Context: an optimization exercise on an open-source flow, tuned for a short achievable clock period and few clock cycles. The choices shown serve that exercise and are no tape-out recipe.
At most, simulation tests tie the RTL to the original design; equivalence was not proved.
The series may have gaps, and a smaller design here may also do less where the tests do not look.
No functional check of the RTL was part of run 2.

`flow/design.v`:
```
`timescale 1ns/100ps
module AddressLogic (
  PCside, Rside, Iside, ALout, ResetPC, PCplusI, PCplus1, RplusI, Rplus0
);
input [15:0] PCside;
input [15:0] Rside;
input [7:0] Iside;
input ResetPC;
input PCplusI;
input PCplus1;
input RplusI;
input Rplus0;
output [15:0] ALout;
reg [15:0] ALout;
  always @(PCside or Rside or Iside or ResetPC or PCplusI or PCplus1 or RplusI or Rplus0)
    case ({ResetPC, PCplusI, PCplus1, RplusI, Rplus0})
      5'b10000: ALout = 0;
      5'b01000: ALout = PCside + Iside;
      5'b00100: ALout = PCside + 1;
      5'b00010: ALout = Rside + Iside;
      5'b00001: ALout = Rside;
      default: ALout = PCside;
    endcase
endmodule
`timescale 1ns/100ps
module ProgramCounter (in, enable, clk, out);
input [15:0] in;
input enable;
input clk;
output [15:0] out;
reg [15:0] out;
  always @(posedge clk)
    if (enable) out <= in;
endmodule
`timescale 1ns/100ps
module AddressingUnit (
  Rside, Iside, Address, clk, ResetPC, PCplusI, PCplus1, RplusI, Rplus0, PCenable
);
input [15:0] Rside;
input [7:0] Iside;
input ResetPC;
input PCplusI;
input PCplus1;
input RplusI;
input Rplus0;
input PCenable;
input clk;
output [15:0] Address;
wire [15:0] PCout;
  ProgramCounter PC (Address, PCenable, clk, PCout);
  AddressLogic AL (PCout, Rside, Iside, Address, ResetPC, PCplusI, PCplus1, RplusI, Rplus0);
endmodule
`timescale 1ns/100ps
module ArithmeticUnit (
  A, B, 
  B15to0, AandB, AorB, notB, shlB, shrB, AaddB, AsubB, AmulB, AcmpB,  
  aluout, cin, zout, cout
);
input [15:0] A;
input [15:0] B;
input B15to0;
input AandB;
input AorB;
input notB;
input shlB;
input shrB;
input AaddB;
input AsubB;
input AmulB;
input AcmpB;
input cin;
output [15:0] aluout;
output zout;
output cout;
reg [15:0] aluout;
reg zout;
reg cout;
  always @(
    A or B or B15to0 or AandB or AorB or notB or shlB or shrB or AaddB or AsubB  or AmulB  or AcmpB or cin
  ) 
  begin
    zout = 0; cout = 0; aluout = 0;
    case ({B15to0, AandB, AorB, notB, shlB, shrB, AaddB, AsubB, AmulB, AcmpB})
      10'b1000000000:aluout = B;
      10'b0100000000: aluout = A & B;
      10'b0010000000:  aluout = A | B;
      10'b0001000000:  aluout = ~B;
      10'b0000100000:  aluout = {B[14:0], B[0]};
      10'b0000010000:  aluout = {B[15], B[15:1]};
      10'b0000001000: {cout, aluout} = A + B + cin;
      10'b0000000100:  {cout, aluout} = A - B - cin;
      10'b0000000010:  aluout = A[7:0] * B[7:0];
      10'b0000000001: begin
          aluout = A;
        if (A> B) cout = 1; else cout = 0;
        if (A==B) zout = 1; else zout = 0;
      end
      default: aluout = 0;
    endcase
    if (aluout == 0) zout = 1'b1;
    end
endmodule
`timescale 1ns/1ns
module RegisterFile (in, clk, Laddr, Raddr, Base, RFLwrite, RFHwrite, Lout, Rout);
input [15:0] in;
input clk;
input RFLwrite;
input RFHwrite;
input [1:0] Laddr;
input [1:0] Raddr;
input [5:0] Base;
output [15:0] Lout;
output [15:0] Rout;
reg [15:0] MemoryFile [0:63];  
wire [5:0] Laddress = Base + Laddr;
wire [5:0] Raddress = Base + Raddr;
assign Lout = MemoryFile [Laddress];
assign Rout = MemoryFile [Raddress];
  always @(posedge clk) begin
    if (RFLwrite) MemoryFile [Laddress][7:0] <= in [7:0];
    if (RFHwrite) MemoryFile [Laddress][15:8] <= in [15:8];
  end
endmodule
`timescale 1ns/100ps
module InstructionRegister (in, IRload, clk, out);
input [15:0] in;
input IRload;
input clk;
output [15:0] out;
reg [15:0] out;
  always @(posedge clk)
    if (IRload == 1) out <= in;
endmodule
`timescale 1ns/100ps
module StatusRegister (Cin, Zin, SRload, clk, Cset, Creset, Zset, Zreset, Cout, Zout);
input Cin;
input Zin;
input Cset;
input Creset;
input Zset;
input Zreset;
input SRload;
input clk;
output Cout;
output Zout;
reg Cout;
reg Zout;
  always @(posedge clk) 
    if (SRload == 1) begin
      Cout <= Cin;
      Zout <= Zin;
    end else if (Cset)
      Cout <= 1;
    else if (Creset)
      Cout <= 0;
    else if (Zset)
      Zout <= 1;
    else if (Zreset)
      Zout <= 0;
endmodule
`timescale 1ns/100ps
module WindowPointer (in, clk, WPreset, WPadd, out);
input [5:0] in;
input clk;
input WPreset;
input WPadd;
output [5:0] out;
reg [5:0] out;
  always @(posedge clk)
    if (WPreset == 1) out <= 0;
    else if (WPadd == 1) begin
      out <= out + in;
    end
endmodule
`timescale 1ns/100ps
module DataPath (
  clk, Addressbus, 
    ResetPC, PCplusI, PCplus1, RplusI, Rplus0,
    Rs_on_AddressUnitRSide, Rd_on_AddressUnitRSide, EnablePC,
    B15to0, AandB, AorB, notB, shlB, shrB, AaddB, AsubB, AmulB, AcmpB,
    RFLwrite, RFHwrite,
    WPreset, WPadd, IRload, SRload, 
    Address_on_Databus, ALU_on_Databus, IR_on_LOpndBus, IR_on_HOpndBus, RFright_on_OpndBus,
    Cset, Creset, Zset, Zreset, Shadow, 
    Instruction, Cout, Zout, Databus_in, Databus_out
);
input clk;
input [15:0] Databus_in;
output [15:0] Addressbus;
input ResetPC;
input PCplusI;
input PCplus1;
input RplusI;
input Rplus0;
input Rs_on_AddressUnitRSide;
input Rd_on_AddressUnitRSide;
input EnablePC;
input B15to0;
input AandB;
input AorB;
input notB;
input shlB;
input shrB;
input AaddB;
input AsubB;
input AmulB;
input AcmpB;
input RFLwrite;
input RFHwrite;
input WPreset;
input WPadd;
input IRload;
input SRload;
input Address_on_Databus;
input ALU_on_Databus;
input IR_on_LOpndBus;
input IR_on_HOpndBus;
input RFright_on_OpndBus;
input Cset;
input Creset;
input Zset;
input Zreset;
input Shadow;
output [15:0] Databus_out;
output [15:0] Instruction;
output Cout;
output Zout;
wire [15:0] Right, Left, OpndBus, IRout, Address, AddressUnitRSideBus, ALUout;
wire SRCin, SRZin, SRZout, SRCout;  
wire [5:0] WPout;
wire 
  ResetPC, PCplusI, PCplus1, RplusI, Rplus0,
  Rs_on_AddressUnitRSide, Rd_on_AddressUnitRSide, EnablePC,
  B15to0, AandB, AorB, notB, shlB, shrB, AaddB, AsubB, AmulB, AcmpB,
  RFHwrite,
  WPreset, WPadd, IRload, SRload, 
  Address_on_Databus, ALU_on_Databus, IR_on_LOpndBus, IR_on_HOpndBus, RFright_on_OpndBus,
  Cset, Creset, Zset, Zreset, Shadow;
wire [1:0] Raddr, Laddr;
wire [15:0]intermediateWire;
  AddressingUnit AU (
    AddressUnitRSideBus, IRout[7:0], Address, clk, ResetPC, PCplusI, PCplus1, RplusI, Rplus0, EnablePC
  );
  ArithmeticUnit AL (
    Left, OpndBus, B15to0, AandB, AorB, notB, shlB, shrB, AaddB, AsubB, AmulB, AcmpB,
    ALUout, SRCout, SRZin, SRCin
  );
  RegisterFile RF (
    intermediateWire, clk, Laddr, Raddr, WPout, RFLwrite, RFHwrite, Left, Right
  );
  InstructionRegister IR (intermediateWire, IRload, clk, IRout);
  StatusRegister SR (SRCin, SRZin, SRload, clk, Cset, Creset, Zset, Zreset, SRCout, SRZout);
  WindowPointer WP (IRout[5:0], clk, WPreset, WPadd, WPout);
  assign AddressUnitRSideBus = 
    (Rs_on_AddressUnitRSide) ? Right : (Rd_on_AddressUnitRSide) ? Left : 16'd 0;
  assign Addressbus = Address;
  assign intermediateWire = (Address_on_Databus) ? Address : (ALU_on_Databus) ? ALUout : Databus_in;
  assign Databus_out = (Address_on_Databus) ? Address : (ALU_on_Databus) ? ALUout : 16'd 0;
  assign OpndBus[7:0] = IR_on_LOpndBus == 1 ? IRout[7:0] :
						RFright_on_OpndBus == 1 ? Right[7:0] : 8'd 0;
  assign OpndBus[15:8] = IR_on_HOpndBus == 1 ? IRout[7:0] :
						RFright_on_OpndBus == 1 ? Right[15:8] : 8'd 0;
  assign Zout = SRZout;
  assign Cout = SRCout;
  assign Instruction = IRout[15:0];
  assign Laddr = (~Shadow) ? IRout[11:10] : IRout[3:2];
  assign Raddr = (~Shadow) ? IRout[09:08] : IRout[1:0];
endmodule
`timescale 1ns/100ps
module controller (
  ExternalReset, clk,
    ResetPC, PCplusI, PCplus1, RplusI, Rplus0,
    Rs_on_AddressUnitRSide, Rd_on_AddressUnitRSide, EnablePC, 
    B15to0, AandB, AorB, notB, shlB, shrB, AaddB, AsubB, AmulB, AcmpB,
    RFLwrite, RFHwrite,
    WPreset, WPadd, IRload, SRload, 
    Address_on_Databus, ALU_on_Databus, IR_on_LOpndBus, IR_on_HOpndBus, RFright_on_OpndBus,
    ReadMem, WriteMem, ReadIO, WriteIO, Cset, Creset, Zset, Zreset, Shadow,
  Instruction,
  Cflag, Zflag, memDataReady
);
input ExternalReset;
input clk;
input[15:0] Instruction;
input Cflag;
input Zflag;
input memDataReady;
output ResetPC;
output PCplusI;
output PCplus1;
output RplusI;
output Rplus0;
output Rs_on_AddressUnitRSide;
output Rd_on_AddressUnitRSide;
output EnablePC;
output B15to0;
output AandB;
output AorB;
output notB;
output shlB;
output shrB;
output AaddB;
output AsubB;
output AmulB;
output AcmpB;
output RFLwrite;
output RFHwrite;
output WPreset;
output WPadd;
output IRload;
output SRload;
output Address_on_Databus;
output ALU_on_Databus;
output IR_on_LOpndBus;
output IR_on_HOpndBus;
output RFright_on_OpndBus;
output ReadMem;
output WriteMem;
output ReadIO;
output WriteIO;
output Cset;
output Creset;
output Zset;
output Zreset;
output Shadow;
reg ResetPC;
reg PCplusI;
reg PCplus1;
reg RplusI;
reg Rplus0;
reg Rs_on_AddressUnitRSide;
reg Rd_on_AddressUnitRSide;
reg EnablePC;
reg B15to0;
reg AandB;
reg AorB;
reg notB;
reg shlB;
reg shrB;
reg AaddB;
reg AsubB;
reg AmulB;
reg AcmpB;
reg RFLwrite;
reg RFHwrite;
reg WPreset;
reg WPadd;
reg IRload;
reg SRload;
reg Address_on_Databus;
reg ALU_on_Databus;
reg IR_on_LOpndBus;
reg IR_on_HOpndBus;
reg RFright_on_OpndBus;
reg ReadMem;
reg WriteMem;
reg ReadIO;
reg WriteIO;
reg Cset;
reg Creset;
reg Zset;
reg Zreset;
reg Shadow;
reg[3:0] Pstate, Nstate;
reg Regd_MemDataReady;
wire ShadowEn = ~(Instruction[7:0] == 8'b00001111);
  always @ (Instruction or Pstate or ExternalReset or Cflag or Zflag or Regd_MemDataReady)
  begin    
    ResetPC 			   = 1'b0;
    PCplusI 			   = 1'b0;
    PCplus1 			   = 1'b0;
    RplusI 				   = 1'b0;
    Rplus0  			   = 1'b0;
    EnablePC 			   = 1'b0;
    B15to0 				   = 1'b0;
    AandB 				   = 1'b0;
    AorB 				   = 1'b0;
    notB 				   = 1'b0;
    shrB 				   = 1'b0;
    shlB 				   = 1'b0;
    AaddB  				   = 1'b0;
    AsubB 				   = 1'b0;
    AmulB  				   = 1'b0;
    AcmpB  				   = 1'b0;
    RFLwrite			   = 1'b0;
    RFHwrite 			   = 1'b0;
    WPreset				   = 1'b0;
    WPadd				   = 1'b0;
    IRload 				   = 1'b0;
    SRload  			   = 1'b0;
    Address_on_Databus 	   = 1'b0;
    ALU_on_Databus 		   = 1'b0;
    IR_on_LOpndBus 		   = 1'b0;
    IR_on_HOpndBus		   = 1'b0;
    RFright_on_OpndBus 	   = 1'b0;
    ReadMem 			   = 1'b0;
    WriteMem 			   = 1'b0;
    ReadIO 				   = 1'b0;
    WriteIO 			   = 1'b0;
    Shadow				   = 1'b0;
    Cset				   = 1'b0;
    Creset				   = 1'b0;
    Zset				   = 1'b0;
    Zreset				   = 1'b0;
    Rs_on_AddressUnitRSide = 1'b0;
    Rd_on_AddressUnitRSide = 1'b0;
    case (Pstate)
    4'b0000 :  
      if(ExternalReset == 1'b1) begin
        WPreset = 1'b1;
        ResetPC = 1'b1;
        EnablePC=1'b1;
        Creset = 1'b1;
        Zreset = 1'b1;
        Nstate = 4'b0000;
      end
      else
        Nstate = 4'b0010;
    4'b0001 :  
      if(ExternalReset == 1'b1)
        Nstate = 4'b0010;
      else
        Nstate = 4'b0001;
    4'b0010 :  
      if(ExternalReset == 1'b1)
        Nstate = 4'b0000;
      else begin
        ReadMem = 1'b1;
        Nstate = 4'b0011;
      end 
    4'b0011 :  
      if(ExternalReset == 1'b1)
        Nstate = 4'b0000;
      else begin
        if (Regd_MemDataReady == 1'b0) begin
          ReadMem = 1'b1;
          Nstate = 4'b0011;
        end
        else begin   
          ReadMem = 1'b1;
          IRload = 1'b1;   
          Nstate = 4'b0100;
        end
      end
    4'b0100 :  
      if(ExternalReset == 1'b1)
        Nstate = 4'b0000;
      else begin
        case (Instruction[15:12])
        4'b0000 :
          case (Instruction[11:8]) 
          4'b0000 :
            if (ShadowEn==1'b1)  
              Nstate = 4'b0101;
            else begin
              PCplus1 = 1'b1;
              EnablePC=1'b1;
              Nstate = 4'b0010;
            end
          4'b0001 :
            Nstate = 4'b0001;
          4'b0010 : begin
            Zset = 1'b1;
            if (ShadowEn==1'b1)  
              Nstate = 4'b0101;
            else begin
              PCplus1 = 1'b1;
              EnablePC=1'b1;
              Nstate = 4'b0010; 
            end
          end
          4'b0011 : begin
            Zreset = 1'b1;
            if (ShadowEn==1'b1)  
              Nstate = 4'b0101;
            else begin
              PCplus1 = 1'b1;
              EnablePC=1'b1;
              Nstate = 4'b0010; 
            end
          end
          4'b0100 : begin
            Cset = 1'b1;
            if (ShadowEn==1'b1)  
              Nstate = 4'b0101;
            else begin
              PCplus1 = 1'b1;
              EnablePC=1'b1;
              Nstate = 4'b0010; 
            end
          end
          4'b0101 : begin
            Creset = 1'b1;
            if (ShadowEn==1'b1)  
              Nstate = 4'b0101;
            else begin
              PCplus1 = 1'b1;
              EnablePC=1'b1;
              Nstate = 4'b0010; 
            end
          end
          4'b0110 : begin
            WPreset = 1'b1;
            if (ShadowEn==1'b1)  
              Nstate = 4'b0101;
            else begin
              PCplus1 = 1'b1;
              EnablePC=1'b1;
              Nstate = 4'b0010; 
            end
          end
          4'b0111 : begin
            PCplusI = 1'b1;
            EnablePC=1'b1;
            Nstate = 4'b0010;
          end
          4'b1000 : begin
            if(Zflag == 1'b1) begin
              PCplusI = 1'b1;
              EnablePC=1'b1;
            end
            else begin
              PCplus1 = 1'b1;
              EnablePC=1'b1;
            end
            Nstate = 4'b0010;
          end
          4'b1001 : begin
            if(Cflag == 1'b1) begin 
              PCplusI = 1'b1;
              EnablePC=1'b1;
            end
            else begin
              PCplus1 = 1'b1;
              EnablePC=1'b1;
            end  
            Nstate = 4'b0010;
          end
          4'b1010 : begin
            PCplus1 = 1'b1;
            EnablePC = 1'b1;
            WPadd = 1'b1;
            Nstate = 4'b0010;
          end
          default: begin
            PCplus1 = 1'b1;
            EnablePC = 1'b1;
            Nstate = 4'b0010;
          end
          endcase
        4'b0001 : begin
          RFright_on_OpndBus = 1'b1;
          B15to0 = 1'b1;
          ALU_on_Databus = 1'b1;
          RFLwrite = 1'b1;
          RFHwrite = 1'b1;
          SRload = 1'b1;
          if (ShadowEn==1'b1)  
            Nstate = 4'b0101;
          else begin
            PCplus1 = 1'b1;
            EnablePC=1'b1;
            Nstate = 4'b0010; 
          end
        end
        4'b0010 : begin
          Rplus0 = 1'b1;
          Rs_on_AddressUnitRSide = 1'b1;
          ReadMem = 1'b1;
            RFLwrite = 1'b1;
            RFHwrite = 1'b1;
          Nstate = 4'b0110;
        end
        4'b0011 : begin
          Rplus0 = 1'b1;
          Rd_on_AddressUnitRSide = 1'b1;
          RFright_on_OpndBus = 1'b1;
          B15to0 = 1'b1;
          ALU_on_Databus = 1'b1;
          WriteMem = 1'b1;
            Nstate = 4'b1001;
        end
        4'b0100 : begin
          Rplus0 = 1'b1;
          Rs_on_AddressUnitRSide = 1'b1;
          ReadIO = 1'b1;
          RFLwrite = 1'b1;
          RFHwrite = 1'b1;
          SRload = 1'b1;
          if (ShadowEn==1'b1)  
            Nstate = 4'b0101;
          else
            Nstate = 4'b1000; 
        end
        4'b0101 : begin
          Rplus0 = 1'b1;
          Rd_on_AddressUnitRSide = 1'b1;
          B15to0 = 1'b1;
          ALU_on_Databus = 1'b1;
          RFright_on_OpndBus = 1'b1;
          WriteIO = 1'b1;
          if (ShadowEn==1'b1)  
            Nstate = 4'b0101;
          else
            Nstate = 4'b1000; 
        end
        4'b0110 : begin
          RFright_on_OpndBus = 1'b1;
          AandB = 1'b1;
          ALU_on_Databus = 1'b1;
          RFLwrite = 1'b1;
          RFHwrite = 1'b1;
          SRload = 1'b1;
          if (ShadowEn==1'b1)  
            Nstate = 4'b0101;
          else begin
            PCplus1 = 1'b1;
            EnablePC=1'b1;
            Nstate = 4'b0010; 
          end
        end
        4'b0111 : begin
          RFright_on_OpndBus = 1'b1;
          AorB = 1'b1;
          ALU_on_Databus = 1'b1;
          RFLwrite = 1'b1;
          RFHwrite = 1'b1;
          SRload = 1'b1;
          if (ShadowEn==1'b1)  
            Nstate = 4'b0101;
          else begin
            PCplus1 = 1'b1;
            EnablePC=1'b1;
            Nstate = 4'b0010; 
          end
        end
        4'b1000 : begin
          RFright_on_OpndBus = 1'b1;
          notB = 1'b1;
          ALU_on_Databus = 1'b1;
          RFLwrite = 1'b1;
          RFHwrite = 1'b1;
          SRload = 1'b1;
          if (ShadowEn==1'b1)
            Nstate = 4'b0101;
          else begin
            PCplus1 = 1'b1;
            EnablePC=1'b1;
            Nstate = 4'b0010; 
          end
        end
        4'b1001 : begin
          RFright_on_OpndBus = 1'b1;
          shlB = 1'b1;
          ALU_on_Databus = 1'b1;
          RFLwrite = 1'b1;
          RFHwrite = 1'b1;
          SRload = 1'b1;
          if (ShadowEn==1'b1)  
            Nstate = 4'b0101;
          else begin
            PCplus1 = 1'b1;
            EnablePC=1'b1;
            Nstate = 4'b0010; 
          end
        end
        4'b1010 : begin
          RFright_on_OpndBus = 1'b1;
          shrB = 1'b1;
          ALU_on_Databus = 1'b1;
          RFLwrite = 1'b1;
          RFHwrite = 1'b1;
          SRload = 1'b1;
          if (ShadowEn==1'b1)  
            Nstate = 4'b0101;
          else begin
            PCplus1 = 1'b1;
            EnablePC=1'b1;
            Nstate = 4'b0010; 
          end
        end
        4'b1011 : begin
          RFright_on_OpndBus = 1'b1;
          AaddB = 1'b1;
          ALU_on_Databus = 1'b1;
          RFLwrite = 1'b1;
          RFHwrite = 1'b1;
          SRload = 1'b1;
          if (ShadowEn==1'b1)  
            Nstate = 4'b0101;
          else begin
            PCplus1 = 1'b1;
            EnablePC=1'b1;
            Nstate = 4'b0010; 
          end
        end
        4'b1100 : begin
          RFright_on_OpndBus = 1'b1;
          AsubB = 1'b1;
          ALU_on_Databus = 1'b1;
          RFLwrite = 1'b1;
          RFHwrite = 1'b1;
          SRload = 1'b1;
          if (ShadowEn==1'b1)  
            Nstate = 4'b0101;
          else begin
            PCplus1 = 1'b1;
            EnablePC=1'b1;
            Nstate = 4'b0010; 
          end
        end
        4'b1101 : begin
          RFright_on_OpndBus = 1'b1;
          AmulB = 1'b1;
          ALU_on_Databus = 1'b1;
          RFLwrite = 1'b1;
          RFHwrite = 1'b1;
          SRload = 1'b1;
          if (ShadowEn==1'b1)  
            Nstate = 4'b0101;
          else begin
            PCplus1 = 1'b1;
            EnablePC=1'b1;
            Nstate = 4'b0010; 
          end
        end
        4'b1110 : begin
          RFright_on_OpndBus = 1'b1;
          AcmpB = 1'b1;
          SRload = 1'b1;
          if (ShadowEn==1'b1)  
            Nstate = 4'b0101;
          else begin
            PCplus1 = 1'b1;
            EnablePC=1'b1;
            Nstate = 4'b0010; 
          end
        end
        4'b1111 :
          case (Instruction[9: 8]) 
          2'b00 : begin
            IR_on_LOpndBus = 1'b1;
            ALU_on_Databus = 1'b1;
            B15to0 = 1'b1;
            RFLwrite = 1'b1;
            SRload = 1'b1;
            PCplus1 = 1'b1;
            EnablePC=1'b1;
            Nstate = 4'b0010;
          end
          2'b01 : begin
            IR_on_HOpndBus = 1'b1;
            ALU_on_Databus = 1'b1;
            B15to0 = 1'b1;
            RFHwrite = 1'b1;
            SRload = 1'b1;
            PCplus1 = 1'b1;
            EnablePC=1'b1;
            Nstate = 4'b0010;
          end
          2'b10 : begin
            PCplusI = 1'b1;
            Address_on_Databus = 1'b1;
            RFLwrite = 1'b1;
            RFHwrite = 1'b1;
		   Nstate = 4'b1000;  
          end
          2'b11 : begin
            Rd_on_AddressUnitRSide = 1'b1;
            RplusI = 1'b1;
            EnablePC=1'b1;
            Nstate = 4'b0010; 
          end
          default:
            Nstate = 4'b0010;
          endcase
        default :
          Nstate = 4'b0010;
        endcase
      end 
    4'b0110 : 
      if(ExternalReset == 1'b1)
        Nstate = 4'b0000;
      else begin
        if (Regd_MemDataReady == 1'b0) begin
          Rplus0 = 1'b1;
          Rs_on_AddressUnitRSide = 1'b1;
          ReadMem = 1'b1;
           RFLwrite = 1'b1;
            RFHwrite = 1'b1;
            Nstate = 4'b0110;
        end
        else begin  
          if (ShadowEn==1'b1)  
            Nstate = 4'b0101;
          else begin
            PCplus1 = 1'b1;
            EnablePC=1'b1;
            Nstate = 4'b0010;
          end
        end
      end
    4'b1001 :
     if (ExternalReset ==1'b1) 
            Nstate = 4'b0000;
     else begin
       if (Regd_MemDataReady == 1'b0) begin
             Rplus0 = 1'b1;
             Rd_on_AddressUnitRSide = 1'b1;
             RFright_on_OpndBus = 1'b1;
             B15to0 = 1'b1;
             ALU_on_Databus = 1'b1;
             WriteMem = 1'b1;
             Nstate = 4'b1001;
        end
        else begin  
         if (ShadowEn == 1'b1)
              Nstate = 4'b0101;
         else
            Nstate = 4'b1000; 
        end
    end
    4'b0101 : begin  
      Shadow=1'b1;
      if(ExternalReset == 1'b1)
        Nstate = 4'b0000;
      else begin
        case (Instruction[7:4])
        4'b0000 :
          case (Instruction[3: 0]) 
          4'b0001 :
            Nstate = 4'b0001;
          4'b0010 : begin
            Zset = 1'b1;
            PCplus1 = 1'b1;
            EnablePC = 1'b1;
            Nstate = 4'b0010;
          end
          4'b0011 : begin
            Zreset = 1'b1;
            PCplus1 = 1'b1;
            EnablePC = 1'b1;
            Nstate = 4'b0010; 
          end
          4'b0100 : begin
            Cset = 1'b1;
            PCplus1 = 1'b1;
            EnablePC = 1'b1;
            Nstate = 4'b0010; 
          end
          4'b0101 : begin
            Creset = 1'b1;
            PCplus1 = 1'b1;
            EnablePC = 1'b1;
            Nstate = 4'b0010; 
          end
          4'b0110 : begin
            WPreset = 1'b1;
            PCplus1 = 1'b1;
            EnablePC = 1'b1;
            Nstate = 4'b0010; 
          end
          default : begin
            PCplus1 = 1'b1;
            EnablePC = 1'b1;
            Nstate = 4'b0010;
          end
          endcase
        4'b0001 : begin
          RFright_on_OpndBus = 1'b1;
          B15to0 = 1'b1;
          ALU_on_Databus = 1'b1;
          RFLwrite = 1'b1;
          RFHwrite = 1'b1;
          SRload = 1'b1;
          PCplus1 = 1'b1;
          EnablePC = 1'b1;
          Nstate = 4'b0010; 
        end
        4'b0010 : begin
          Rplus0 = 1'b1;
          Rs_on_AddressUnitRSide = 1'b1;
          ReadMem = 1'b1;
           RFLwrite = 1'b1;
            RFHwrite = 1'b1;
          Nstate = 4'b0111;
        end
        4'b0011 : begin
          Rplus0 = 1'b1;
          Rd_on_AddressUnitRSide = 1'b1;
          RFright_on_OpndBus = 1'b1;
          B15to0 = 1'b1;
          ALU_on_Databus = 1'b1;
          WriteMem = 1'b1;
          Nstate = 4'b1010; 
        end
        4'b0100 : begin
          Rplus0 = 1'b1;
          Rs_on_AddressUnitRSide = 1'b1;
          ReadIO = 1'b1;
          RFLwrite = 1'b1;
          RFHwrite = 1'b1;
          SRload = 1'b1;
          Nstate = 4'b1000; 
        end
        4'b0101 : begin
          Rplus0 = 1'b1;
          Rd_on_AddressUnitRSide = 1'b1;
          B15to0 = 1'b1;
          ALU_on_Databus = 1'b1;
          RFright_on_OpndBus = 1'b1;
          WriteIO = 1'b1;
          Nstate = 4'b1000; 
        end
        4'b0110 : begin
          RFright_on_OpndBus = 1'b1;
          AandB = 1'b1;
          ALU_on_Databus = 1'b1;
          RFLwrite = 1'b1;
          RFHwrite = 1'b1;
          SRload = 1'b1;
          PCplus1 = 1'b1;
          EnablePC = 1'b1;
          Nstate = 4'b0010; 
        end
        4'b0111 : begin
          RFright_on_OpndBus = 1'b1;
          AorB = 1'b1;
          ALU_on_Databus = 1'b1;
          RFLwrite = 1'b1;
          RFHwrite = 1'b1;
          SRload = 1'b1;
          PCplus1 = 1'b1;
          EnablePC = 1'b1;
          Nstate = 4'b0010; 
        end
        4'b1000 : begin
          RFright_on_OpndBus = 1'b1;
          notB = 1'b1;
          ALU_on_Databus = 1'b1;
          RFLwrite = 1'b1;
          RFHwrite = 1'b1;
          SRload = 1'b1;
          PCplus1 = 1'b1;
          EnablePC = 1'b1;
          Nstate = 4'b0010; 
        end
        4'b1001 : begin
          RFright_on_OpndBus = 1'b1;
          shlB = 1'b1;
          ALU_on_Databus = 1'b1;
          RFLwrite = 1'b1;
          RFHwrite = 1'b1;
          SRload = 1'b1;
          PCplus1 = 1'b1;
          EnablePC = 1'b1;
          Nstate = 4'b0010; 
        end
        4'b1010 : begin
          RFright_on_OpndBus = 1'b1;
          shrB = 1'b1;
          ALU_on_Databus = 1'b1;
          RFLwrite = 1'b1;
          RFHwrite = 1'b1;
          SRload = 1'b1;
          PCplus1 = 1'b1;
          EnablePC = 1'b1;
          Nstate = 4'b0010; 
        end
        4'b1011 : begin
          RFright_on_OpndBus = 1'b1;
          AaddB = 1'b1;
          ALU_on_Databus = 1'b1;
          RFLwrite = 1'b1;
          RFHwrite = 1'b1;
          SRload = 1'b1;
          PCplus1 = 1'b1;
          EnablePC = 1'b1;
          Nstate = 4'b0010; 
        end
        4'b1100 : begin
          RFright_on_OpndBus = 1'b1;
          AsubB = 1'b1;
          ALU_on_Databus = 1'b1;
          RFLwrite = 1'b1;
          RFHwrite = 1'b1;
          SRload = 1'b1;
          PCplus1 = 1'b1;
          EnablePC = 1'b1;
          Nstate = 4'b0010; 
        end
        4'b1101 : begin
          RFright_on_OpndBus = 1'b1;
          AmulB = 1'b1;
          ALU_on_Databus = 1'b1;
          RFLwrite = 1'b1;
          RFHwrite = 1'b1;
          SRload = 1'b1;
          PCplus1 = 1'b1;
          EnablePC = 1'b1;
          Nstate = 4'b0010; 
        end
        4'b1110 : begin
          RFright_on_OpndBus = 1'b1;
          AcmpB = 1'b1;
          SRload = 1'b1;
          PCplus1 = 1'b1;
          EnablePC = 1'b1;
          Nstate = 4'b0010; 
        end
        default:
          Nstate = 4'b0010;
        endcase
      end
    end
    4'b0111 : begin
      Shadow=1'b1;
      if(ExternalReset == 1'b1)
        Nstate = 4'b0000;
      else begin
        if (Regd_MemDataReady == 1'b0) begin
          Rplus0 = 1'b1;
          Rs_on_AddressUnitRSide = 1'b1;
          ReadMem = 1'b1;
            RFLwrite = 1'b1;
            RFHwrite = 1'b1;
          Nstate = 4'b0111;
        end
        else begin   
          PCplus1 = 1'b1;
          EnablePC = 1'b1;
          Nstate = 4'b0010;
        end
      end
    end
    4'b1010 : begin
     Shadow = 1'b1;
     if (ExternalReset == 1'b1) 
            Nstate = 4'b0000;
     else begin
       if (Regd_MemDataReady == 1'b0) begin
             Rplus0 = 1'b1;
             Rd_on_AddressUnitRSide = 1'b1;
             RFright_on_OpndBus = 1'b1;
             B15to0 = 1'b1;
             ALU_on_Databus = 1'b1;
             WriteMem = 1'b1;
             Nstate = 4'b1001;
        end
        else begin  
             Nstate = 4'b1000; 
        end
      end
    end
    4'b1000 : begin
      PCplus1 = 1'b1;
      EnablePC = 1'b1;
      Nstate = 4'b0010;
    end
    default:  Nstate = 4'b0000;
    endcase
  end
  always @ (posedge clk) begin
    Regd_MemDataReady <= memDataReady;
    Pstate <= Nstate;
  end
endmodule
`timescale 1ns/100ps
module Sayeh (
  clk,
  ReadMem, WriteMem, ReadIO, WriteIO,
  Addressbus,
  ExternalReset, MemDataready, Databus_in, Databus_out
);
input clk;
output ReadMem;
output WriteMem;
output ReadIO;
output WriteIO;
input [15: 0] Databus_in;
output [15: 0] Databus_out;
output [15: 0] Addressbus;
input ExternalReset;
input MemDataready;
reg [49:0] temp;
wire[15:0] Instruction;
wire
  ResetPC, PCplusI, PCplus1, RplusI, Rplus0,
  Rs_on_AddressUnitRSide, Rd_on_AddressUnitRSide, EnablePC,
  B15to0, AandB, AorB, notB, shlB, shrB, AaddB, AsubB, AmulB, AcmpB,
  RFHwrite, RFLwrite, 
  WPreset, WPadd, IRload, SRload, 
  Address_on_Databus, ALU_on_Databus, IR_on_LOpndBus, IR_on_HOpndBus, RFright_on_OpndBus,
  Cset, Creset, Zset, Zreset, Shadow,
  Cflag, Zflag;  
  DataPath dp (
    clk, Addressbus, ResetPC, PCplusI, PCplus1, RplusI, Rplus0,
    Rs_on_AddressUnitRSide, Rd_on_AddressUnitRSide, EnablePC,
    B15to0, AandB, AorB, notB, shlB, shrB, AaddB, AsubB, AmulB, AcmpB,
    RFLwrite, RFHwrite,
    WPreset, WPadd, IRload, SRload, 
    Address_on_Databus, ALU_on_Databus, IR_on_LOpndBus, IR_on_HOpndBus, RFright_on_OpndBus,
    Cset, Creset, Zset, Zreset, Shadow,
    Instruction, Cflag, Zflag, Databus_in, Databus_out
  );
  controller ctrl (
    ExternalReset, clk,
    ResetPC, PCplusI, PCplus1, RplusI, Rplus0, 
    Rs_on_AddressUnitRSide, Rd_on_AddressUnitRSide, EnablePC, 
    B15to0, AandB, AorB, notB, shlB, shrB, AaddB, AsubB, AmulB, AcmpB,
    RFLwrite, RFHwrite,
    WPreset, WPadd,IRload, SRload, 
    Address_on_Databus, ALU_on_Databus, IR_on_LOpndBus, IR_on_HOpndBus, RFright_on_OpndBus,
    ReadMem, WriteMem,ReadIO, WriteIO, Cset, Creset, Zset, Zreset, Shadow, 
    Instruction, Cflag, Zflag, MemDataready
  );
endmodule 
```
`flow/run.sh`:
```
#!/bin/bash
# synth_recipe.tcl (not shown) runs the flow's synth.tcl, then flattens the netlist and writes it again
# the make line also repeats each setting of config.mk as NAME=value (left out here)
make -C /OpenROAD-flow-scripts/flow DESIGN_CONFIG=/design/flow/config.mk WORK_HOME=/design/flow/orfs CLKGATE_MAP_FILE= SYNTH_SCRIPT=/design/flow/synth_recipe.tcl finish
```
`flow/config.mk`:
```
export PLATFORM = sky130hd
export DESIGN_NAME = Sayeh
export DESIGN_NICKNAME = Sayeh
export VERILOG_FILES = /design/flow/design.v
export SDC_FILE = /design/flow/constraint.sdc
export NUM_CORES = 4
export LEC_CHECK = 0
export CAP_MARGIN = 20
export CORE_MARGIN = 2
export CORE_UTILIZATION = 40
export SLEW_MARGIN = 20
```
`flow/constraint.sdc`:
```
create_clock -name core_clock -period 13.0 [get_ports {clk}]
set_input_delay 2.6000 -clock core_clock [delete_from_list [all_inputs] [get_ports {clk}]]
set_output_delay 2.6000 -clock core_clock [all_outputs]
set_load 0.01 [all_outputs]
```
Run 1, met1 routing:
Drawn at 1.5 px/µm.
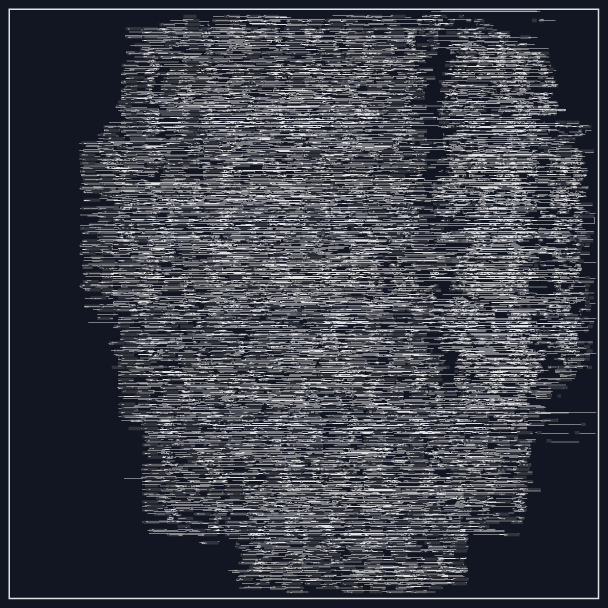
share of all routed wire = 38%
longest straight run = 83.7 µm
main direction = horizontal
wire length on this layer = 86.5 mm
vias post-DR: 46200
met1 usage in global routing: 0.389
Final Routed Wirelength: 230 mm

Run 1, signal wires by layer:
Drawn at 1 px/µm.
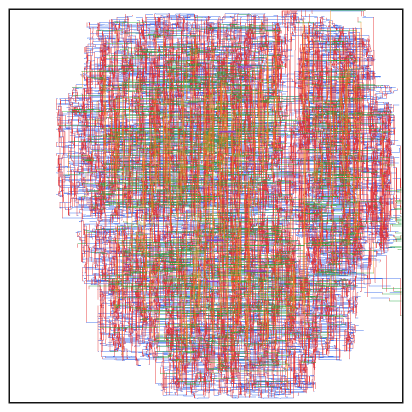
blue -> metal 1  # wire length 86.5 mm
orange -> metal 4  # wire length 14700 µm
purple -> metal 5  # wire length 75.4 µm
green -> metal 3  # wire length 27.0 mm
red -> metal 2  # wire length 102 mm
DR WL/cell: 32.5 µm
gr usage total: 0.294

Run 1, close-up of the layout:
Window x 176 to 216, y 98 to 138 µm. Cells in grey, sequential cells in the stronger grey; small squares are vias.
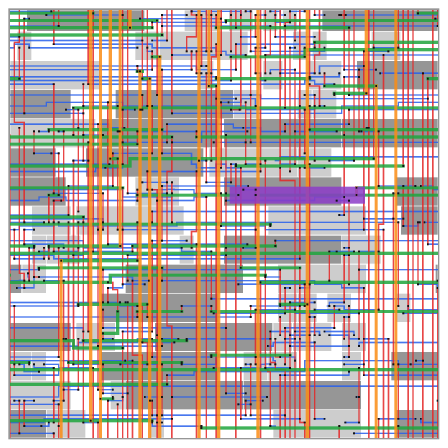
orange -> metal 4
purple -> metal 5
red -> metal 2
green -> metal 3
blue -> metal 1
netlist names of flops here include = dp.RF.MemoryFile (18)
cells with their middle in the window = 70
sequential cells in the window = 18
most frequent = edfxtp_1 (18), nor2_1 (9)

==> flow_metrics.py, run 1 <==
metrics = {
    "status": {
        "status": "finished clean",
    },
    "clock_tree": {
        "post_cts_resized": 55,
        "cts_buffer_depth": 3,
    },
    "synthesis": {
        "syn-instance-count": 4767,
        "ys_warn_count": 8,
        "synth_area_um2": 60200,
        "synth.most_common_cell": "edfxtp_1",
        "netlist.area_leader.share": 0.528,
        "synth_simple_gate_area_frac": 0.114,
        "async_reset_ff_frac": 0,
    },
    "critical_path": {
        "critPathKind": "reg2out",
        "r2r_slack_ns": 2.78,
        "required_ns": 10.40,
        "crit_slowest_cell": "mux4_2",
        "critPathArrivalTime_ns": 10.15,
        "critPathMaxFanout": 12,
    },
    "sta": {
        "fin_crit_sh": 0.981,
        "grt_setup_unrepaired": "false",
    },
    "finish": {
        "seq_share": 0.464,
        "inverters": 143,
        "mostFrequentLayoutCells": "1058 x edfxtp_1, 623 x nand2_1, 331 x buf_4, 317 x nor2_1, 301 x mux4_2",
        "seq_cells": 1069,
        "buffer_area_frac": 0.0568,
    },
    "global_route": {
        "grt-busiest-layer": "met2",
        "use_met3": 0.0689,
    },
    "die": {
        "coreArea_um2": 150000,
    },
    "route": {
        "m1WireLength_mm": 86.5,
        "route.met2.wl_mm": 102,
    },
    "worst_hold_path": {
        "hold_end": "dp.WP.out[1]$_SDFFE_PP0P_",
    },
    "placed_design": {
        "dp_cells": 6833,
    },
}
Testbench counts for the RTL of run 1, summed over its fixed seeds: cycles 68,670.
## Run 2: files that changed since run 1, shown whole
removed: flow/run.sh
==> flow/design.v <==
`timescale 1ns/100ps
module Sayeh (
  clk,
  ReadMem, WriteMem, ReadIO, WriteIO,
  Addressbus,
  ExternalReset, MemDataready, Databus_in, Databus_out
);
input clk;
output ReadMem;
output WriteMem;
output ReadIO;
output WriteIO;
input [15: 0] Databus_in;
output [15: 0] Databus_out;
output [15: 0] Addressbus;
input ExternalReset;
input MemDataready;
wire rst = ExternalReset;
reg b_rm, b_wm, b_ri, b_wi;
reg [15:0] b_addr, b_dout;
assign ReadMem = b_rm;
assign WriteMem = b_wm;
assign ReadIO = b_ri;
assign WriteIO = b_wi;
assign Addressbus = b_addr;
assign Databus_out = b_dout;
reg [15:0] rf [0:63];
reg [15:0] win0, win1, win2, win3;
reg [5:0] wp;
reg cf, zf;
reg halted;
reg pw_v, pv_v;                  
reg [5:0] pw_a, pv_a;
reg [15:0] pw_d, pv_d;
reg [15:0] fa;                   
reg inf;                         
reg q0v, q1v;
reg [15:0] q0w, q1w, q0a, q1a;
reg xv;                          
reg xup;                         
reg xlo;                         
reg xpair;                       
reg xfirst;                      
reg xph2;                        
reg [7:0] xi;                    
reg [7:0] ximm;                  
reg [15:0] xpc;                  
reg [3:0] stale;                 
reg bar;                         
reg rl_pend;                     
reg [5:0] ld0, ld1, ld2, ld3;    
function [15:0] wsel;
  input [1:0] n;
  input [15:0] w0, w1, w2, w3;
  begin
    case (n)
      2'd0: wsel = w0;
      2'd1: wsel = w1;
      2'd2: wsel = w2;
      default: wsel = w3;
    endcase
  end
endfunction
function up_ok;
  input [7:0] u;
  begin
    up_ok = (u[7:4] != 4'h0 && u[7:4] != 4'hF) || (u == 8'h00) ||
            (u >= 8'h02 && u <= 8'h06);
  end
endfunction
function lo_ok;
  input [7:0] l;
  begin
    lo_ok = (l[7:4] != 4'h0 && l[7:4] != 4'hF) || (l >= 8'h01 && l <= 8'h06);
  end
endfunction
function pairable;
  input [7:0] u, l;
  reg [3:0] uo, lo;
  reg uok, lok, uw, lrd, lrs, ubus, lbus, lrc, uwc;
  begin
    uo = u[7:4]; lo = l[7:4];
    uok = (u == 8'h00) || (u >= 8'h02 && u <= 8'h05) || (uo == 4'h1) || (uo == 4'h3) ||
          (uo >= 4'h6 && uo <= 4'hE);
    lok = (l >= 8'h02 && l <= 8'h05) || (lo == 4'h1) || (lo == 4'h3) || (lo == 4'h5) ||
          (lo >= 4'h6 && lo <= 4'hE);
    uw = (uo == 4'h1) || (uo >= 4'h6 && uo <= 4'hD);
    lrd = (lo == 4'h3) || (lo == 4'h5) || (lo == 4'h6) || (lo == 4'h7) ||
          (lo >= 4'hB && lo <= 4'hE);
    lrs = (lo != 4'h0);
    ubus = (uo == 4'h3) || (uo == 4'h5);
    lbus = (lo == 4'h3) || (lo == 4'h5);
    lrc = (lo == 4'hB) || (lo == 4'hC);
    uwc = (uo == 4'hB) || (uo == 4'hC) || (uo == 4'hE);
    pairable = uok && lok && !(ubus && lbus) &&
               !(uw && ((lrd && l[3:2] == u[3:2]) || (lrs && l[1:0] == u[3:2]))) &&
               !(lrc && uwc);
  end
endfunction
function [31:0] csa_mul;
  input [7:0] a, b;
  reg [15:0] r0, r1, r2, r3, r4, r5, r6, r7;
  reg [15:0] s1, c1, s2, c2, s3, c3, s4, c4, s5, c5, s6, c6;
  begin
    r0 = b[0] ? {8'd0, a}       : 16'd0;
    r1 = b[1] ? {7'd0, a, 1'b0} : 16'd0;
    r2 = b[2] ? {6'd0, a, 2'b0} : 16'd0;
    r3 = b[3] ? {5'd0, a, 3'b0} : 16'd0;
    r4 = b[4] ? {4'd0, a, 4'b0} : 16'd0;
    r5 = b[5] ? {3'd0, a, 5'b0} : 16'd0;
    r6 = b[6] ? {2'd0, a, 6'b0} : 16'd0;
    r7 = b[7] ? {1'd0, a, 7'b0} : 16'd0;
    s1 = r0 ^ r1 ^ r2; c1 = ((r0 & r1) | (r0 & r2) | (r1 & r2)) << 1;
    s2 = r3 ^ r4 ^ r5; c2 = ((r3 & r4) | (r3 & r5) | (r4 & r5)) << 1;
    s3 = s1 ^ c1 ^ s2; c3 = ((s1 & c1) | (s1 & s2) | (c1 & s2)) << 1;
    s4 = c2 ^ r6 ^ r7; c4 = ((c2 & r6) | (c2 & r7) | (r6 & r7)) << 1;
    s5 = s3 ^ c3 ^ s4; c5 = ((s3 & c3) | (s3 & s4) | (c3 & s4)) << 1;
    s6 = s5 ^ c5 ^ c4; c6 = ((s5 & c5) | (s5 & c4) | (c5 & c4)) << 1;
    csa_mul = {s6, c6};
  end
endfunction
reg [31:0] p00, p01, p02, p03, p11, p12, p13, p22, p23, p33;
always @(posedge clk) begin
  p00 <= csa_mul(win0[7:0], win0[7:0]);
  p01 <= csa_mul(win0[7:0], win1[7:0]);
  p02 <= csa_mul(win0[7:0], win2[7:0]);
  p03 <= csa_mul(win0[7:0], win3[7:0]);
  p11 <= csa_mul(win1[7:0], win1[7:0]);
  p12 <= csa_mul(win1[7:0], win2[7:0]);
  p13 <= csa_mul(win1[7:0], win3[7:0]);
  p22 <= csa_mul(win2[7:0], win2[7:0]);
  p23 <= csa_mul(win2[7:0], win3[7:0]);
  p33 <= csa_mul(win3[7:0], win3[7:0]);
end
function [31:0] psel;
  input [3:0] rr;
  begin
    case (rr)
      4'b0000: psel = p00;
      4'b0001, 4'b0100: psel = p01;
      4'b0010, 4'b1000: psel = p02;
      4'b0011, 4'b1100: psel = p03;
      4'b0101: psel = p11;
      4'b0110, 4'b1001: psel = p12;
      4'b0111, 4'b1101: psel = p13;
      4'b1010: psel = p22;
      4'b1011, 4'b1110: psel = p23;
      default: psel = p33;
    endcase
  end
endfunction
function [20:0] alu;
  input [7:0] op;
  input [15:0] a, b;
  input cin;
  input [31:0] pp;
  reg [16:0] s;
  reg [15:0] r;
  reg wr, wc, c, wz, z;
  begin
    wr = 1'b0; wc = 1'b0; c = 1'b0; wz = 1'b0; z = 1'b0; r = 16'd0;
    case (op[7:4])
      4'h0: begin
        case (op[3:0])
          4'h2: begin wz = 1'b1; z = 1'b1; end
          4'h3: begin wz = 1'b1; z = 1'b0; end
          4'h4: begin wc = 1'b1; c = 1'b1; end
          4'h5: begin wc = 1'b1; c = 1'b0; end
          default: ;
        endcase
      end
      4'h1: begin wr = 1'b1; r = b; end
      4'h4: begin wc = 1'b1; wz = 1'b1; z = 1'b1; end      
      4'h6: begin wr = 1'b1; r = a & b; end
      4'h7: begin wr = 1'b1; r = a | b; end
      4'h8: begin wr = 1'b1; r = ~b; end
      4'h9: begin wr = 1'b1; r = {b[14:0], b[0]}; end
      4'hA: begin wr = 1'b1; r = {b[15], b[15:1]}; end
      4'hB: begin wr = 1'b1; s = {1'b0, a} + {1'b0, b} + {16'd0, cin}; r = s[15:0]; c = s[16]; end
      4'hC: begin wr = 1'b1; s = {1'b0, a} - {1'b0, b} - {16'd0, cin}; r = s[15:0]; c = s[16]; end
      4'hD: begin wr = 1'b1; r = pp[31:16] + pp[15:0]; end
      4'hE: begin wc = 1'b1; wz = 1'b1; c = (a > b); z = (a == b) | (a == 16'd0); end
      default: ;
    endcase
    if (wr) begin
      wc = 1'b1; wz = 1'b1; z = (r == 16'd0);
    end
    alu = {wr, r, wc, c, wz, z};
  end
endfunction
wire [3:0] xop = xi[7:4];
wire [1:0] xrd = xi[3:2];
wire [1:0] xrs = xi[1:0];
wire x_ctl = (xop == 4'h0);
wire d_hlt = x_ctl & (xi[3:0] == 4'h1);
wire d_cwp = x_ctl & (xi[3:0] == 4'h6);
wire d_jpr = xup & x_ctl & (xi[3:0] == 4'h7);
wire d_brz = xup & x_ctl & (xi[3:0] == 4'h8);
wire d_brc = xup & x_ctl & (xi[3:0] == 4'h9);
wire d_awp = xup & x_ctl & (xi[3:0] == 4'hA);
wire d_lda = (xop == 4'h2);
wire d_sta = (xop == 4'h3);
wire d_inp = (xop == 4'h4);
wire d_oup = (xop == 4'h5);
wire d_mul = (xop == 4'hD);
wire d_f   = xup & (xop == 4'hF);
wire d_mil = d_f & (xi[1:0] == 2'b00);
wire d_mih = d_f & (xi[1:0] == 2'b01);
wire d_spc = d_f & (xi[1:0] == 2'b10);
wire d_jpa = d_f & (xi[1:0] == 2'b11);
wire lv = xup & xpair;           
wire [1:0] lrd = ximm[3:2];
wire [1:0] lrs = ximm[1:0];
wire l_sta = (ximm[7:4] == 4'h3);
wire l_oup = (ximm[7:4] == 4'h5);
wire l_mul = (ximm[7:4] == 4'hD);
wire mstall = (d_mul & (stale[xrd] | stale[xrs])) |
              (lv & l_mul & (stale[lrd] | stale[lrs]));
wire run = xv & ~halted & ~mstall & ~bar;
wire [15:0] A = wsel(xrd, win0, win1, win2, win3);
wire [15:0] B = wsel(xrs, win0, win1, win2, win3);
wire [15:0] LA = wsel(lrd, win0, win1, win2, win3);
wire [15:0] LB = wsel(lrs, win0, win1, win2, win3);
wire u_setc = x_ctl & (xi[3:0] == 4'h4);
wire u_clrc = (x_ctl & (xi[3:0] == 4'h5)) | (xop == 4'h1) | (xop >= 4'h6 && xop <= 4'hA) | d_mul;
wire l_cin = u_setc | (~u_clrc & cf);
wire [20:0] au = alu(xi, A, B, cf, psel({xrd, xrs}));
wire [20:0] al = alu(ximm, LA, LB, l_cin, psel({lrd, lrs}));
wire [15:0] pc_imm = xpc + {8'd0, ximm};
wire [15:0] rd_imm = A + {8'd0, ximm};
wire u_wr = au[20] | d_mil | d_mih | d_spc;
wire [15:0] u_res = d_mil ? {A[15:8], ximm} :
                    d_mih ? {ximm, A[7:0]} :
                    d_spc ? pc_imm : au[19:4];
wire u_wc = au[3] | d_mil | d_mih;
wire u_c  = au[2] & ~(d_mil | d_mih);
wire u_wz = au[1] | d_mil | d_mih;
wire u_z  = (d_mil | d_mih) ? (ximm == 8'd0) : au[0];
wire inph1 = (d_lda | d_inp) & ~xph2;                 
wire wr_u = run & ((u_wr & ~d_lda & ~d_inp) | ((d_lda | d_inp) & xph2));
wire [15:0] wd_u = ((d_lda | d_inp) & xph2) ? Databus_in : u_res;
wire wr_l = run & lv & al[20];
wire [15:0] wd_l = al[19:4];
wire taken = run & (d_jpr | (d_brz & zf) | (d_brc & cf) | d_jpa);
wire [15:0] target = d_jpa ? rd_imm : pc_imm;
wire u_bus = inph1 | d_sta | d_oup;
wire iss = run & (u_bus | (lv & (l_sta | l_oup)));
wire [15:0] iss_addr = u_bus ? ((d_lda | d_inp) ? B : A) : LA;
wire [15:0] iss_data = u_bus ? B : LB;
wire [15:0] st_addr = d_sta ? A : LA;
wire st = run & (d_sta | (lv & l_sta));
wire smc = st & ((q0v & (q0a == st_addr)) | (q1v & (q1a == st_addr)) | (inf & (b_addr == st_addr)));
wire bar_set = run & ((d_oup & (A == 16'hFFFF)) | (lv & l_oup & (LA == 16'hFFFF)));
wire x_adv = run & ~inph1 & ~d_hlt;
wire to_lo = x_adv & xup & xlo;
wire need = ~xv | (x_adv & ~to_lo);
wire arr = inf;                          
wire [15:0] nw = q0v ? q0w : Databus_in;
wire [15:0] na = q0v ? q0a : b_addr;
wire nwv = q0v | arr;
wire n_lo = lo_ok(nw[7:0]);
wire n_skip = (nw[15:8] == 8'h00) & n_lo;           
wire n_has = up_ok(nw[15:8]) & n_lo & ~n_skip;
wire n_pair = n_has & pairable(nw[15:8], nw[7:0]);
wire flush = taken | smc;
wire pop = need & q0v;
wire direct = need & ~q0v;               
wire push = arr & ~direct;
wire [1:0] qcnt = {1'b0, q0v} + {1'b0, q1v};
wire fetch = ~halted & ~(run & d_hlt) & ({1'b0, qcnt} + {2'b0, inf} < 3'd2);
wire reload = rl_pend | (run & (d_awp | d_cwp));
wire wp_upd = reload & ~(rst & ~rl_pend);
wire [5:0] wp_next = reload ? ld0 : wp;
always @(posedge clk) begin
  if (pop & q1v) begin
    q0w <= q1w; q0a <= q1a;
  end else if (pop | ~q0v) begin
    q0w <= Databus_in; q0a <= b_addr;
  end
  if (q0v & ~(pop ^ q1v)) begin
    q1w <= Databus_in; q1a <= b_addr;
  end
  if (rst || flush) begin
    q0v <= 1'b0;
    q1v <= 1'b0;
  end else begin
    case ({pop, push})
      2'b10: begin q0v <= q1v; q1v <= 1'b0; end
      2'b01: begin q0v <= 1'b1; q1v <= q0v; end
      2'b11: begin q0v <= 1'b1; q1v <= q1v; end
      default: ;
    endcase
  end
  if (to_lo) begin
    xup <= 1'b0;
    xlo <= 1'b0;
    xfirst <= 1'b0;
    xi <= ximm;
  end else if (need) begin
    xup <= ~n_skip;
    xlo <= n_has & ~n_pair;
    xpair <= n_pair;
    xfirst <= 1'b1;
    xi <= n_skip ? nw[7:0] : nw[15:8];
    ximm <= nw[7:0];
    xpc <= na;
  end else if (run) begin
    xfirst <= 1'b0;
  end
  xph2 <= ~rst & run & inph1;
  if (rst | to_lo | (need & (n_skip | (nw[15:8] != 8'h0A)))) begin
    ld0 <= 6'd0; ld1 <= 6'd1; ld2 <= 6'd2; ld3 <= 6'd3;
  end else if (need) begin
    ld0 <= wp_next + nw[5:0];
    ld1 <= wp_next + nw[5:0] + 6'd1;
    ld2 <= wp_next + nw[5:0] + 6'd2;
    ld3 <= wp_next + nw[5:0] + 6'd3;
  end
  if (rst || taken) xv <= 1'b0;
  else if (need) xv <= nwv & ~smc;
  if (rst) bar <= 1'b0;
  else if (bar_set) bar <= 1'b1;
  else if (b_rm & MemDataready) bar <= 1'b0;
  if (rst) halted <= 1'b0;
  else if (run & d_hlt) halted <= 1'b1;
  b_addr <= taken ? target : iss ? iss_addr : fa;
  b_dout <= iss_data;
  if (rst) begin
    b_rm <= 1'b0; b_wm <= 1'b0; b_ri <= 1'b0; b_wi <= 1'b0;
    inf <= 1'b0;
  end else begin
    b_rm <= taken | (run & d_lda & ~xph2) | (~iss & (fetch | bar));
    b_wm <= run & (d_sta | (lv & l_sta));
    b_ri <= run & d_inp & ~xph2;
    b_wi <= run & (d_oup | (lv & l_oup));
    inf <= taken | (~iss & fetch);
  end
  if (rst) fa <= 16'd0;
  else if (taken) fa <= target + 16'd1;
  else if (smc) fa <= xpc + 16'd1;
  else if (~iss & fetch) fa <= fa + 16'd1;
end
always @(posedge clk) begin
  if (rst) cf <= 1'b0;
  else if (run) begin
    if (lv & al[3]) cf <= al[2];
    else if (u_wc & ~xph2) cf <= u_c;
    if (lv & al[1]) zf <= al[0];
    else if (u_wz & ~xph2) zf <= u_z;
  end
end
function [15:0] rf_eff;
  input [5:0] i;
  begin
    rf_eff = (pv_v && pv_a == i) ? pv_d : (pw_v && pw_a == i) ? pw_d : rf[i];
  end
endfunction
always @(posedge clk) begin
  if (pw_v) rf[pw_a] <= pw_d;
  if (pv_v) rf[pv_a] <= pv_d;
  pw_v <= ~rst & wr_u;
  pw_a <= wp + {4'd0, xrd};
  pw_d <= wd_u;
  pv_v <= ~rst & wr_l;
  pv_a <= wp + {4'd0, lrd};
  pv_d <= wd_l;
  rl_pend <= rst;
  stale[0] <= wp_upd | (~rst & ((wr_u & (xrd == 2'd0)) | (wr_l & (lrd == 2'd0))));
  stale[1] <= wp_upd | (~rst & ((wr_u & (xrd == 2'd1)) | (wr_l & (lrd == 2'd1))));
  stale[2] <= wp_upd | (~rst & ((wr_u & (xrd == 2'd2)) | (wr_l & (lrd == 2'd2))));
  stale[3] <= wp_upd | (~rst & ((wr_u & (xrd == 2'd3)) | (wr_l & (lrd == 2'd3))));
  if (wp_upd) begin
    wp <= ld0;
    win0 <= rf_eff(ld0);
    win1 <= rf_eff(ld1);
    win2 <= rf_eff(ld2);
    win3 <= rf_eff(ld3);
  end else if (~rst) begin
    if (wr_l & (lrd == 2'd0)) win0 <= wd_l; else if (wr_u & (xrd == 2'd0)) win0 <= wd_u;
    if (wr_l & (lrd == 2'd1)) win1 <= wd_l; else if (wr_u & (xrd == 2'd1)) win1 <= wd_u;
    if (wr_l & (lrd == 2'd2)) win2 <= wd_l; else if (wr_u & (xrd == 2'd2)) win2 <= wd_u;
    if (wr_l & (lrd == 2'd3)) win3 <= wd_l; else if (wr_u & (xrd == 2'd3)) win3 <= wd_u;
  end
end
endmodule
==> flow/flow/run.sh <==
#!/bin/bash
set -euo pipefail
export SETUP_SLACK_MARGIN=9.0
bash standard.sh > standard_flow.log 2>&1
==> flow/standard.sh <==
#!/bin/bash
# synth_recipe.tcl (not shown) runs the flow's synth.tcl, then flattens the netlist and writes it again
# the make line also repeats each setting of config.mk as NAME=value (left out here)
make -C /OpenROAD-flow-scripts/flow DESIGN_CONFIG=/design/flow/config.mk WORK_HOME=/design/flow/orfs CLKGATE_MAP_FILE= SYNTH_SCRIPT=/design/flow/synth_recipe.tcl "${@:-finish}"
==> flow/config.mk <==
export PLATFORM = sky130hd
export DESIGN_NAME = Sayeh
export DESIGN_NICKNAME = Sayeh
export VERILOG_FILES = /design/flow/design.v
export SDC_FILE = /design/flow/constraint.sdc
export NUM_CORES = 4
export LEC_CHECK = 0
export ABC_CLOCK_PERIOD_IN_PS = 3000
export CAP_MARGIN = 20
export CORE_MARGIN = 2
export CORE_UTILIZATION = 40
export SLEW_MARGIN = 20
Run 2, routing congestion:
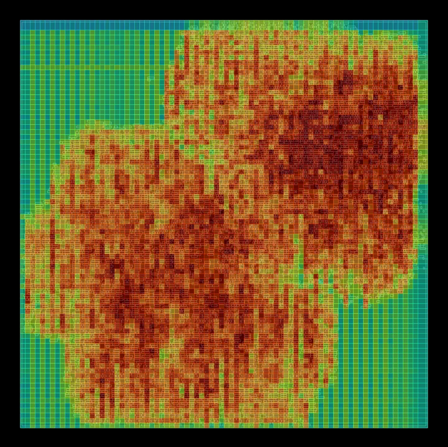
met1 usage in global routing: 0.430
Final Util: 0.477
met2 usage: 0.534
met3 GRT Util: 0.138
gr usage total: 0.362

Run 2, wiring heat map:
Drawn at 0.5 px/µm. The die is cut into 28 by 28 equal tiles; dark blue is low, red is high, scaled to the fullest tile. Values are wire area over tile area, all layers added.
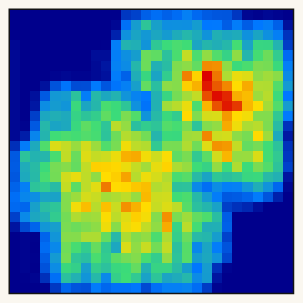
mean over tiles = 0.34
densest ninth of the die = middle
emptiest ninth of the die = top left
tiles over half the peak = 37%
fullest tile = 0.91
nearly empty tiles = 20%
DR WL/cell: 41.7 µm
vias post-DR: 101000

==> flow_metrics.py, run 2 <==
metrics = {
    "status": {
        "status": "finished clean",
    },
    "worst_hold_path": {
        "hold_end": "fa[14]$_SDFFE_PP0P_",
    },
    "sta": {
        "fin_crit_sh": 0.400,
        "hold_ws_ns": 0.512,
        "grt_setup_unrepaired": "true",
        "slew-limit-headroom": 0.187,
        "fin_ws_ns": 7.80,
        "fmax_mhz": 192,
        "finClkSkew_ns": 0.127,
    },
    "finish": {
        "mostFrequentLayoutCells": "1408 x mux4_2, 1192 x edfxtp_1, 1083 x mux2_2, 590 x buf_4, 496 x inv_1",
        "seq_share": 0.295,
        "buffer_area_frac": 0.0722,
        "mostFrequentLayoutCell": "mux4_2",
        "nMultiInputCombCells": 6586,
        "inverters": 552,
        "seq_cells": 1605,
    },
    "flow_run": {
        "maxCapViolations": 0,
    },
    "global_route": {
        "grt-busiest-layer": "met2",
        "antenna_found_initial": 60,
    },
    "synthesis": {
        "synth.most_common_cell": "mux4_2",
        "ys_warn_count": 1,
        "synth_simple_gate_area_frac": 0.0699,
        "ys_seq_area_frac": 0.349,
        "synth_area_um2": 126000,
        "async_reset_ff_frac": 0,
        "synth-compound-area-share": 0.0656,
        "syn-instance-count": 9730,
        "netlist.area_leader.share": 0.284,
    },
    "clock_tree": {
        "cts_buffer_depth": 4,
        "clkSinkCount": 1605,
        "post_cts_resized": 880,
        "cts_hold_buffers": 0,
    },
    "route": {
        "vias_per_cell": 7.10,
        "totalWireLength_mm": 593,
        "route.met2.wl_mm": 254,
        "dr.first_iter.drc_count": 16900,
        "m1WireLength_mm": 199,
    },
    "critical_path": {
        "critPathKind": "reg2reg",
        "critPathArrivalTime_ns": 5.91,
        "reg2reg_from": "xi[3]$_DFFE_PP_",
        "critPathMaxFanout": 7,
        "required_ns": 13.70,
        "crit_buf_inv": 4,
        "crit_slowest_cell": "edfxtp_1",
        "r2r_slack_ns": 7.80,
        "crit_chain": "buf_12 > nor2b_4 > a22o_4 > buf_12 > a222oi_1 > nand3_1 > a211o_1 > o21a_1 > ha_1 > a21o_1 > a21oi_4 > o21ai_2 > a2111o_1 > a31o_2 > a21oi_2 > xnor2_1 > nand2_1 > o211ai_1 > a211oi_2 > buf_4 > buf_6 > mux2_4 > a21oi_2",
    },
    "die": {
        "coreArea_um2": 314000,
        "die_w_um": 565,
    },
    "placed_design": {
        "dp_cells": 13300,
        "portBuffers": 54,
    },
}
## Run 3: files that changed since run 2, shown whole
==> flow/design.v <==
`timescale 1ns/100ps
module Sayeh (
  clk,
  ReadMem, WriteMem, ReadIO, WriteIO,
  Addressbus,
  ExternalReset, MemDataready, Databus_in, Databus_out
);
input clk;
output ReadMem;
output WriteMem;
output ReadIO;
output WriteIO;
input [15: 0] Databus_in;
output [15: 0] Databus_out;
output [15: 0] Addressbus;
input ExternalReset;
input MemDataready;
wire rst = ExternalReset;
reg b_rm, b_wm, b_ri, b_wi;
reg [15:0] b_addr, b_dout;
assign ReadMem = b_rm;
assign WriteMem = b_wm;
assign ReadIO = b_ri;
assign WriteIO = b_wi;
assign Addressbus = b_addr;
assign Databus_out = b_dout;
reg [15:0] rf [0:63];
reg [15:0] win0, win1, win2, win3;
reg [5:0] wp;
reg cf, zf;
reg halted;
reg pw_v, pv_v;                  
reg [5:0] pw_a, pv_a;
reg [15:0] pw_d, pv_d;
reg [15:0] fa;                   
reg fa_lazy;                     
reg inf;                         
reg [1:0] qn;                    
reg qh;                          
reg [15:0] qw0, qw1, qa0, qa1;   
reg xv;                          
reg xup;                         
reg xlo;                         
reg xpair;                       
reg xfirst;                      
reg xph2;                        
reg xpre;                        
reg [7:0] xi;                    
reg [7:0] ximm;                  
reg [15:0] xpc;                  
reg [3:0] stale;                 
reg bar;                         
reg rl_pend;                     
reg [5:0] ld0, ld1, ld2, ld3;    
function [15:0] wsel;
  input [1:0] n;
  input [15:0] w0, w1, w2, w3;
  begin
    case (n)
      2'd0: wsel = w0;
      2'd1: wsel = w1;
      2'd2: wsel = w2;
      default: wsel = w3;
    endcase
  end
endfunction
function up_ok;
  input [7:0] u;
  begin
    up_ok = (u[7:4] != 4'h0 && u[7:4] != 4'hF) || (u == 8'h00) ||
            (u >= 8'h02 && u <= 8'h06);
  end
endfunction
function lo_ok;
  input [7:0] l;
  begin
    lo_ok = (l[7:4] != 4'h0 && l[7:4] != 4'hF) || (l >= 8'h01 && l <= 8'h06);
  end
endfunction
function pairable;
  input [7:0] u, l;
  reg [3:0] uo, lo;
  reg uok, lok, uw, lrd, lrs, ubus, lbus, lrc, uwc;
  begin
    uo = u[7:4]; lo = l[7:4];
    uok = (u == 8'h00) || (u >= 8'h02 && u <= 8'h05) || (uo == 4'h1) || (uo == 4'h3) ||
          (uo >= 4'h6 && uo <= 4'hE);
    lok = (l >= 8'h02 && l <= 8'h05) || (lo == 4'h1) || (lo == 4'h3) || (lo == 4'h5) ||
          (lo >= 4'h6 && lo <= 4'hE);
    uw = (uo == 4'h1) || (uo >= 4'h6 && uo <= 4'hD);
    lrd = (lo == 4'h3) || (lo == 4'h5) || (lo == 4'h6) || (lo == 4'h7) ||
          (lo >= 4'hB && lo <= 4'hE);
    lrs = (lo != 4'h0);
    ubus = (uo == 4'h3) || (uo == 4'h5);
    lbus = (lo == 4'h3) || (lo == 4'h5);
    lrc = (lo == 4'hB) || (lo == 4'hC);
    uwc = (uo == 4'hB) || (uo == 4'hC) || (uo == 4'hE);
    pairable = uok && lok && !(ubus && lbus) &&
               !(uw && ((lrd && l[3:2] == u[3:2]) || (lrs && l[1:0] == u[3:2]))) &&
               !(lrc && uwc);
  end
endfunction
function [31:0] csa_mul;
  input [7:0] a, b;
  reg [15:0] r0, r1, r2, r3, r4, r5, r6, r7;
  reg [15:0] s1, c1, s2, c2, s3, c3, s4, c4, s5, c5, s6, c6;
  begin
    r0 = b[0] ? {8'd0, a}       : 16'd0;
    r1 = b[1] ? {7'd0, a, 1'b0} : 16'd0;
    r2 = b[2] ? {6'd0, a, 2'b0} : 16'd0;
    r3 = b[3] ? {5'd0, a, 3'b0} : 16'd0;
    r4 = b[4] ? {4'd0, a, 4'b0} : 16'd0;
    r5 = b[5] ? {3'd0, a, 5'b0} : 16'd0;
    r6 = b[6] ? {2'd0, a, 6'b0} : 16'd0;
    r7 = b[7] ? {1'd0, a, 7'b0} : 16'd0;
    s1 = r0 ^ r1 ^ r2; c1 = ((r0 & r1) | (r0 & r2) | (r1 & r2)) << 1;
    s2 = r3 ^ r4 ^ r5; c2 = ((r3 & r4) | (r3 & r5) | (r4 & r5)) << 1;
    s3 = s1 ^ c1 ^ s2; c3 = ((s1 & c1) | (s1 & s2) | (c1 & s2)) << 1;
    s4 = c2 ^ r6 ^ r7; c4 = ((c2 & r6) | (c2 & r7) | (r6 & r7)) << 1;
    s5 = s3 ^ c3 ^ s4; c5 = ((s3 & c3) | (s3 & s4) | (c3 & s4)) << 1;
    s6 = s5 ^ c5 ^ c4; c6 = ((s5 & c5) | (s5 & c4) | (c5 & c4)) << 1;
    csa_mul = {s6, c6};
  end
endfunction
reg [31:0] p00, p01, p02, p03, p11, p12, p13, p22, p23, p33;
always @(posedge clk) begin
  p00 <= csa_mul(win0[7:0], win0[7:0]);
  p01 <= csa_mul(win0[7:0], win1[7:0]);
  p02 <= csa_mul(win0[7:0], win2[7:0]);
  p03 <= csa_mul(win0[7:0], win3[7:0]);
  p11 <= csa_mul(win1[7:0], win1[7:0]);
  p12 <= csa_mul(win1[7:0], win2[7:0]);
  p13 <= csa_mul(win1[7:0], win3[7:0]);
  p22 <= csa_mul(win2[7:0], win2[7:0]);
  p23 <= csa_mul(win2[7:0], win3[7:0]);
  p33 <= csa_mul(win3[7:0], win3[7:0]);
end
function [31:0] psel;
  input [3:0] rr;
  begin
    case (rr)
      4'b0000: psel = p00;
      4'b0001, 4'b0100: psel = p01;
      4'b0010, 4'b1000: psel = p02;
      4'b0011, 4'b1100: psel = p03;
      4'b0101: psel = p11;
      4'b0110, 4'b1001: psel = p12;
      4'b0111, 4'b1101: psel = p13;
      4'b1010: psel = p22;
      4'b1011, 4'b1110: psel = p23;
      default: psel = p33;
    endcase
  end
endfunction
function zsum;
  input [15:0] x, y;
  input c;
  reg [15:0] p, k;
  begin
    p = x ^ y;
    k = x | y;
    zsum = (p[0] == c) && (p[15:1] == k[14:0]);
  end
endfunction
function [20:0] alu;
  input [7:0] op;
  input up, ph2;
  input [15:0] a, b;
  input cin;
  input [31:0] pp;
  input [7:0] imm;
  input [15:0] pcimm;
  input [15:0] din;
  reg [16:0] s;
  reg [15:0] r;
  reg wr, wc, c, wz, z;
  begin
    wr = 1'b0; wc = 1'b0; c = 1'b0; wz = 1'b0; z = 1'b0; r = 16'd0; s = 17'd0;
    case (op[7:4])
      4'h0: begin
        case (op[3:0])
          4'h2: begin wz = 1'b1; z = 1'b1; end
          4'h3: begin wz = 1'b1; z = 1'b0; end
          4'h4: begin wc = 1'b1; c = 1'b1; end
          4'h5: begin wc = 1'b1; c = 1'b0; end
          default: ;
        endcase
      end
      4'h1: begin wr = 1'b1; r = b; wc = 1'b1; wz = 1'b1; z = (b == 16'd0); end
      4'h2: begin wr = ph2; r = din; end
      4'h4: begin wr = ph2; r = din; wc = ph2; wz = ph2; z = 1'b1; end
      4'h6: begin wr = 1'b1; r = a & b; wc = 1'b1; wz = 1'b1; z = ((a & b) == 16'd0); end
      4'h7: begin wr = 1'b1; r = a | b; wc = 1'b1; wz = 1'b1; z = ((a | b) == 16'd0); end
      4'h8: begin wr = 1'b1; r = ~b; wc = 1'b1; wz = 1'b1; z = (b == 16'hFFFF); end
      4'h9: begin wr = 1'b1; r = {b[14:0], b[0]}; wc = 1'b1; wz = 1'b1; z = (b[14:0] == 15'd0); end
      4'hA: begin wr = 1'b1; r = {b[15], b[15:1]}; wc = 1'b1; wz = 1'b1; z = (b[15:1] == 15'd0); end
      4'hB: begin
        wr = 1'b1; s = {1'b0, a} + {1'b0, b} + {16'd0, cin}; r = s[15:0];
        wc = 1'b1; c = s[16]; wz = 1'b1; z = zsum(a, b, cin);
      end
      4'hC: begin
        wr = 1'b1; s = {1'b0, a} - {1'b0, b} - {16'd0, cin}; r = s[15:0];
        wc = 1'b1; c = s[16]; wz = 1'b1; z = zsum(a, ~b, ~cin);
      end
      4'hD: begin
        wr = 1'b1; r = pp[31:16] + pp[15:0];
        wc = 1'b1; wz = 1'b1; z = (a[7:0] == 8'd0) | (b[7:0] == 8'd0);
      end
      4'hE: begin wc = 1'b1; wz = 1'b1; c = (a > b); z = (a == b) | (a == 16'd0); end
      4'hF: begin
        if (up) begin
          case (op[1:0])
            2'b00: begin wr = 1'b1; r = {a[15:8], imm}; wc = 1'b1; wz = 1'b1; z = (imm == 8'd0); end
            2'b01: begin wr = 1'b1; r = {imm, a[7:0]}; wc = 1'b1; wz = 1'b1; z = (imm == 8'd0); end
            2'b10: begin wr = 1'b1; r = pcimm; end
            default: ;
          endcase
        end
      end
      default: ;
    endcase
    alu = {wr, r, wc, c, wz, z};
  end
endfunction
wire [3:0] xop = xi[7:4];
wire [1:0] xrd = xi[3:2];
wire [1:0] xrs = xi[1:0];
wire x_ctl = (xop == 4'h0);
wire d_hlt = x_ctl & (xi[3:0] == 4'h1);
wire d_cwp = x_ctl & (xi[3:0] == 4'h6);
wire d_jpr = xup & x_ctl & (xi[3:0] == 4'h7);
wire d_brz = xup & x_ctl & (xi[3:0] == 4'h8);
wire d_brc = xup & x_ctl & (xi[3:0] == 4'h9);
wire d_awp = xup & x_ctl & (xi[3:0] == 4'hA);
wire d_lda = (xop == 4'h2);
wire d_sta = (xop == 4'h3);
wire d_inp = (xop == 4'h4);
wire d_oup = (xop == 4'h5);
wire d_mul = (xop == 4'hD);
wire d_f   = xup & (xop == 4'hF);
wire d_mil = d_f & (xi[1:0] == 2'b00);
wire d_mih = d_f & (xi[1:0] == 2'b01);
wire d_spc = d_f & (xi[1:0] == 2'b10);
wire d_jpa = d_f & (xi[1:0] == 2'b11);
wire lv = xup & xpair;           
wire [1:0] lrd = ximm[3:2];
wire [1:0] lrs = ximm[1:0];
wire l_sta = (ximm[7:4] == 4'h3);
wire l_oup = (ximm[7:4] == 4'h5);
wire l_mul = (ximm[7:4] == 4'hD);
wire mstall = (d_mul & (stale[xrd] | stale[xrs])) |
              (lv & l_mul & (stale[lrd] | stale[lrs]));
wire run = xv & ~halted & ~mstall & ~bar;
wire [15:0] A = wsel(xrd, win0, win1, win2, win3);
wire [15:0] B = wsel(xrs, win0, win1, win2, win3);
wire [15:0] LA = wsel(lrd, win0, win1, win2, win3);
wire [15:0] LB = wsel(lrs, win0, win1, win2, win3);
wire u_setc = x_ctl & (xi[3:0] == 4'h4);
wire u_clrc = (x_ctl & (xi[3:0] == 4'h5)) | (xop == 4'h1) | (xop >= 4'h6 && xop <= 4'hA) | d_mul;
wire l_cin = u_setc | (~u_clrc & cf);
function [15:0] addcs;
  input [15:0] base;
  input [7:0] hi1;
  input [7:0] imm;
  input c;
  reg [8:0] lo;
  begin
    lo = {1'b0, base[7:0]} + {1'b0, imm} + {8'd0, c};
    addcs = {lo[8] ? hi1 : base[15:8], lo[7:0]};
  end
endfunction
function [7:0] wsel8;
  input [1:0] n;
  input [7:0] w0, w1, w2, w3;
  begin
    case (n)
      2'd0: wsel8 = w0;
      2'd1: wsel8 = w1;
      2'd2: wsel8 = w2;
      default: wsel8 = w3;
    endcase
  end
endfunction
wire [7:0] w0_hi1 = win0[15:8] + 8'd1;
wire [7:0] w1_hi1 = win1[15:8] + 8'd1;
wire [7:0] w2_hi1 = win2[15:8] + 8'd1;
wire [7:0] w3_hi1 = win3[15:8] + 8'd1;
wire [7:0] xpc_hi1 = xpc[15:8] + 8'd1;
wire [15:0] pc_imm = addcs(xpc, xpc_hi1, ximm, 1'b0);
wire [15:0] t_base = d_jpa ? A : xpc;
wire [7:0] t_hi1 = d_jpa ? wsel8(xrd, w0_hi1, w1_hi1, w2_hi1, w3_hi1) : xpc_hi1;
wire [15:0] target = addcs(t_base, t_hi1, ximm, 1'b0);
wire [20:0] au = alu(xi, xup, xph2, A, B, cf, psel({xrd, xrs}), ximm, pc_imm, Databus_in);
wire [20:0] al = alu(ximm, 1'b0, 1'b0, LA, LB, l_cin, psel({lrd, lrs}), 8'd0, 16'd0, 16'd0);
wire u_wc = au[3];
wire u_c  = au[2];
wire u_wz = au[1];
wire u_z  = au[0];
wire inph1 = (d_lda | d_inp) & ~xph2;                 
wire wr_u = run & au[20];
wire [15:0] wd_u = au[19:4];
wire wr_l = run & lv & al[20];
wire [15:0] wd_l = al[19:4];
wire taken = run & ~xpre & (d_jpr | (d_brz & zf) | (d_brc & cf) | d_jpa);
wire u_bus = inph1 | d_sta | d_oup;
wire iss = run & (u_bus | (lv & (l_sta | l_oup)));
wire [15:0] iss_addr = u_bus ? ((d_lda | d_inp) ? B : A) : LA;
wire [15:0] iss_data = u_bus ? B : LB;
wire [15:0] st_addr = d_sta ? A : LA;
wire st = run & (d_sta | (lv & l_sta));
wire smc = st & (((qn != 2'd0) & (qa0 == st_addr)) | ((qn != 2'd0) & (qa1 == st_addr)) | (inf & (b_addr == st_addr)));
wire bar_set = run & ((d_oup & (A == 16'hFFFF)) | (lv & l_oup & (LA == 16'hFFFF)));
wire x_adv = run & ~inph1 & ~d_hlt;
wire to_lo = x_adv & xup & xlo;
wire need = ~xv | (x_adv & ~to_lo);
wire arr = inf;                          
wire q0v = (qn != 2'd0);
wire [15:0] q0w = qh ? qw1 : qw0;
wire [15:0] q0a = qh ? qa1 : qa0;
wire [15:0] nw = q0v ? q0w : Databus_in;
wire [15:0] na = q0v ? q0a : b_addr;
wire nwv = q0v | arr;
wire n_lo = lo_ok(nw[7:0]);
wire n_skip = (nw[15:8] == 8'h00) & n_lo;           
wire n_has = up_ok(nw[15:8]) & n_lo & ~n_skip;
wire n_pair = n_has & pairable(nw[15:8], nw[7:0]);
wire flush = taken | smc;
wire pop = need & q0v;
wire direct = need & ~q0v;               
wire push = arr & ~direct;
wire [1:0] qcnt = qn;
wire fetch = ~halted & ~(run & d_hlt) & ({1'b0, qcnt} + {2'b0, inf} < 3'd2);
wire u_wr_dec = (xop == 4'h1) | (xop >= 4'h6 && xop <= 4'hD) | d_mil | d_mih | d_spc |
                ((d_lda | d_inp) & xph2);
wire l_wr_dec = lv & ((ximm[7:4] == 4'h1) | (ximm[7:4] >= 4'h6 && ximm[7:4] <= 4'hD));
wire x_wp = rl_pend | (xv & (d_awp | d_cwp));
wire [3:0] xw_may;
assign xw_may[0] = x_wp | (xv & ((u_wr_dec & (xrd == 2'd0)) | (l_wr_dec & (lrd == 2'd0))));
assign xw_may[1] = x_wp | (xv & ((u_wr_dec & (xrd == 2'd1)) | (l_wr_dec & (lrd == 2'd1))));
assign xw_may[2] = x_wp | (xv & ((u_wr_dec & (xrd == 2'd2)) | (l_wr_dec & (lrd == 2'd2))));
assign xw_may[3] = x_wp | (xv & ((u_wr_dec & (xrd == 2'd3)) | (l_wr_dec & (lrd == 2'd3))));
wire xwz = xv & (u_wz | (lv & al[1]));
wire xwc = xv & (u_wc | (lv & al[3]));
wire nxt_v = to_lo | (need & nwv);
wire [7:0] nb = to_lo ? ximm : nw[15:8];
wire ok_e = nxt_v & ~flush & ~bar_set & ~bar & ~halted & ~iss;
wire nb_ld = (nb[7:4] == 4'h2);
wire nb_in = (nb[7:4] == 4'h4);
wire e_ld = ok_e & (nb_ld | nb_in) & ~xw_may[nb[1:0]];
wire [15:0] e_ld_addr = wsel(nb[1:0], win0, win1, win2, win3);
wire nw_jpa = (nw[15:12] == 4'hF) & (nw[9:8] == 2'b11);
wire [7:0] nwu = nw[15:8];
wire e_br = ok_e & ~to_lo & ((nwu == 8'h07) | ((nwu == 8'h08) & ~xwz & zf) |
                             ((nwu == 8'h09) & ~xwc & cf) | (nw_jpa & ~xw_may[nw[11:10]]));
wire [7:0] na_hi1 = q0v ? (q0a[15:8] + 8'd1) : (b_addr[15:8] + 8'd1);
wire [15:0] j_base = wsel(nw[11:10], win0, win1, win2, win3);
wire [7:0] j_hi1 = wsel8(nw[11:10], w0_hi1, w1_hi1, w2_hi1, w3_hi1);
wire [15:0] e_t0 = addcs(win0, w0_hi1, nw[7:0], 1'b0);
wire [15:0] e_t1 = addcs(win1, w1_hi1, nw[7:0], 1'b0);
wire [15:0] e_t2 = addcs(win2, w2_hi1, nw[7:0], 1'b0);
wire [15:0] e_t3 = addcs(win3, w3_hi1, nw[7:0], 1'b0);
wire [15:0] e_tj = wsel(nw[11:10], e_t0, e_t1, e_t2, e_t3);
wire [15:0] e_target = nw_jpa ? e_tj : addcs(na, na_hi1, nw[7:0], 1'b0);
wire [15:0] fa_eff = fa_lazy ? b_addr + 16'd1 : fa;
wire reload = rl_pend | (run & (d_awp | d_cwp));
wire wp_upd = reload & ~(rst & ~rl_pend);
wire [5:0] wp_next = reload ? ld0 : wp;
always @(posedge clk) begin
  if (arr & (qh ^ qn[0]) == 1'b0) begin qw0 <= Databus_in; qa0 <= b_addr; end
  if (arr & (qh ^ qn[0]) == 1'b1) begin qw1 <= Databus_in; qa1 <= b_addr; end
  if (rst || flush || e_br) begin
    qn <= 2'd0;
  end else begin
    qn <= qn + {1'b0, push} - {1'b0, pop};
  end
  if (pop) qh <= ~qh;
  if (to_lo) begin
    xup <= 1'b0;
    xlo <= 1'b0;
    xfirst <= 1'b0;
    xi <= ximm;
  end else if (need) begin
    xpre <= e_br;
    xup <= ~n_skip;
    xlo <= n_has & ~n_pair;
    xpair <= n_pair;
    xfirst <= 1'b1;
    xi <= n_skip ? nw[7:0] : nw[15:8];
    ximm <= nw[7:0];
    xpc <= na;
  end else if (run) begin
    xfirst <= 1'b0;
  end
  xph2 <= ~rst & ((run & inph1) | e_ld);
  if (rst | to_lo | (need & (n_skip | (nw[15:8] != 8'h0A)))) begin
    ld0 <= 6'd0; ld1 <= 6'd1; ld2 <= 6'd2; ld3 <= 6'd3;
  end else if (need) begin
    ld0 <= wp_next + nw[5:0];
    ld1 <= wp_next + nw[5:0] + 6'd1;
    ld2 <= wp_next + nw[5:0] + 6'd2;
    ld3 <= wp_next + nw[5:0] + 6'd3;
  end
  if (rst || taken) xv <= 1'b0;
  else if (need) xv <= nwv & ~smc;
  if (rst) bar <= 1'b0;
  else if (bar_set) bar <= 1'b1;
  else if (b_rm & MemDataready) bar <= 1'b0;
  if (rst) halted <= 1'b0;
  else if (run & d_hlt) halted <= 1'b1;
  b_addr <= taken ? target : iss ? iss_addr : e_br ? e_target : e_ld ? e_ld_addr : fa_eff;
  b_dout <= iss_data;
  if (rst) begin
    b_rm <= 1'b0; b_wm <= 1'b0; b_ri <= 1'b0; b_wi <= 1'b0;
    inf <= 1'b0;
  end else begin
    b_rm <= taken | (run & d_lda & ~xph2) | e_br | (e_ld & nb_ld) | (~iss & ~e_ld & (fetch | bar));
    b_wm <= run & (d_sta | (lv & l_sta));
    b_ri <= (run & d_inp & ~xph2) | (e_ld & nb_in);
    b_wi <= run & (d_oup | (lv & l_oup));
    inf <= taken | e_br | (~iss & ~e_ld & fetch);
  end
  if (rst) begin
    fa <= 16'd0; fa_lazy <= 1'b0;
  end else if (taken | e_br) begin
    fa_lazy <= 1'b1;
  end else if (smc) begin
    fa <= xpc + 16'd1; fa_lazy <= 1'b0;
  end else if (~iss & ~e_ld & fetch) begin
    fa_lazy <= 1'b1;
  end else begin
    fa <= fa_eff; fa_lazy <= 1'b0;
  end
end
always @(posedge clk) begin
  if (rst) cf <= 1'b0;
  else if (run) begin
    if (lv & al[3]) cf <= al[2];
    else if (u_wc) cf <= u_c;
    if (lv & al[1]) zf <= al[0];
    else if (u_wz) zf <= u_z;
  end
end
function [15:0] rf_eff;
  input [5:0] i;
  begin
    rf_eff = (pv_v && pv_a == i) ? pv_d : (pw_v && pw_a == i) ? pw_d : rf[i];
  end
endfunction
always @(posedge clk) begin
  if (pw_v) rf[pw_a] <= pw_d;
  if (pv_v) rf[pv_a] <= pv_d;
  pw_v <= ~rst & wr_u;
  pw_a <= wp + {4'd0, xrd};
  pw_d <= wd_u;
  pv_v <= ~rst & wr_l;
  pv_a <= wp + {4'd0, lrd};
  pv_d <= wd_l;
  rl_pend <= rst;
  stale[0] <= wp_upd | (~rst & ((wr_u & (xrd == 2'd0)) | (wr_l & (lrd == 2'd0))));
  stale[1] <= wp_upd | (~rst & ((wr_u & (xrd == 2'd1)) | (wr_l & (lrd == 2'd1))));
  stale[2] <= wp_upd | (~rst & ((wr_u & (xrd == 2'd2)) | (wr_l & (lrd == 2'd2))));
  stale[3] <= wp_upd | (~rst & ((wr_u & (xrd == 2'd3)) | (wr_l & (lrd == 2'd3))));
  if (wp_upd) begin
    wp <= ld0;
    win0 <= rf_eff(ld0);
    win1 <= rf_eff(ld1);
    win2 <= rf_eff(ld2);
    win3 <= rf_eff(ld3);
  end else if (~rst) begin
    if (wr_l & (lrd == 2'd0)) win0 <= wd_l; else if (wr_u & (xrd == 2'd0)) win0 <= wd_u;
    if (wr_l & (lrd == 2'd1)) win1 <= wd_l; else if (wr_u & (xrd == 2'd1)) win1 <= wd_u;
    if (wr_l & (lrd == 2'd2)) win2 <= wd_l; else if (wr_u & (xrd == 2'd2)) win2 <= wd_u;
    if (wr_l & (lrd == 2'd3)) win3 <= wd_l; else if (wr_u & (xrd == 2'd3)) win3 <= wd_u;
  end
end
endmodule
==> flow/config.mk <==
export PLATFORM = sky130hd
export DESIGN_NAME = Sayeh
export DESIGN_NICKNAME = Sayeh
export VERILOG_FILES = /design/flow/design.v
export SDC_FILE = /design/flow/constraint.sdc
export NUM_CORES = 4
export LEC_CHECK = 0
export ABC_CLOCK_PERIOD_IN_PS = 1000
export CAP_MARGIN = 30
export CORE_MARGIN = 2
export CORE_UTILIZATION = 40
export SLEW_MARGIN = 30
Run 3, signal wires by layer:
Drawn at 1 px/µm.
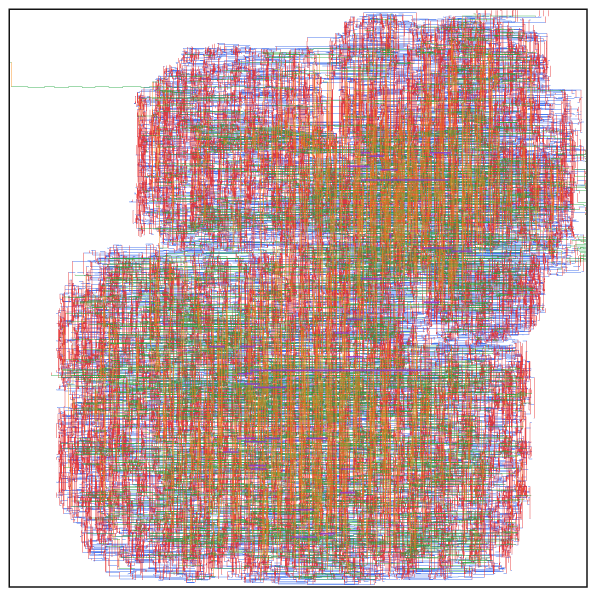
blue -> metal 1  # wire length 211 mm
orange -> metal 4  # wire length 49.3 mm
green -> metal 3  # wire length 99.1 mm
red -> metal 2  # wire length 251 mm
purple -> metal 5  # wire length 751 µm
vias post-DR: 107000
gr usage total: 0.358
Final Routed Wirelength: 611 mm
DR WL/cell: 40.8 µm

Run 3, met1 routing:
Drawn at 1 px/µm.
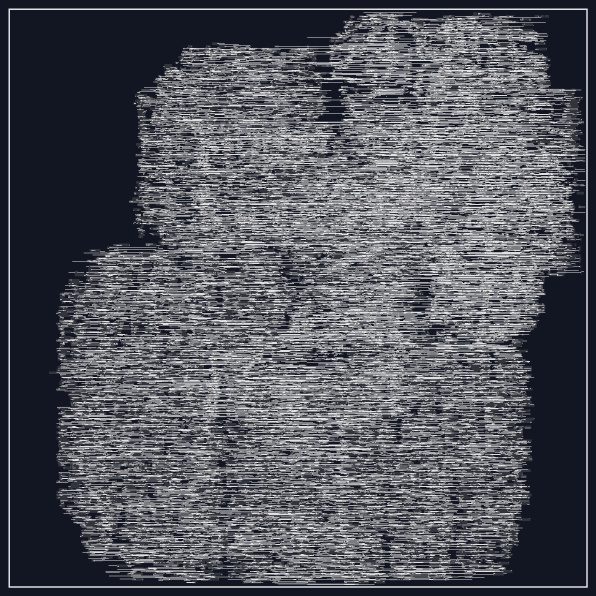
share of all routed wire = 35%
longest straight run = 100 µm
nets with wire on the layer = 10621
main direction = horizontal
wire length on this layer = 211 mm
met1 usage in global routing: 0.446

==> flow_metrics.py, run 3 <==
metrics = {
    "status": {
        "status": "finished clean",
    },
    "synthesis": {
        "netlist.area_leader.share": 0.274,
        "async_reset_ff_frac": 0,
        "synth_top_family_by_area": "multiplexers",
        "synth.most_common_cell": "mux4_2",
        "ys_seq_area_frac": 0.337,
        "synth_simple_gate_area_frac": 0.0716,
        "ys_warn_count": 1,
        "synth-compound-area-share": 0.0729,
        "syn-instance-count": 10400,
    },
    "critical_path": {
        "r2r_slack_ns": 8.04,
        "crit_slowest_cell": "a2111o_1",
        "reg2reg_from": "win1[14]$_DFFE_PP_",
        "cpLargestDelayFamily": "compound AO/OA/AOI/OAI gates",
        "critPathKind": "in2reg",
        "critPathMaxFanout": 5,
        "critPathArrivalTime_ns": 5.77,
        "required_ns": 13.78,
        "crit_chain": "buf_2 > a21oi_4 > clkinvlp_4 > buf_8 > ha_4 > a211oi_2 > o21bai_2 > a2111o_1 > buf_6 > nand3_2 > xor2_1 > o22ai_1 > a211o_1 > a21oi_2 > a221o_1 > a21oi_1",
        "crit_buf_inv": 4,
        "startpoint": "Databus_in[2]",
    },
    "finish": {
        "mostFrequentLayoutCell": "mux4_2",
        "mostFrequentLayoutCells": "1417 x mux4_2, 1194 x edfxtp_1, 1012 x mux2_2, 556 x buf_4, 479 x inv_1",
        "seq_cells": 1608,
        "postLayoutCoreUtil": 0.476,
        "inverters": 538,
        "seq_share": 0.285,
        "nMultiInputCombCells": 7193,
    },
    "placed_design": {
        "dp_cells": 14100,
        "portBuffers": 54,
    },
    "global_route": {
        "use_met3": 0.160,
        "grt-busiest-layer": "met2",
        "grt.met2_usage": 0.500,
    },
    "route": {
        "dr.first_iter.drc_count": 18800,
        "vias_per_cell": 7.14,
        "m1WireLength_mm": 211,
        "route.met2.wl_mm": 251,
    },
    "sta": {
        "fin_crit_sh": 0.384,
        "fmax_mhz": 200,
        "hold_ws_ns": 0.480,
        "grt_setup_unrepaired": "true",
        "finClkSkew_ns": 0.0999,
        "slew-limit-headroom": 0.255,
    },
    "worst_hold_path": {
        "hold_end": "fa[2]$_SDFFE_PP0P_",
    },
    "clock_tree": {
        "cts_hold_buffers": 0,
        "clkSinkCount": 1608,
        "cts_buffer_depth": 4,
    },
    "die": {
        "coreArea_um2": 327000,
        "die_w_um": 576,
    },
    "flow_run": {
        "maxCapViolations": 0,
    },
}
Testbench counts for the RTL of run 3, summed over its fixed seeds: cycles 24,360.
--- run 4: outline of the changes from run 3 ---
flow/design.v: 476 -> 723 lines; modules unchanged: 0
  Sayeh: edited, 475 -> 722 lines
Run 4, signal wires by layer:
Drawn at 1 px/µm.
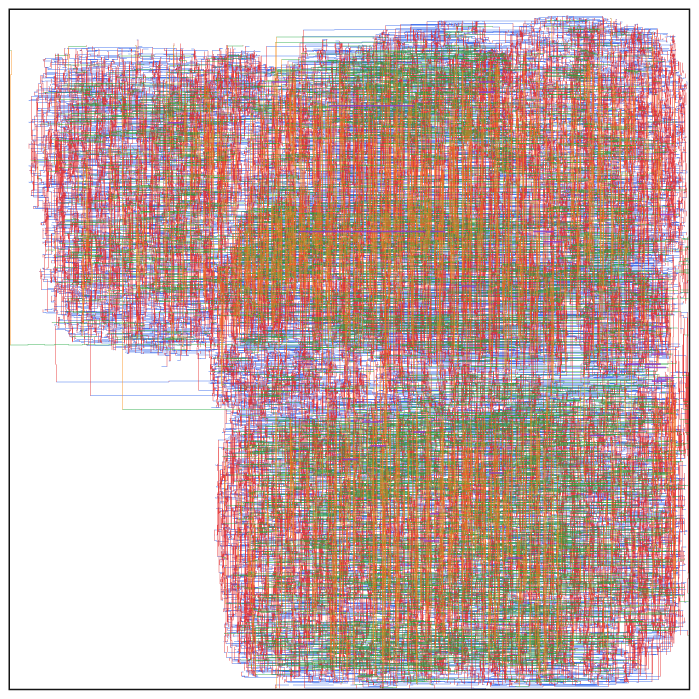
blue -> metal 1  # wire length 319 mm
orange -> metal 4  # wire length 74.1 mm
green -> metal 3  # wire length 142 mm
red -> metal 2  # wire length 359 mm
purple -> metal 5  # wire length 558 µm
Final Routed Wirelength: 894 mm
gr usage total: 0.373

Run 4, routing congestion:
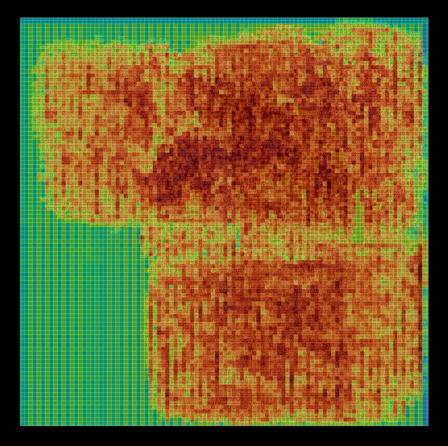
met2 usage: 0.513
met3 GRT Util: 0.158
met1 usage in global routing: 0.479
layer with the highest usage: met2

==> flow_metrics.py, run 4 <==
metrics = {
    "sta": {
        "fmax_mhz": 205,
        "final.min_clock_period_ns": 4.88,
        "fin_ws_ns": 8.12,
        "hold_ws_ns": 0.476,
        "grt_setup_unrepaired": "true",
        "slew-limit-headroom": 0.187,
        "finClkSkew_ns": 0.103,
        "fin_crit_sh": 0.376,
    },
    "synthesis": {
        "synth_area_um2": 182000,
        "synth.most_common_cell": "edfxtp_1",
        "async_reset_ff_frac": 0,
        "synth_top_family_by_area": "multiplexers",
        "ys_warn_count": 1,
        "synth-compound-area-share": 0.0937,
        "netlist.area_leader.share": 0.358,
        "syn-instance-count": 14400,
    },
    "finish": {
        "multi_input_area_share": 0.488,
        "seq_cells": 2640,
        "buffer_area_frac": 0.0839,
        "postLayoutCoreUtil": 0.487,
        "nMultiInputCombCells": 9796,
        "mostFrequentLayoutCell": "edfxtp_1",
        "inverters": 594,
        "seq_share": 0.339,
        "clkbuf_count": 420,
        "mostFrequentLayoutCells": "2170 x edfxtp_1, 1454 x mux4_2, 1069 x mux2_2, 874 x buf_4, 721 x nand2_1",
        "multi_input_area_um2": 108000,
    },
    "status": {
        "status": "finished clean",
    },
    "die": {
        "die_w_um": 679,
        "coreArea_um2": 453000,
    },
    "placed_design": {
        "dp_cells": 19600,
        "portBuffers": 54,
    },
    "route": {
        "route.met2.wl_mm": 359,
        "via_count": 150000,
        "m1WireLength_mm": 319,
        "drt-wirelength-per-cell_um": 42.4,
        "vias_per_cell": 7.12,
    },
    "global_route": {
        "antenna_found_initial": 93,
    },
    "worst_hold_path": {
        "hold_end": "cv[13]$_SDFFE_PP0P_",
    },
    "critical_path": {
        "crit_chain": "buf_4 > and2_4 > buf_12 > buf_4 > a22o_1 > a221oi_1 > nand4_1 > ha_1 > a21o_1 > a21oi_4 > nor4b_2 > a211o_1 > or4_4 > a221o_1",
        "worstSetupEndpointType": "flop",
        "critPathMaxFanout": 21,
        "crit_buf_inv": 3,
        "critPathArrivalTime_ns": 5.60,
        "crit_slowest_cell": "or4_4",
        "reg2reg_from": "l_rso[1]$_DFFE_PP_",
        "r2r_slack_ns": 8.12,
        "startpoint": "l_rso[1]$_DFFE_PP_",
    },
    "flow_run": {
        "maxCapViolations": 0,
    },
    "clock_tree": {
        "post_cts_resized": 1547,
        "cts_buffer_depth": 4,
        "clkSinkCount": 2640,
    },
}
Testbench counts for the RTL of run 4, summed over its fixed seeds: cycles 23,386.
--- run 5 (diff from run 4) ---
--- a/flow/design.v
+++ b/flow/design.v
@@ -57,4 +57,5 @@
 reg [15:0] xpc;                  
 reg [3:0] u_rdo, u_rso, l_rdo, l_rso;    
+reg [9:0] u_pso, l_pso;          
 reg [15:0] u_opo, l_opo;         
 reg u_setc, u_clrc;              
@@ -187,5 +188,5 @@
   end
 endfunction
-function [30:0] udec;
+function [28:0] udec;
   input [7:0] u;
   input up;
@@ -245,5 +246,5 @@
   input [15:0] pcimm;
   input [15:0] din;
-  reg [16:0] sa, ss;
+  reg [16:0] sa, ss, pm;
   reg [15:0] r;
   reg wr, wc, c, wz, z, f_mil, f_mih, f_spc, ldin, logic_op;
@@ -252,4 +253,5 @@
     ss = ks16(a, ~b, ~cin);
     ss[16] = ~ss[16];
+    pm = ks16(pp[31:16], pp[15:0], 1'b0);
     f_mil = fsel[0];
     f_mih = fsel[1];
@@ -265,5 +267,5 @@
         ({16{oh[11]}} & sa[15:0]) |
         ({16{oh[12]}} & ss[15:0]) |
-        ({16{oh[13]}} & (pp[31:16] + pp[15:0])) |
+        ({16{oh[13]}} & pm[15:0]) |
         ({16{f_mil}} & {a[15:8], imm}) |
         ({16{f_mih}} & {imm, a[7:0]}) |
@@ -437,6 +439,6 @@
 wire [7:0] t_hi1 = d_jpa ? wsel8(xrd, w0_hi1, w1_hi1, w2_hi1, w3_hi1) : xpc_hi1;
 wire [15:0] target = addcs(t_base, t_hi1, ximm, 1'b0);
-wire [20:0] au = alu(u_opo, xi[3:0], u_fsel, xph2, A, B, cf, psel_oh(pso_of(u_rdo, u_rso)), ximm, pc_imm, Databus_in);
-wire [20:0] al = alu(l_opo, ximm[3:0], 3'b000, 1'b1, LA, LB, l_cin, psel_oh(pso_of(l_rdo, l_rso)), 8'd0, 16'd0, Databus_in);
+wire [20:0] au = alu(u_opo, xi[3:0], u_fsel, xph2, A, B, cf, psel_oh(u_pso), ximm, pc_imm, Databus_in);
+wire [20:0] al = alu(l_opo, ximm[3:0], 3'b000, 1'b1, LA, LB, l_cin, psel_oh(l_pso), 8'd0, 16'd0, Databus_in);
 wire u_wc = au[3];
 wire u_c  = au[2];
@@ -503,9 +505,34 @@
 wire n_has = wdn[1];
 wire n_pair_b = wdn[0];
-wire [30:0] ud_q = wd_q[2] ? udec(q0w[7:0], 1'b0) : udec(q0w[15:8], 1'b1);
-wire [30:0] ud_d = wd_d[2] ? udec(Databus_in[7:0], 1'b0) : udec(Databus_in[15:8], 1'b1);
-wire [30:0] ud_c = wd_c[2] ? udec(cw[7:0], 1'b0) : udec(cw[15:8], 1'b1);
-wire [30:0] ud_n = to_lo ? udec(ximm, 1'b0) : (q0v ? ud_q : inf ? ud_d : ud_c);
+wire [28:0] ud_q = wd_q[2] ? udec(q0w[7:0], 1'b0) : udec(q0w[15:8], 1'b1);
+wire [28:0] ud_d = wd_d[2] ? udec(Databus_in[7:0], 1'b0) : udec(Databus_in[15:8], 1'b1);
+wire [28:0] ud_c = wd_c[2] ? udec(cw[7:0], 1'b0) : udec(cw[15:8], 1'b1);
+wire [28:0] ud_n = to_lo ? udec(ximm, 1'b0) : (q0v ? ud_q : inf ? ud_d : ud_c);
 wire [23:0] ld_n = q0v ? ldec(q0w[7:0]) : inf ? ldec(Databus_in[7:0]) : ldec(cw[7:0]);
+wire [3:0] u_nd = ud_n[28:25];
+wire [3:0] u_ns = ud_n[24:21];
+wire [3:0] l_nd = ld_n[23:20];
+wire [3:0] l_ns = ld_n[19:16];
+wire [9:0] u_pso_n, l_pso_n;
+assign u_pso_n[0] = u_nd[0] & u_ns[0];
+assign u_pso_n[1] = (u_nd[0] & u_ns[1]) | (u_nd[1] & u_ns[0]);
+assign u_pso_n[2] = (u_nd[0] & u_ns[2]) | (u_nd[2] & u_ns[0]);
+assign u_pso_n[3] = (u_nd[0] & u_ns[3]) | (u_nd[3] & u_ns[0]);
+assign u_pso_n[4] = u_nd[1] & u_ns[1];
+assign u_pso_n[5] = (u_nd[1] & u_ns[2]) | (u_nd[2] & u_ns[1]);
+assign u_pso_n[6] = (u_nd[1] & u_ns[3]) | (u_nd[3] & u_ns[1]);
+assign u_pso_n[7] = u_nd[2] & u_ns[2];
+assign u_pso_n[8] = (u_nd[2] & u_ns[3]) | (u_nd[3] & u_ns[2]);
+assign u_pso_n[9] = u_nd[3] & u_ns[3];
+assign l_pso_n[0] = l_nd[0] & l_ns[0];
+assign l_pso_n[1] = (l_nd[0] & l_ns[1]) | (l_nd[1] & l_ns[0]);
+assign l_pso_n[2] = (l_nd[0] & l_ns[2]) | (l_nd[2] & l_ns[0]);
+assign l_pso_n[3] = (l_nd[0] & l_ns[3]) | (l_nd[3] & l_ns[0]);
+assign l_pso_n[4] = l_nd[1] & l_ns[1];
+assign l_pso_n[5] = (l_nd[1] & l_ns[2]) | (l_nd[2] & l_ns[1]);
+assign l_pso_n[6] = (l_nd[1] & l_ns[3]) | (l_nd[3] & l_ns[1]);
+assign l_pso_n[7] = l_nd[2] & l_ns[2];
+assign l_pso_n[8] = (l_nd[2] & l_ns[3]) | (l_nd[3] & l_ns[2]);
+assign l_pso_n[9] = l_nd[3] & l_ns[3];
 wire [7:0] xi_q = wd_q[2] ? q0w[7:0] : q0w[15:8];
 wire [7:0] xi_d = wd_d[2] ? Databus_in[7:0] : Databus_in[15:8];
@@ -529,4 +556,6 @@
 wire xwz = xv & (u_wz | (lv & al[1]));
 wire xwc = xv & (u_wc | (lv & al[3]));
+wire z_next = ~xv ? zf : (lv & al[1]) ? al[0] : u_wz ? u_z : zf;
+wire c_next = ~xv ? cf : (lv & al[3]) ? al[2] : u_wc ? u_c : cf;
 wire nxt_v = to_lo | (need & nwv);
 wire ok_e = nxt_v & ~flush & ~bar_set & ~bar & ~halted & ~iss;
@@ -576,7 +605,7 @@
   end
 endfunction
-wire [16:0] ebr_q = ebr(q0w, q0a, q0a[15:8] + 8'd1, xw_may, xwz, xwc, zf, cf,
+wire [16:0] ebr_q = ebr(q0w, q0a, q0a[15:8] + 8'd1, xw_may, 1'b0, 1'b0, z_next, c_next,
                         win0, win1, win2, win3, w0_hi1, w1_hi1, w2_hi1, w3_hi1);
-wire [16:0] ebr_d = ebr(Databus_in, fadr, fadr[15:8] + 8'd1, xw_may, xwz, xwc, zf, cf,
+wire [16:0] ebr_d = ebr(Databus_in, fadr, fadr[15:8] + 8'd1, xw_may, 1'b0, 1'b0, z_next, c_next,
                         win0, win1, win2, win3, w0_hi1, w1_hi1, w2_hi1, w3_hi1);
 wire [16:0] ebr_n = q0v ? ebr_q : inf ? ebr_d : 17'd0;
@@ -615,4 +644,5 @@
   if (pop) qh <= qh + 2'd1;
   if (to_lo | need) {u_rdo, u_rso, u_opo, u_setc, u_clrc, u_fsel} <= ud_n;
+  if (to_lo | need) u_pso <= u_pso_n;
   if (to_lo) begin
     xup <= 1'b0;
@@ -622,4 +652,5 @@
   end else if (need) begin
     {l_rdo, l_rso, l_opo} <= ld_n;
+    l_pso <= l_pso_n;
     xpre <= e_br;
     xup <= ~n_skip;
Run 5, met1 routing:
Drawn at 1 px/µm.
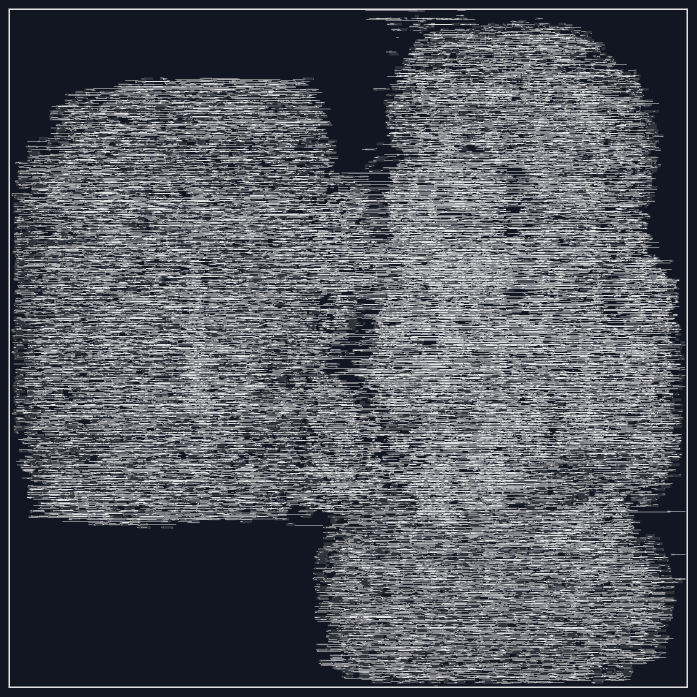
share of all routed wire = 35%
main direction = horizontal
wire length on this layer = 295 mm
Final Routed Wirelength: 847 mm
met1 usage in global routing: 0.444

Run 5, routing congestion:
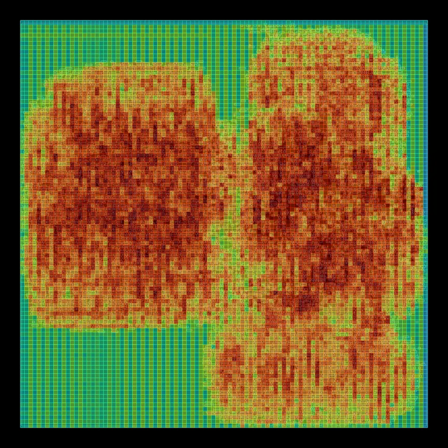
met2 usage: 0.506
Final Util: 0.482

==> flow_metrics.py, run 5 <==
metrics = {
    "sta": {
        "fmax_mhz": 214,
        "slew-limit-headroom": 0.172,
        "fin_crit_sh": 0.360,
        "grt_setup_unrepaired": "true",
        "fin_ws_ns": 8.33,
        "finClkSkew_ns": 0.0835,
    },
    "die": {
        "coreArea_um2": 450000,
    },
    "critical_path": {
        "crit_chain": "nor4_1 > nand4_1 > or2_2 > o21ai_1 > inv_1 > o31ai_4 > buf_12 > nand3_4 > a221oi_4 > o31ai_4 > buf_6 > buf_12 > or3b_4 > nor3b_2",
        "crit_buf_inv": 4,
        "critPathMaxFanout": 5,
        "r2r_slack_ns": 8.33,
        "worstSetupEndpointType": "flop",
        "reg2reg_from": "l_opo[7]$_DFFE_PP_",
        "required_ns": 13.92,
        "cpLargestDelayFamily": "simple AND/OR/NAND/NOR gates",
        "startpoint": "l_opo[7]$_DFFE_PP_",
    },
    "synthesis": {
        "synth_simple_gate_area_frac": 0.0683,
        "synth_top_family_by_area": "multiplexers",
        "netlist.area_leader.share": 0.364,
        "async_reset_ff_frac": 0,
        "syn-instance-count": 14000,
        "synth.most_common_cell": "edfxtp_1",
    },
    "finish": {
        "multi_input_area_share": 0.485,
        "seq_cells": 2660,
        "mostFrequentLayoutCells": "2190 x edfxtp_1, 1497 x mux4_2, 1066 x mux2_2, 879 x buf_4, 658 x nand2_1",
        "buffer_area_frac": 0.0759,
    },
    "route": {
        "dr.first_iter.drc_count": 24200,
        "drt-wirelength-per-cell_um": 41.1,
        "m1WireLength_mm": 295,
    },
    "clock_tree": {
        "cts_buffer_depth": 4,
    },
    "placed_design": {
        "portBuffers": 54,
    },
    "global_route": {
        "grt.total_usage": 0.354,
    },
    "status": {
        "status": "finished clean",
    },
}
Testbench counts for the RTL of run 5, summed over its fixed seeds: cycles 23,092.
--- run 6 (diff from run 5) ---
--- a/flow/design.v
+++ b/flow/design.v
@@ -97,5 +97,5 @@
     uo = u[7:4]; lo = l[7:4];
     uok = (u == 8'h00) || (u >= 8'h02 && u <= 8'h05) || (uo == 4'h1) || (uo == 4'h3) ||
-          (uo >= 4'h6 && uo <= 4'hE) || (((uo == 4'h2) || (uo == 4'h4)) && (lo != 4'hD));
+          (uo == 4'h5) || (uo >= 4'h6 && uo <= 4'hE) || (((uo == 4'h2) || (uo == 4'h4)) && (lo != 4'hD));
     lok = (l >= 8'h02 && l <= 8'h05) || (lo == 4'h1) || (lo == 4'h3) || (lo == 4'h5) ||
           (lo >= 4'h6 && lo <= 4'hE);
@@ -448,5 +448,7 @@
 wire wr_u = run & au[20];
 wire [15:0] wd_u = au[19:4];
-wire wr_l = run & lv & al[20];
+wire u_fin = d_oup & (A == 16'hFFFF);
+wire lv2 = lv & ~u_fin;
+wire wr_l = run & lv2 & al[20];
 wire [15:0] wd_l = al[19:4];
 wire taken = run & ~xpre & (d_jpr | (d_brz & zf) | (d_brc & cf) | d_jpa);
@@ -462,5 +464,5 @@
 wire bar_set = run & ((d_oup & (A == 16'hFFFF)) | (lv & l_oup & (LA == 16'hFFFF)));
 wire x_adv = run & ~inph1 & ~d_hlt;
-wire to_lo = x_adv & xup & xlo;
+wire to_lo = x_adv & xup & (xlo | (xpair & u_fin));
 wire need = ~xv | (x_adv & ~to_lo);
 wire [15:0] cw = cd[fadr[4:0]];
@@ -713,7 +715,7 @@
   if (rst) cf <= 1'b0;
   else if (run) begin
-    if (lv & al[3]) cf <= al[2];
+    if (lv2 & al[3]) cf <= al[2];
     else if (u_wc) cf <= u_c;
-    if (lv & al[1]) zf <= al[0];
+    if (lv2 & al[1]) zf <= al[0];
     else if (u_wz) zf <= u_z;
   end
Run 6, routing congestion:
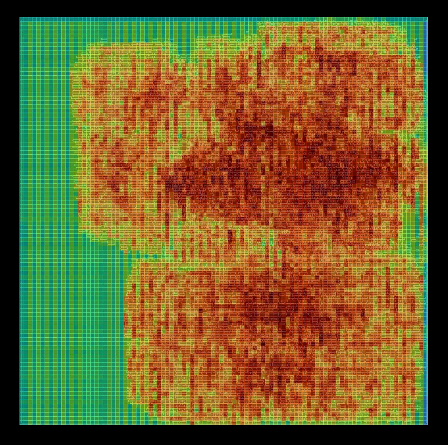
met2 usage: 0.501
gr usage total: 0.361
DR WL/cell: 41.8 µm

Run 6, wiring heat map:
Drawn at 0.5 px/µm. The die is cut into 34 by 34 equal tiles; dark blue is low, red is high, scaled to the fullest tile. Values are wire area over tile area, all layers added.
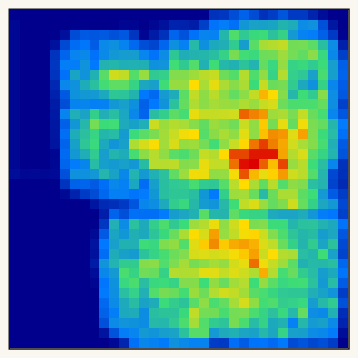
fullest tile = 1.0
mean over tiles = 0.35
densest ninth of the die = right middle
emptiest ninth of the die = bottom left
tiles over half the peak = 32%
nearly empty tiles = 21%
vias post-DR: 145000
Final Routed Wirelength: 862 mm

==> flow_metrics.py, run 6 <==
metrics = {
    "status": {
        "status": "finished clean",
    },
    "sta": {
        "grt_setup_unrepaired": "true",
        "fin_ws_ns": 8.05,
        "hold_ws_ns": 0.462,
        "fmax_mhz": 202,
        "slew-limit-headroom": 0.197,
        "final.min_clock_period_ns": 4.95,
    },
    "global_route": {
        "grt-busiest-layer": "met2",
        "antenna_found_initial": 100,
        "use_met3": 0.174,
        "use_met1": 0.450,
    },
    "route": {
        "m1WireLength_mm": 299,
        "route.met2.wl_mm": 350,
    },
    "finish": {
        "nMultiInputCombCells": 9273,
        "multi_input_area_share": 0.482,
        "postLayoutCoreUtil": 0.486,
        "clkbuf_count": 377,
        "mostFrequentLayoutCells": "2190 x edfxtp_1, 1585 x mux4_2, 1054 x mux2_2, 976 x buf_4, 641 x nand2_1",
        "mostFrequentLayoutCell": "edfxtp_1",
        "inverters": 580,
        "buffer_area_frac": 0.0801,
        "seq_share": 0.345,
    },
    "critical_path": {
        "critPathKind": "reg2reg",
        "cpLargestDelayFamily": "simple AND/OR/NAND/NOR gates",
        "critPathMaxFanout": 5,
        "required_ns": 13.87,
        "crit_buf_inv": 5,
        "reg2reg_from": "u_opo[7]$_DFFE_PP_",
        "startpoint": "u_opo[7]$_DFFE_PP_",
        "worstSetupEndpointType": "flop",
    },
    "synthesis": {
        "ys_seq_area_frac": 0.416,
        "ys_warn_count": 1,
        "synth_simple_gate_area_frac": 0.0688,
        "async_reset_ff_frac": 0,
        "synth-compound-area-share": 0.0859,
        "syn-instance-count": 13800,
        "synth.most_common_cell": "edfxtp_1",
    },
    "clock_tree": {
        "cts_buffer_depth": 4,
        "cts_hold_buffers": 0,
    },
    "die": {
        "coreArea_um2": 450000,
    },
    "placed_design": {
        "dp_cells": 19000,
    },
}
Testbench counts for the RTL of run 6, summed over its fixed seeds: cycles 23,007.

==> screenshots <==
Signal wires by layer.
Drawn at 1 px/µm.
(a)
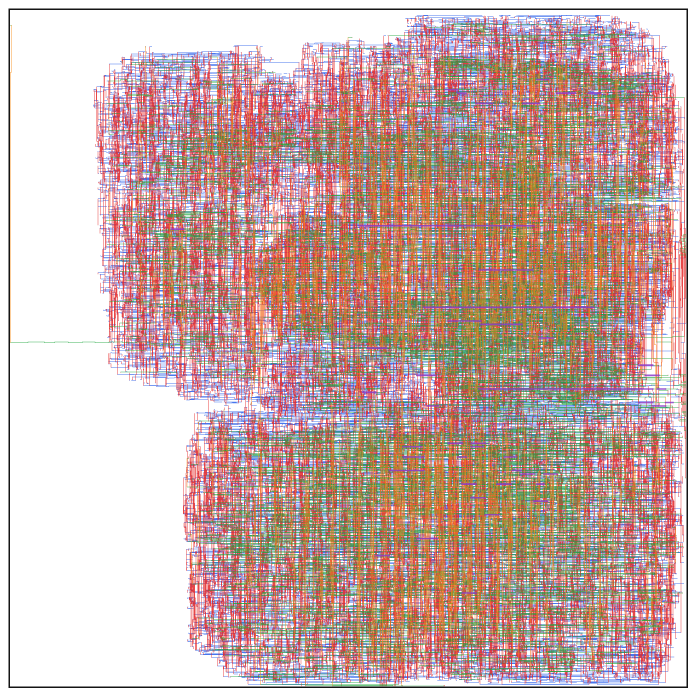
(b)
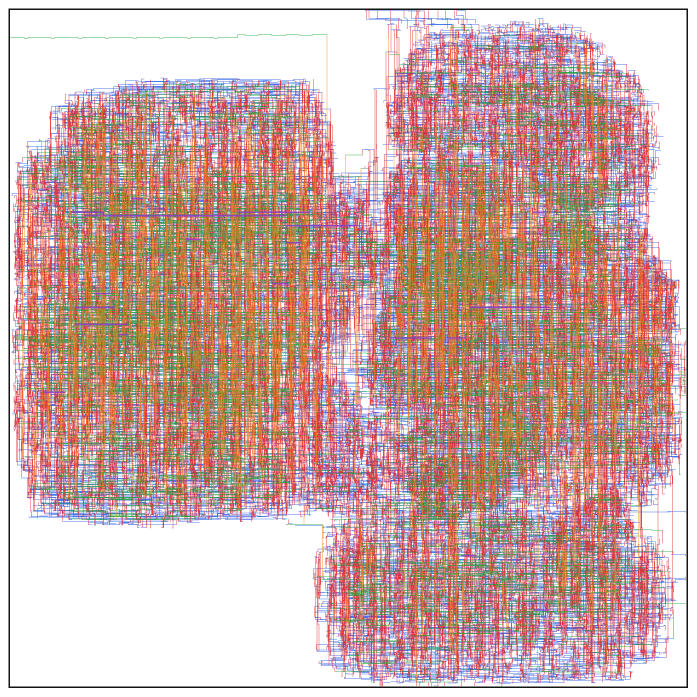
(c)
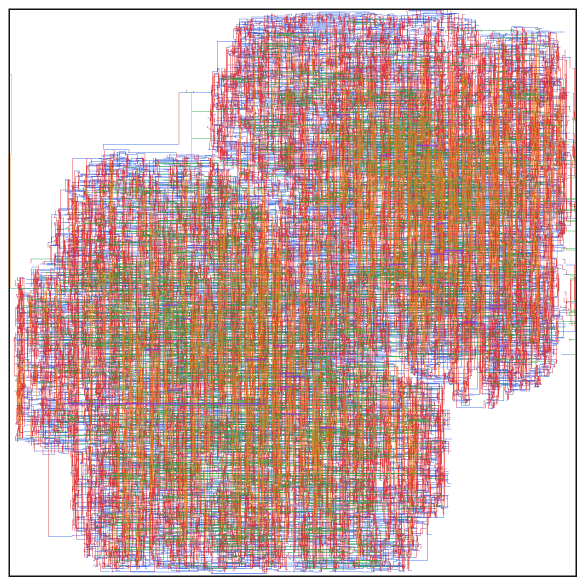
(b): run 5
(a): run 6
(c): run 2
The one with the smallest die is (c).


## Gallery

Close-up of the layout.
picture 1
Window x 318 to 358, y 183 to 223 µm. Cells in grey, sequential cells in the stronger grey; small squares are vias.
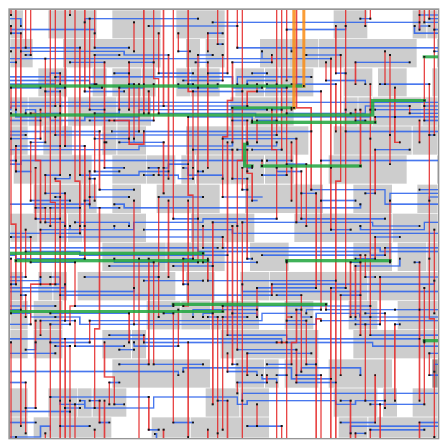
picture 2
Window x 268 to 308, y 153 to 193 µm. Cells in grey, sequential cells in the stronger grey; small squares are vias.
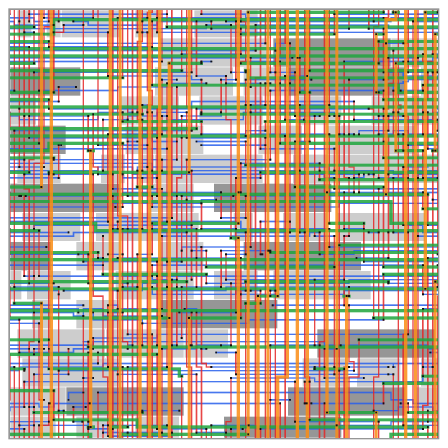
picture 3
Window x 318 to 358, y 183 to 223 µm. Cells in grey, sequential cells in the stronger grey; small squares are vias.
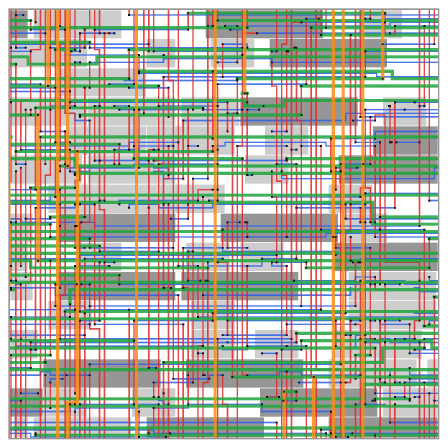
picture 4
Window x 319 to 359, y 184 to 224 µm. Cells in grey, sequential cells in the stronger grey; small squares are vias.
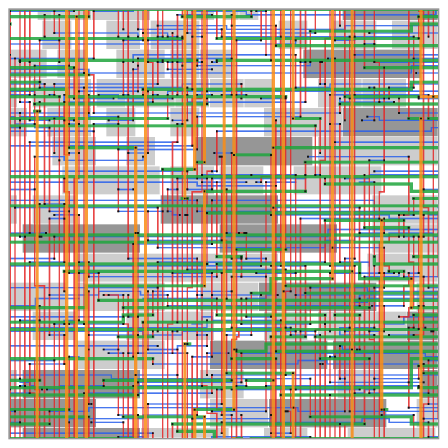
picture 5
Window x 263 to 303, y 150 to 190 µm. Cells in grey, sequential cells in the stronger grey; small squares are vias.
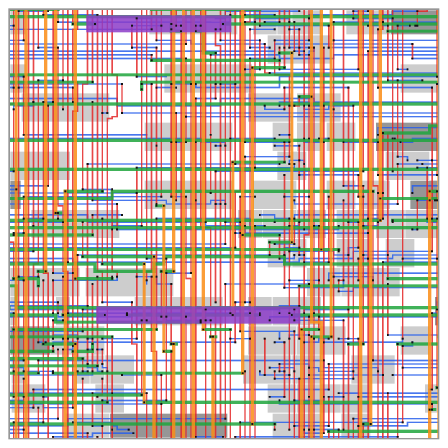
picture 5 -> run 2
picture 1 -> run 5
picture 2 -> run 3
picture 4 -> run 4
picture 3 -> run 6

Key to picture 2:
blue -> metal 1
green -> metal 3
red -> metal 2
orange -> metal 4
sequential cells in the window = 11
netlist names of flops here include = rf (11)
cells with their middle in the window = 61
most frequent = mux2_2 (12), edfxtp_1 (11), mux4_2 (8)

==> afterwards: timing with drivers on the ports <==
The flow's constraints put no driver on any port. The routed layouts listed below were extracted and timed again, unchanged, in two steps. Step 1: set_driving_cell puts a clkbuf_16 on clk and a buf_2 on each other input, an assumption about the parent block. Step 2 also shifts input and output timing later by t, the mid clock arrival at the registers, as if the neighbouring blocks saw the same clock. a / b / c = no drivers / after step 1 / after step 2; a / b = the first two.
run | t (ns) | setup WS [ns] | worst hold slack (ns) | clock arrival spread, ns
run 1 | 0.848 | 0.246 / 0.162 / 0.444 | 0.610 / 0.610 / 0.610 | 0.072 / 0.073
run 2 | 0.990 | 7.795 / 7.795 / 7.715 | 0.512 / 0.512 / 0.512 | 0.131 / 0.130
run 3 | 1.034 | 8.009 / 8.037 / 7.056 | 0.480 / 0.480 / 0.480 | 0.119 / 0.119
run 4 | 1.082 | 8.116 / 8.072 / 6.990 | 0.476 / 0.476 / 0.476 | 0.110 / 0.110
run 5 | 1.115 | 8.325 / 8.325 / 7.342 | 0.479 / 0.479 / 0.479 | 0.085 / 0.085
run 6 | 1.088 | 8.053 / 8.053 / 7.039 | 0.462 / 0.462 / 0.462 | 0.082 / 0.082
After both steps every run listed still meets setup and hold. The setup slack of run 4, which loses most, moves by -0.044 ns with the drivers and by -1.126 ns with both steps.
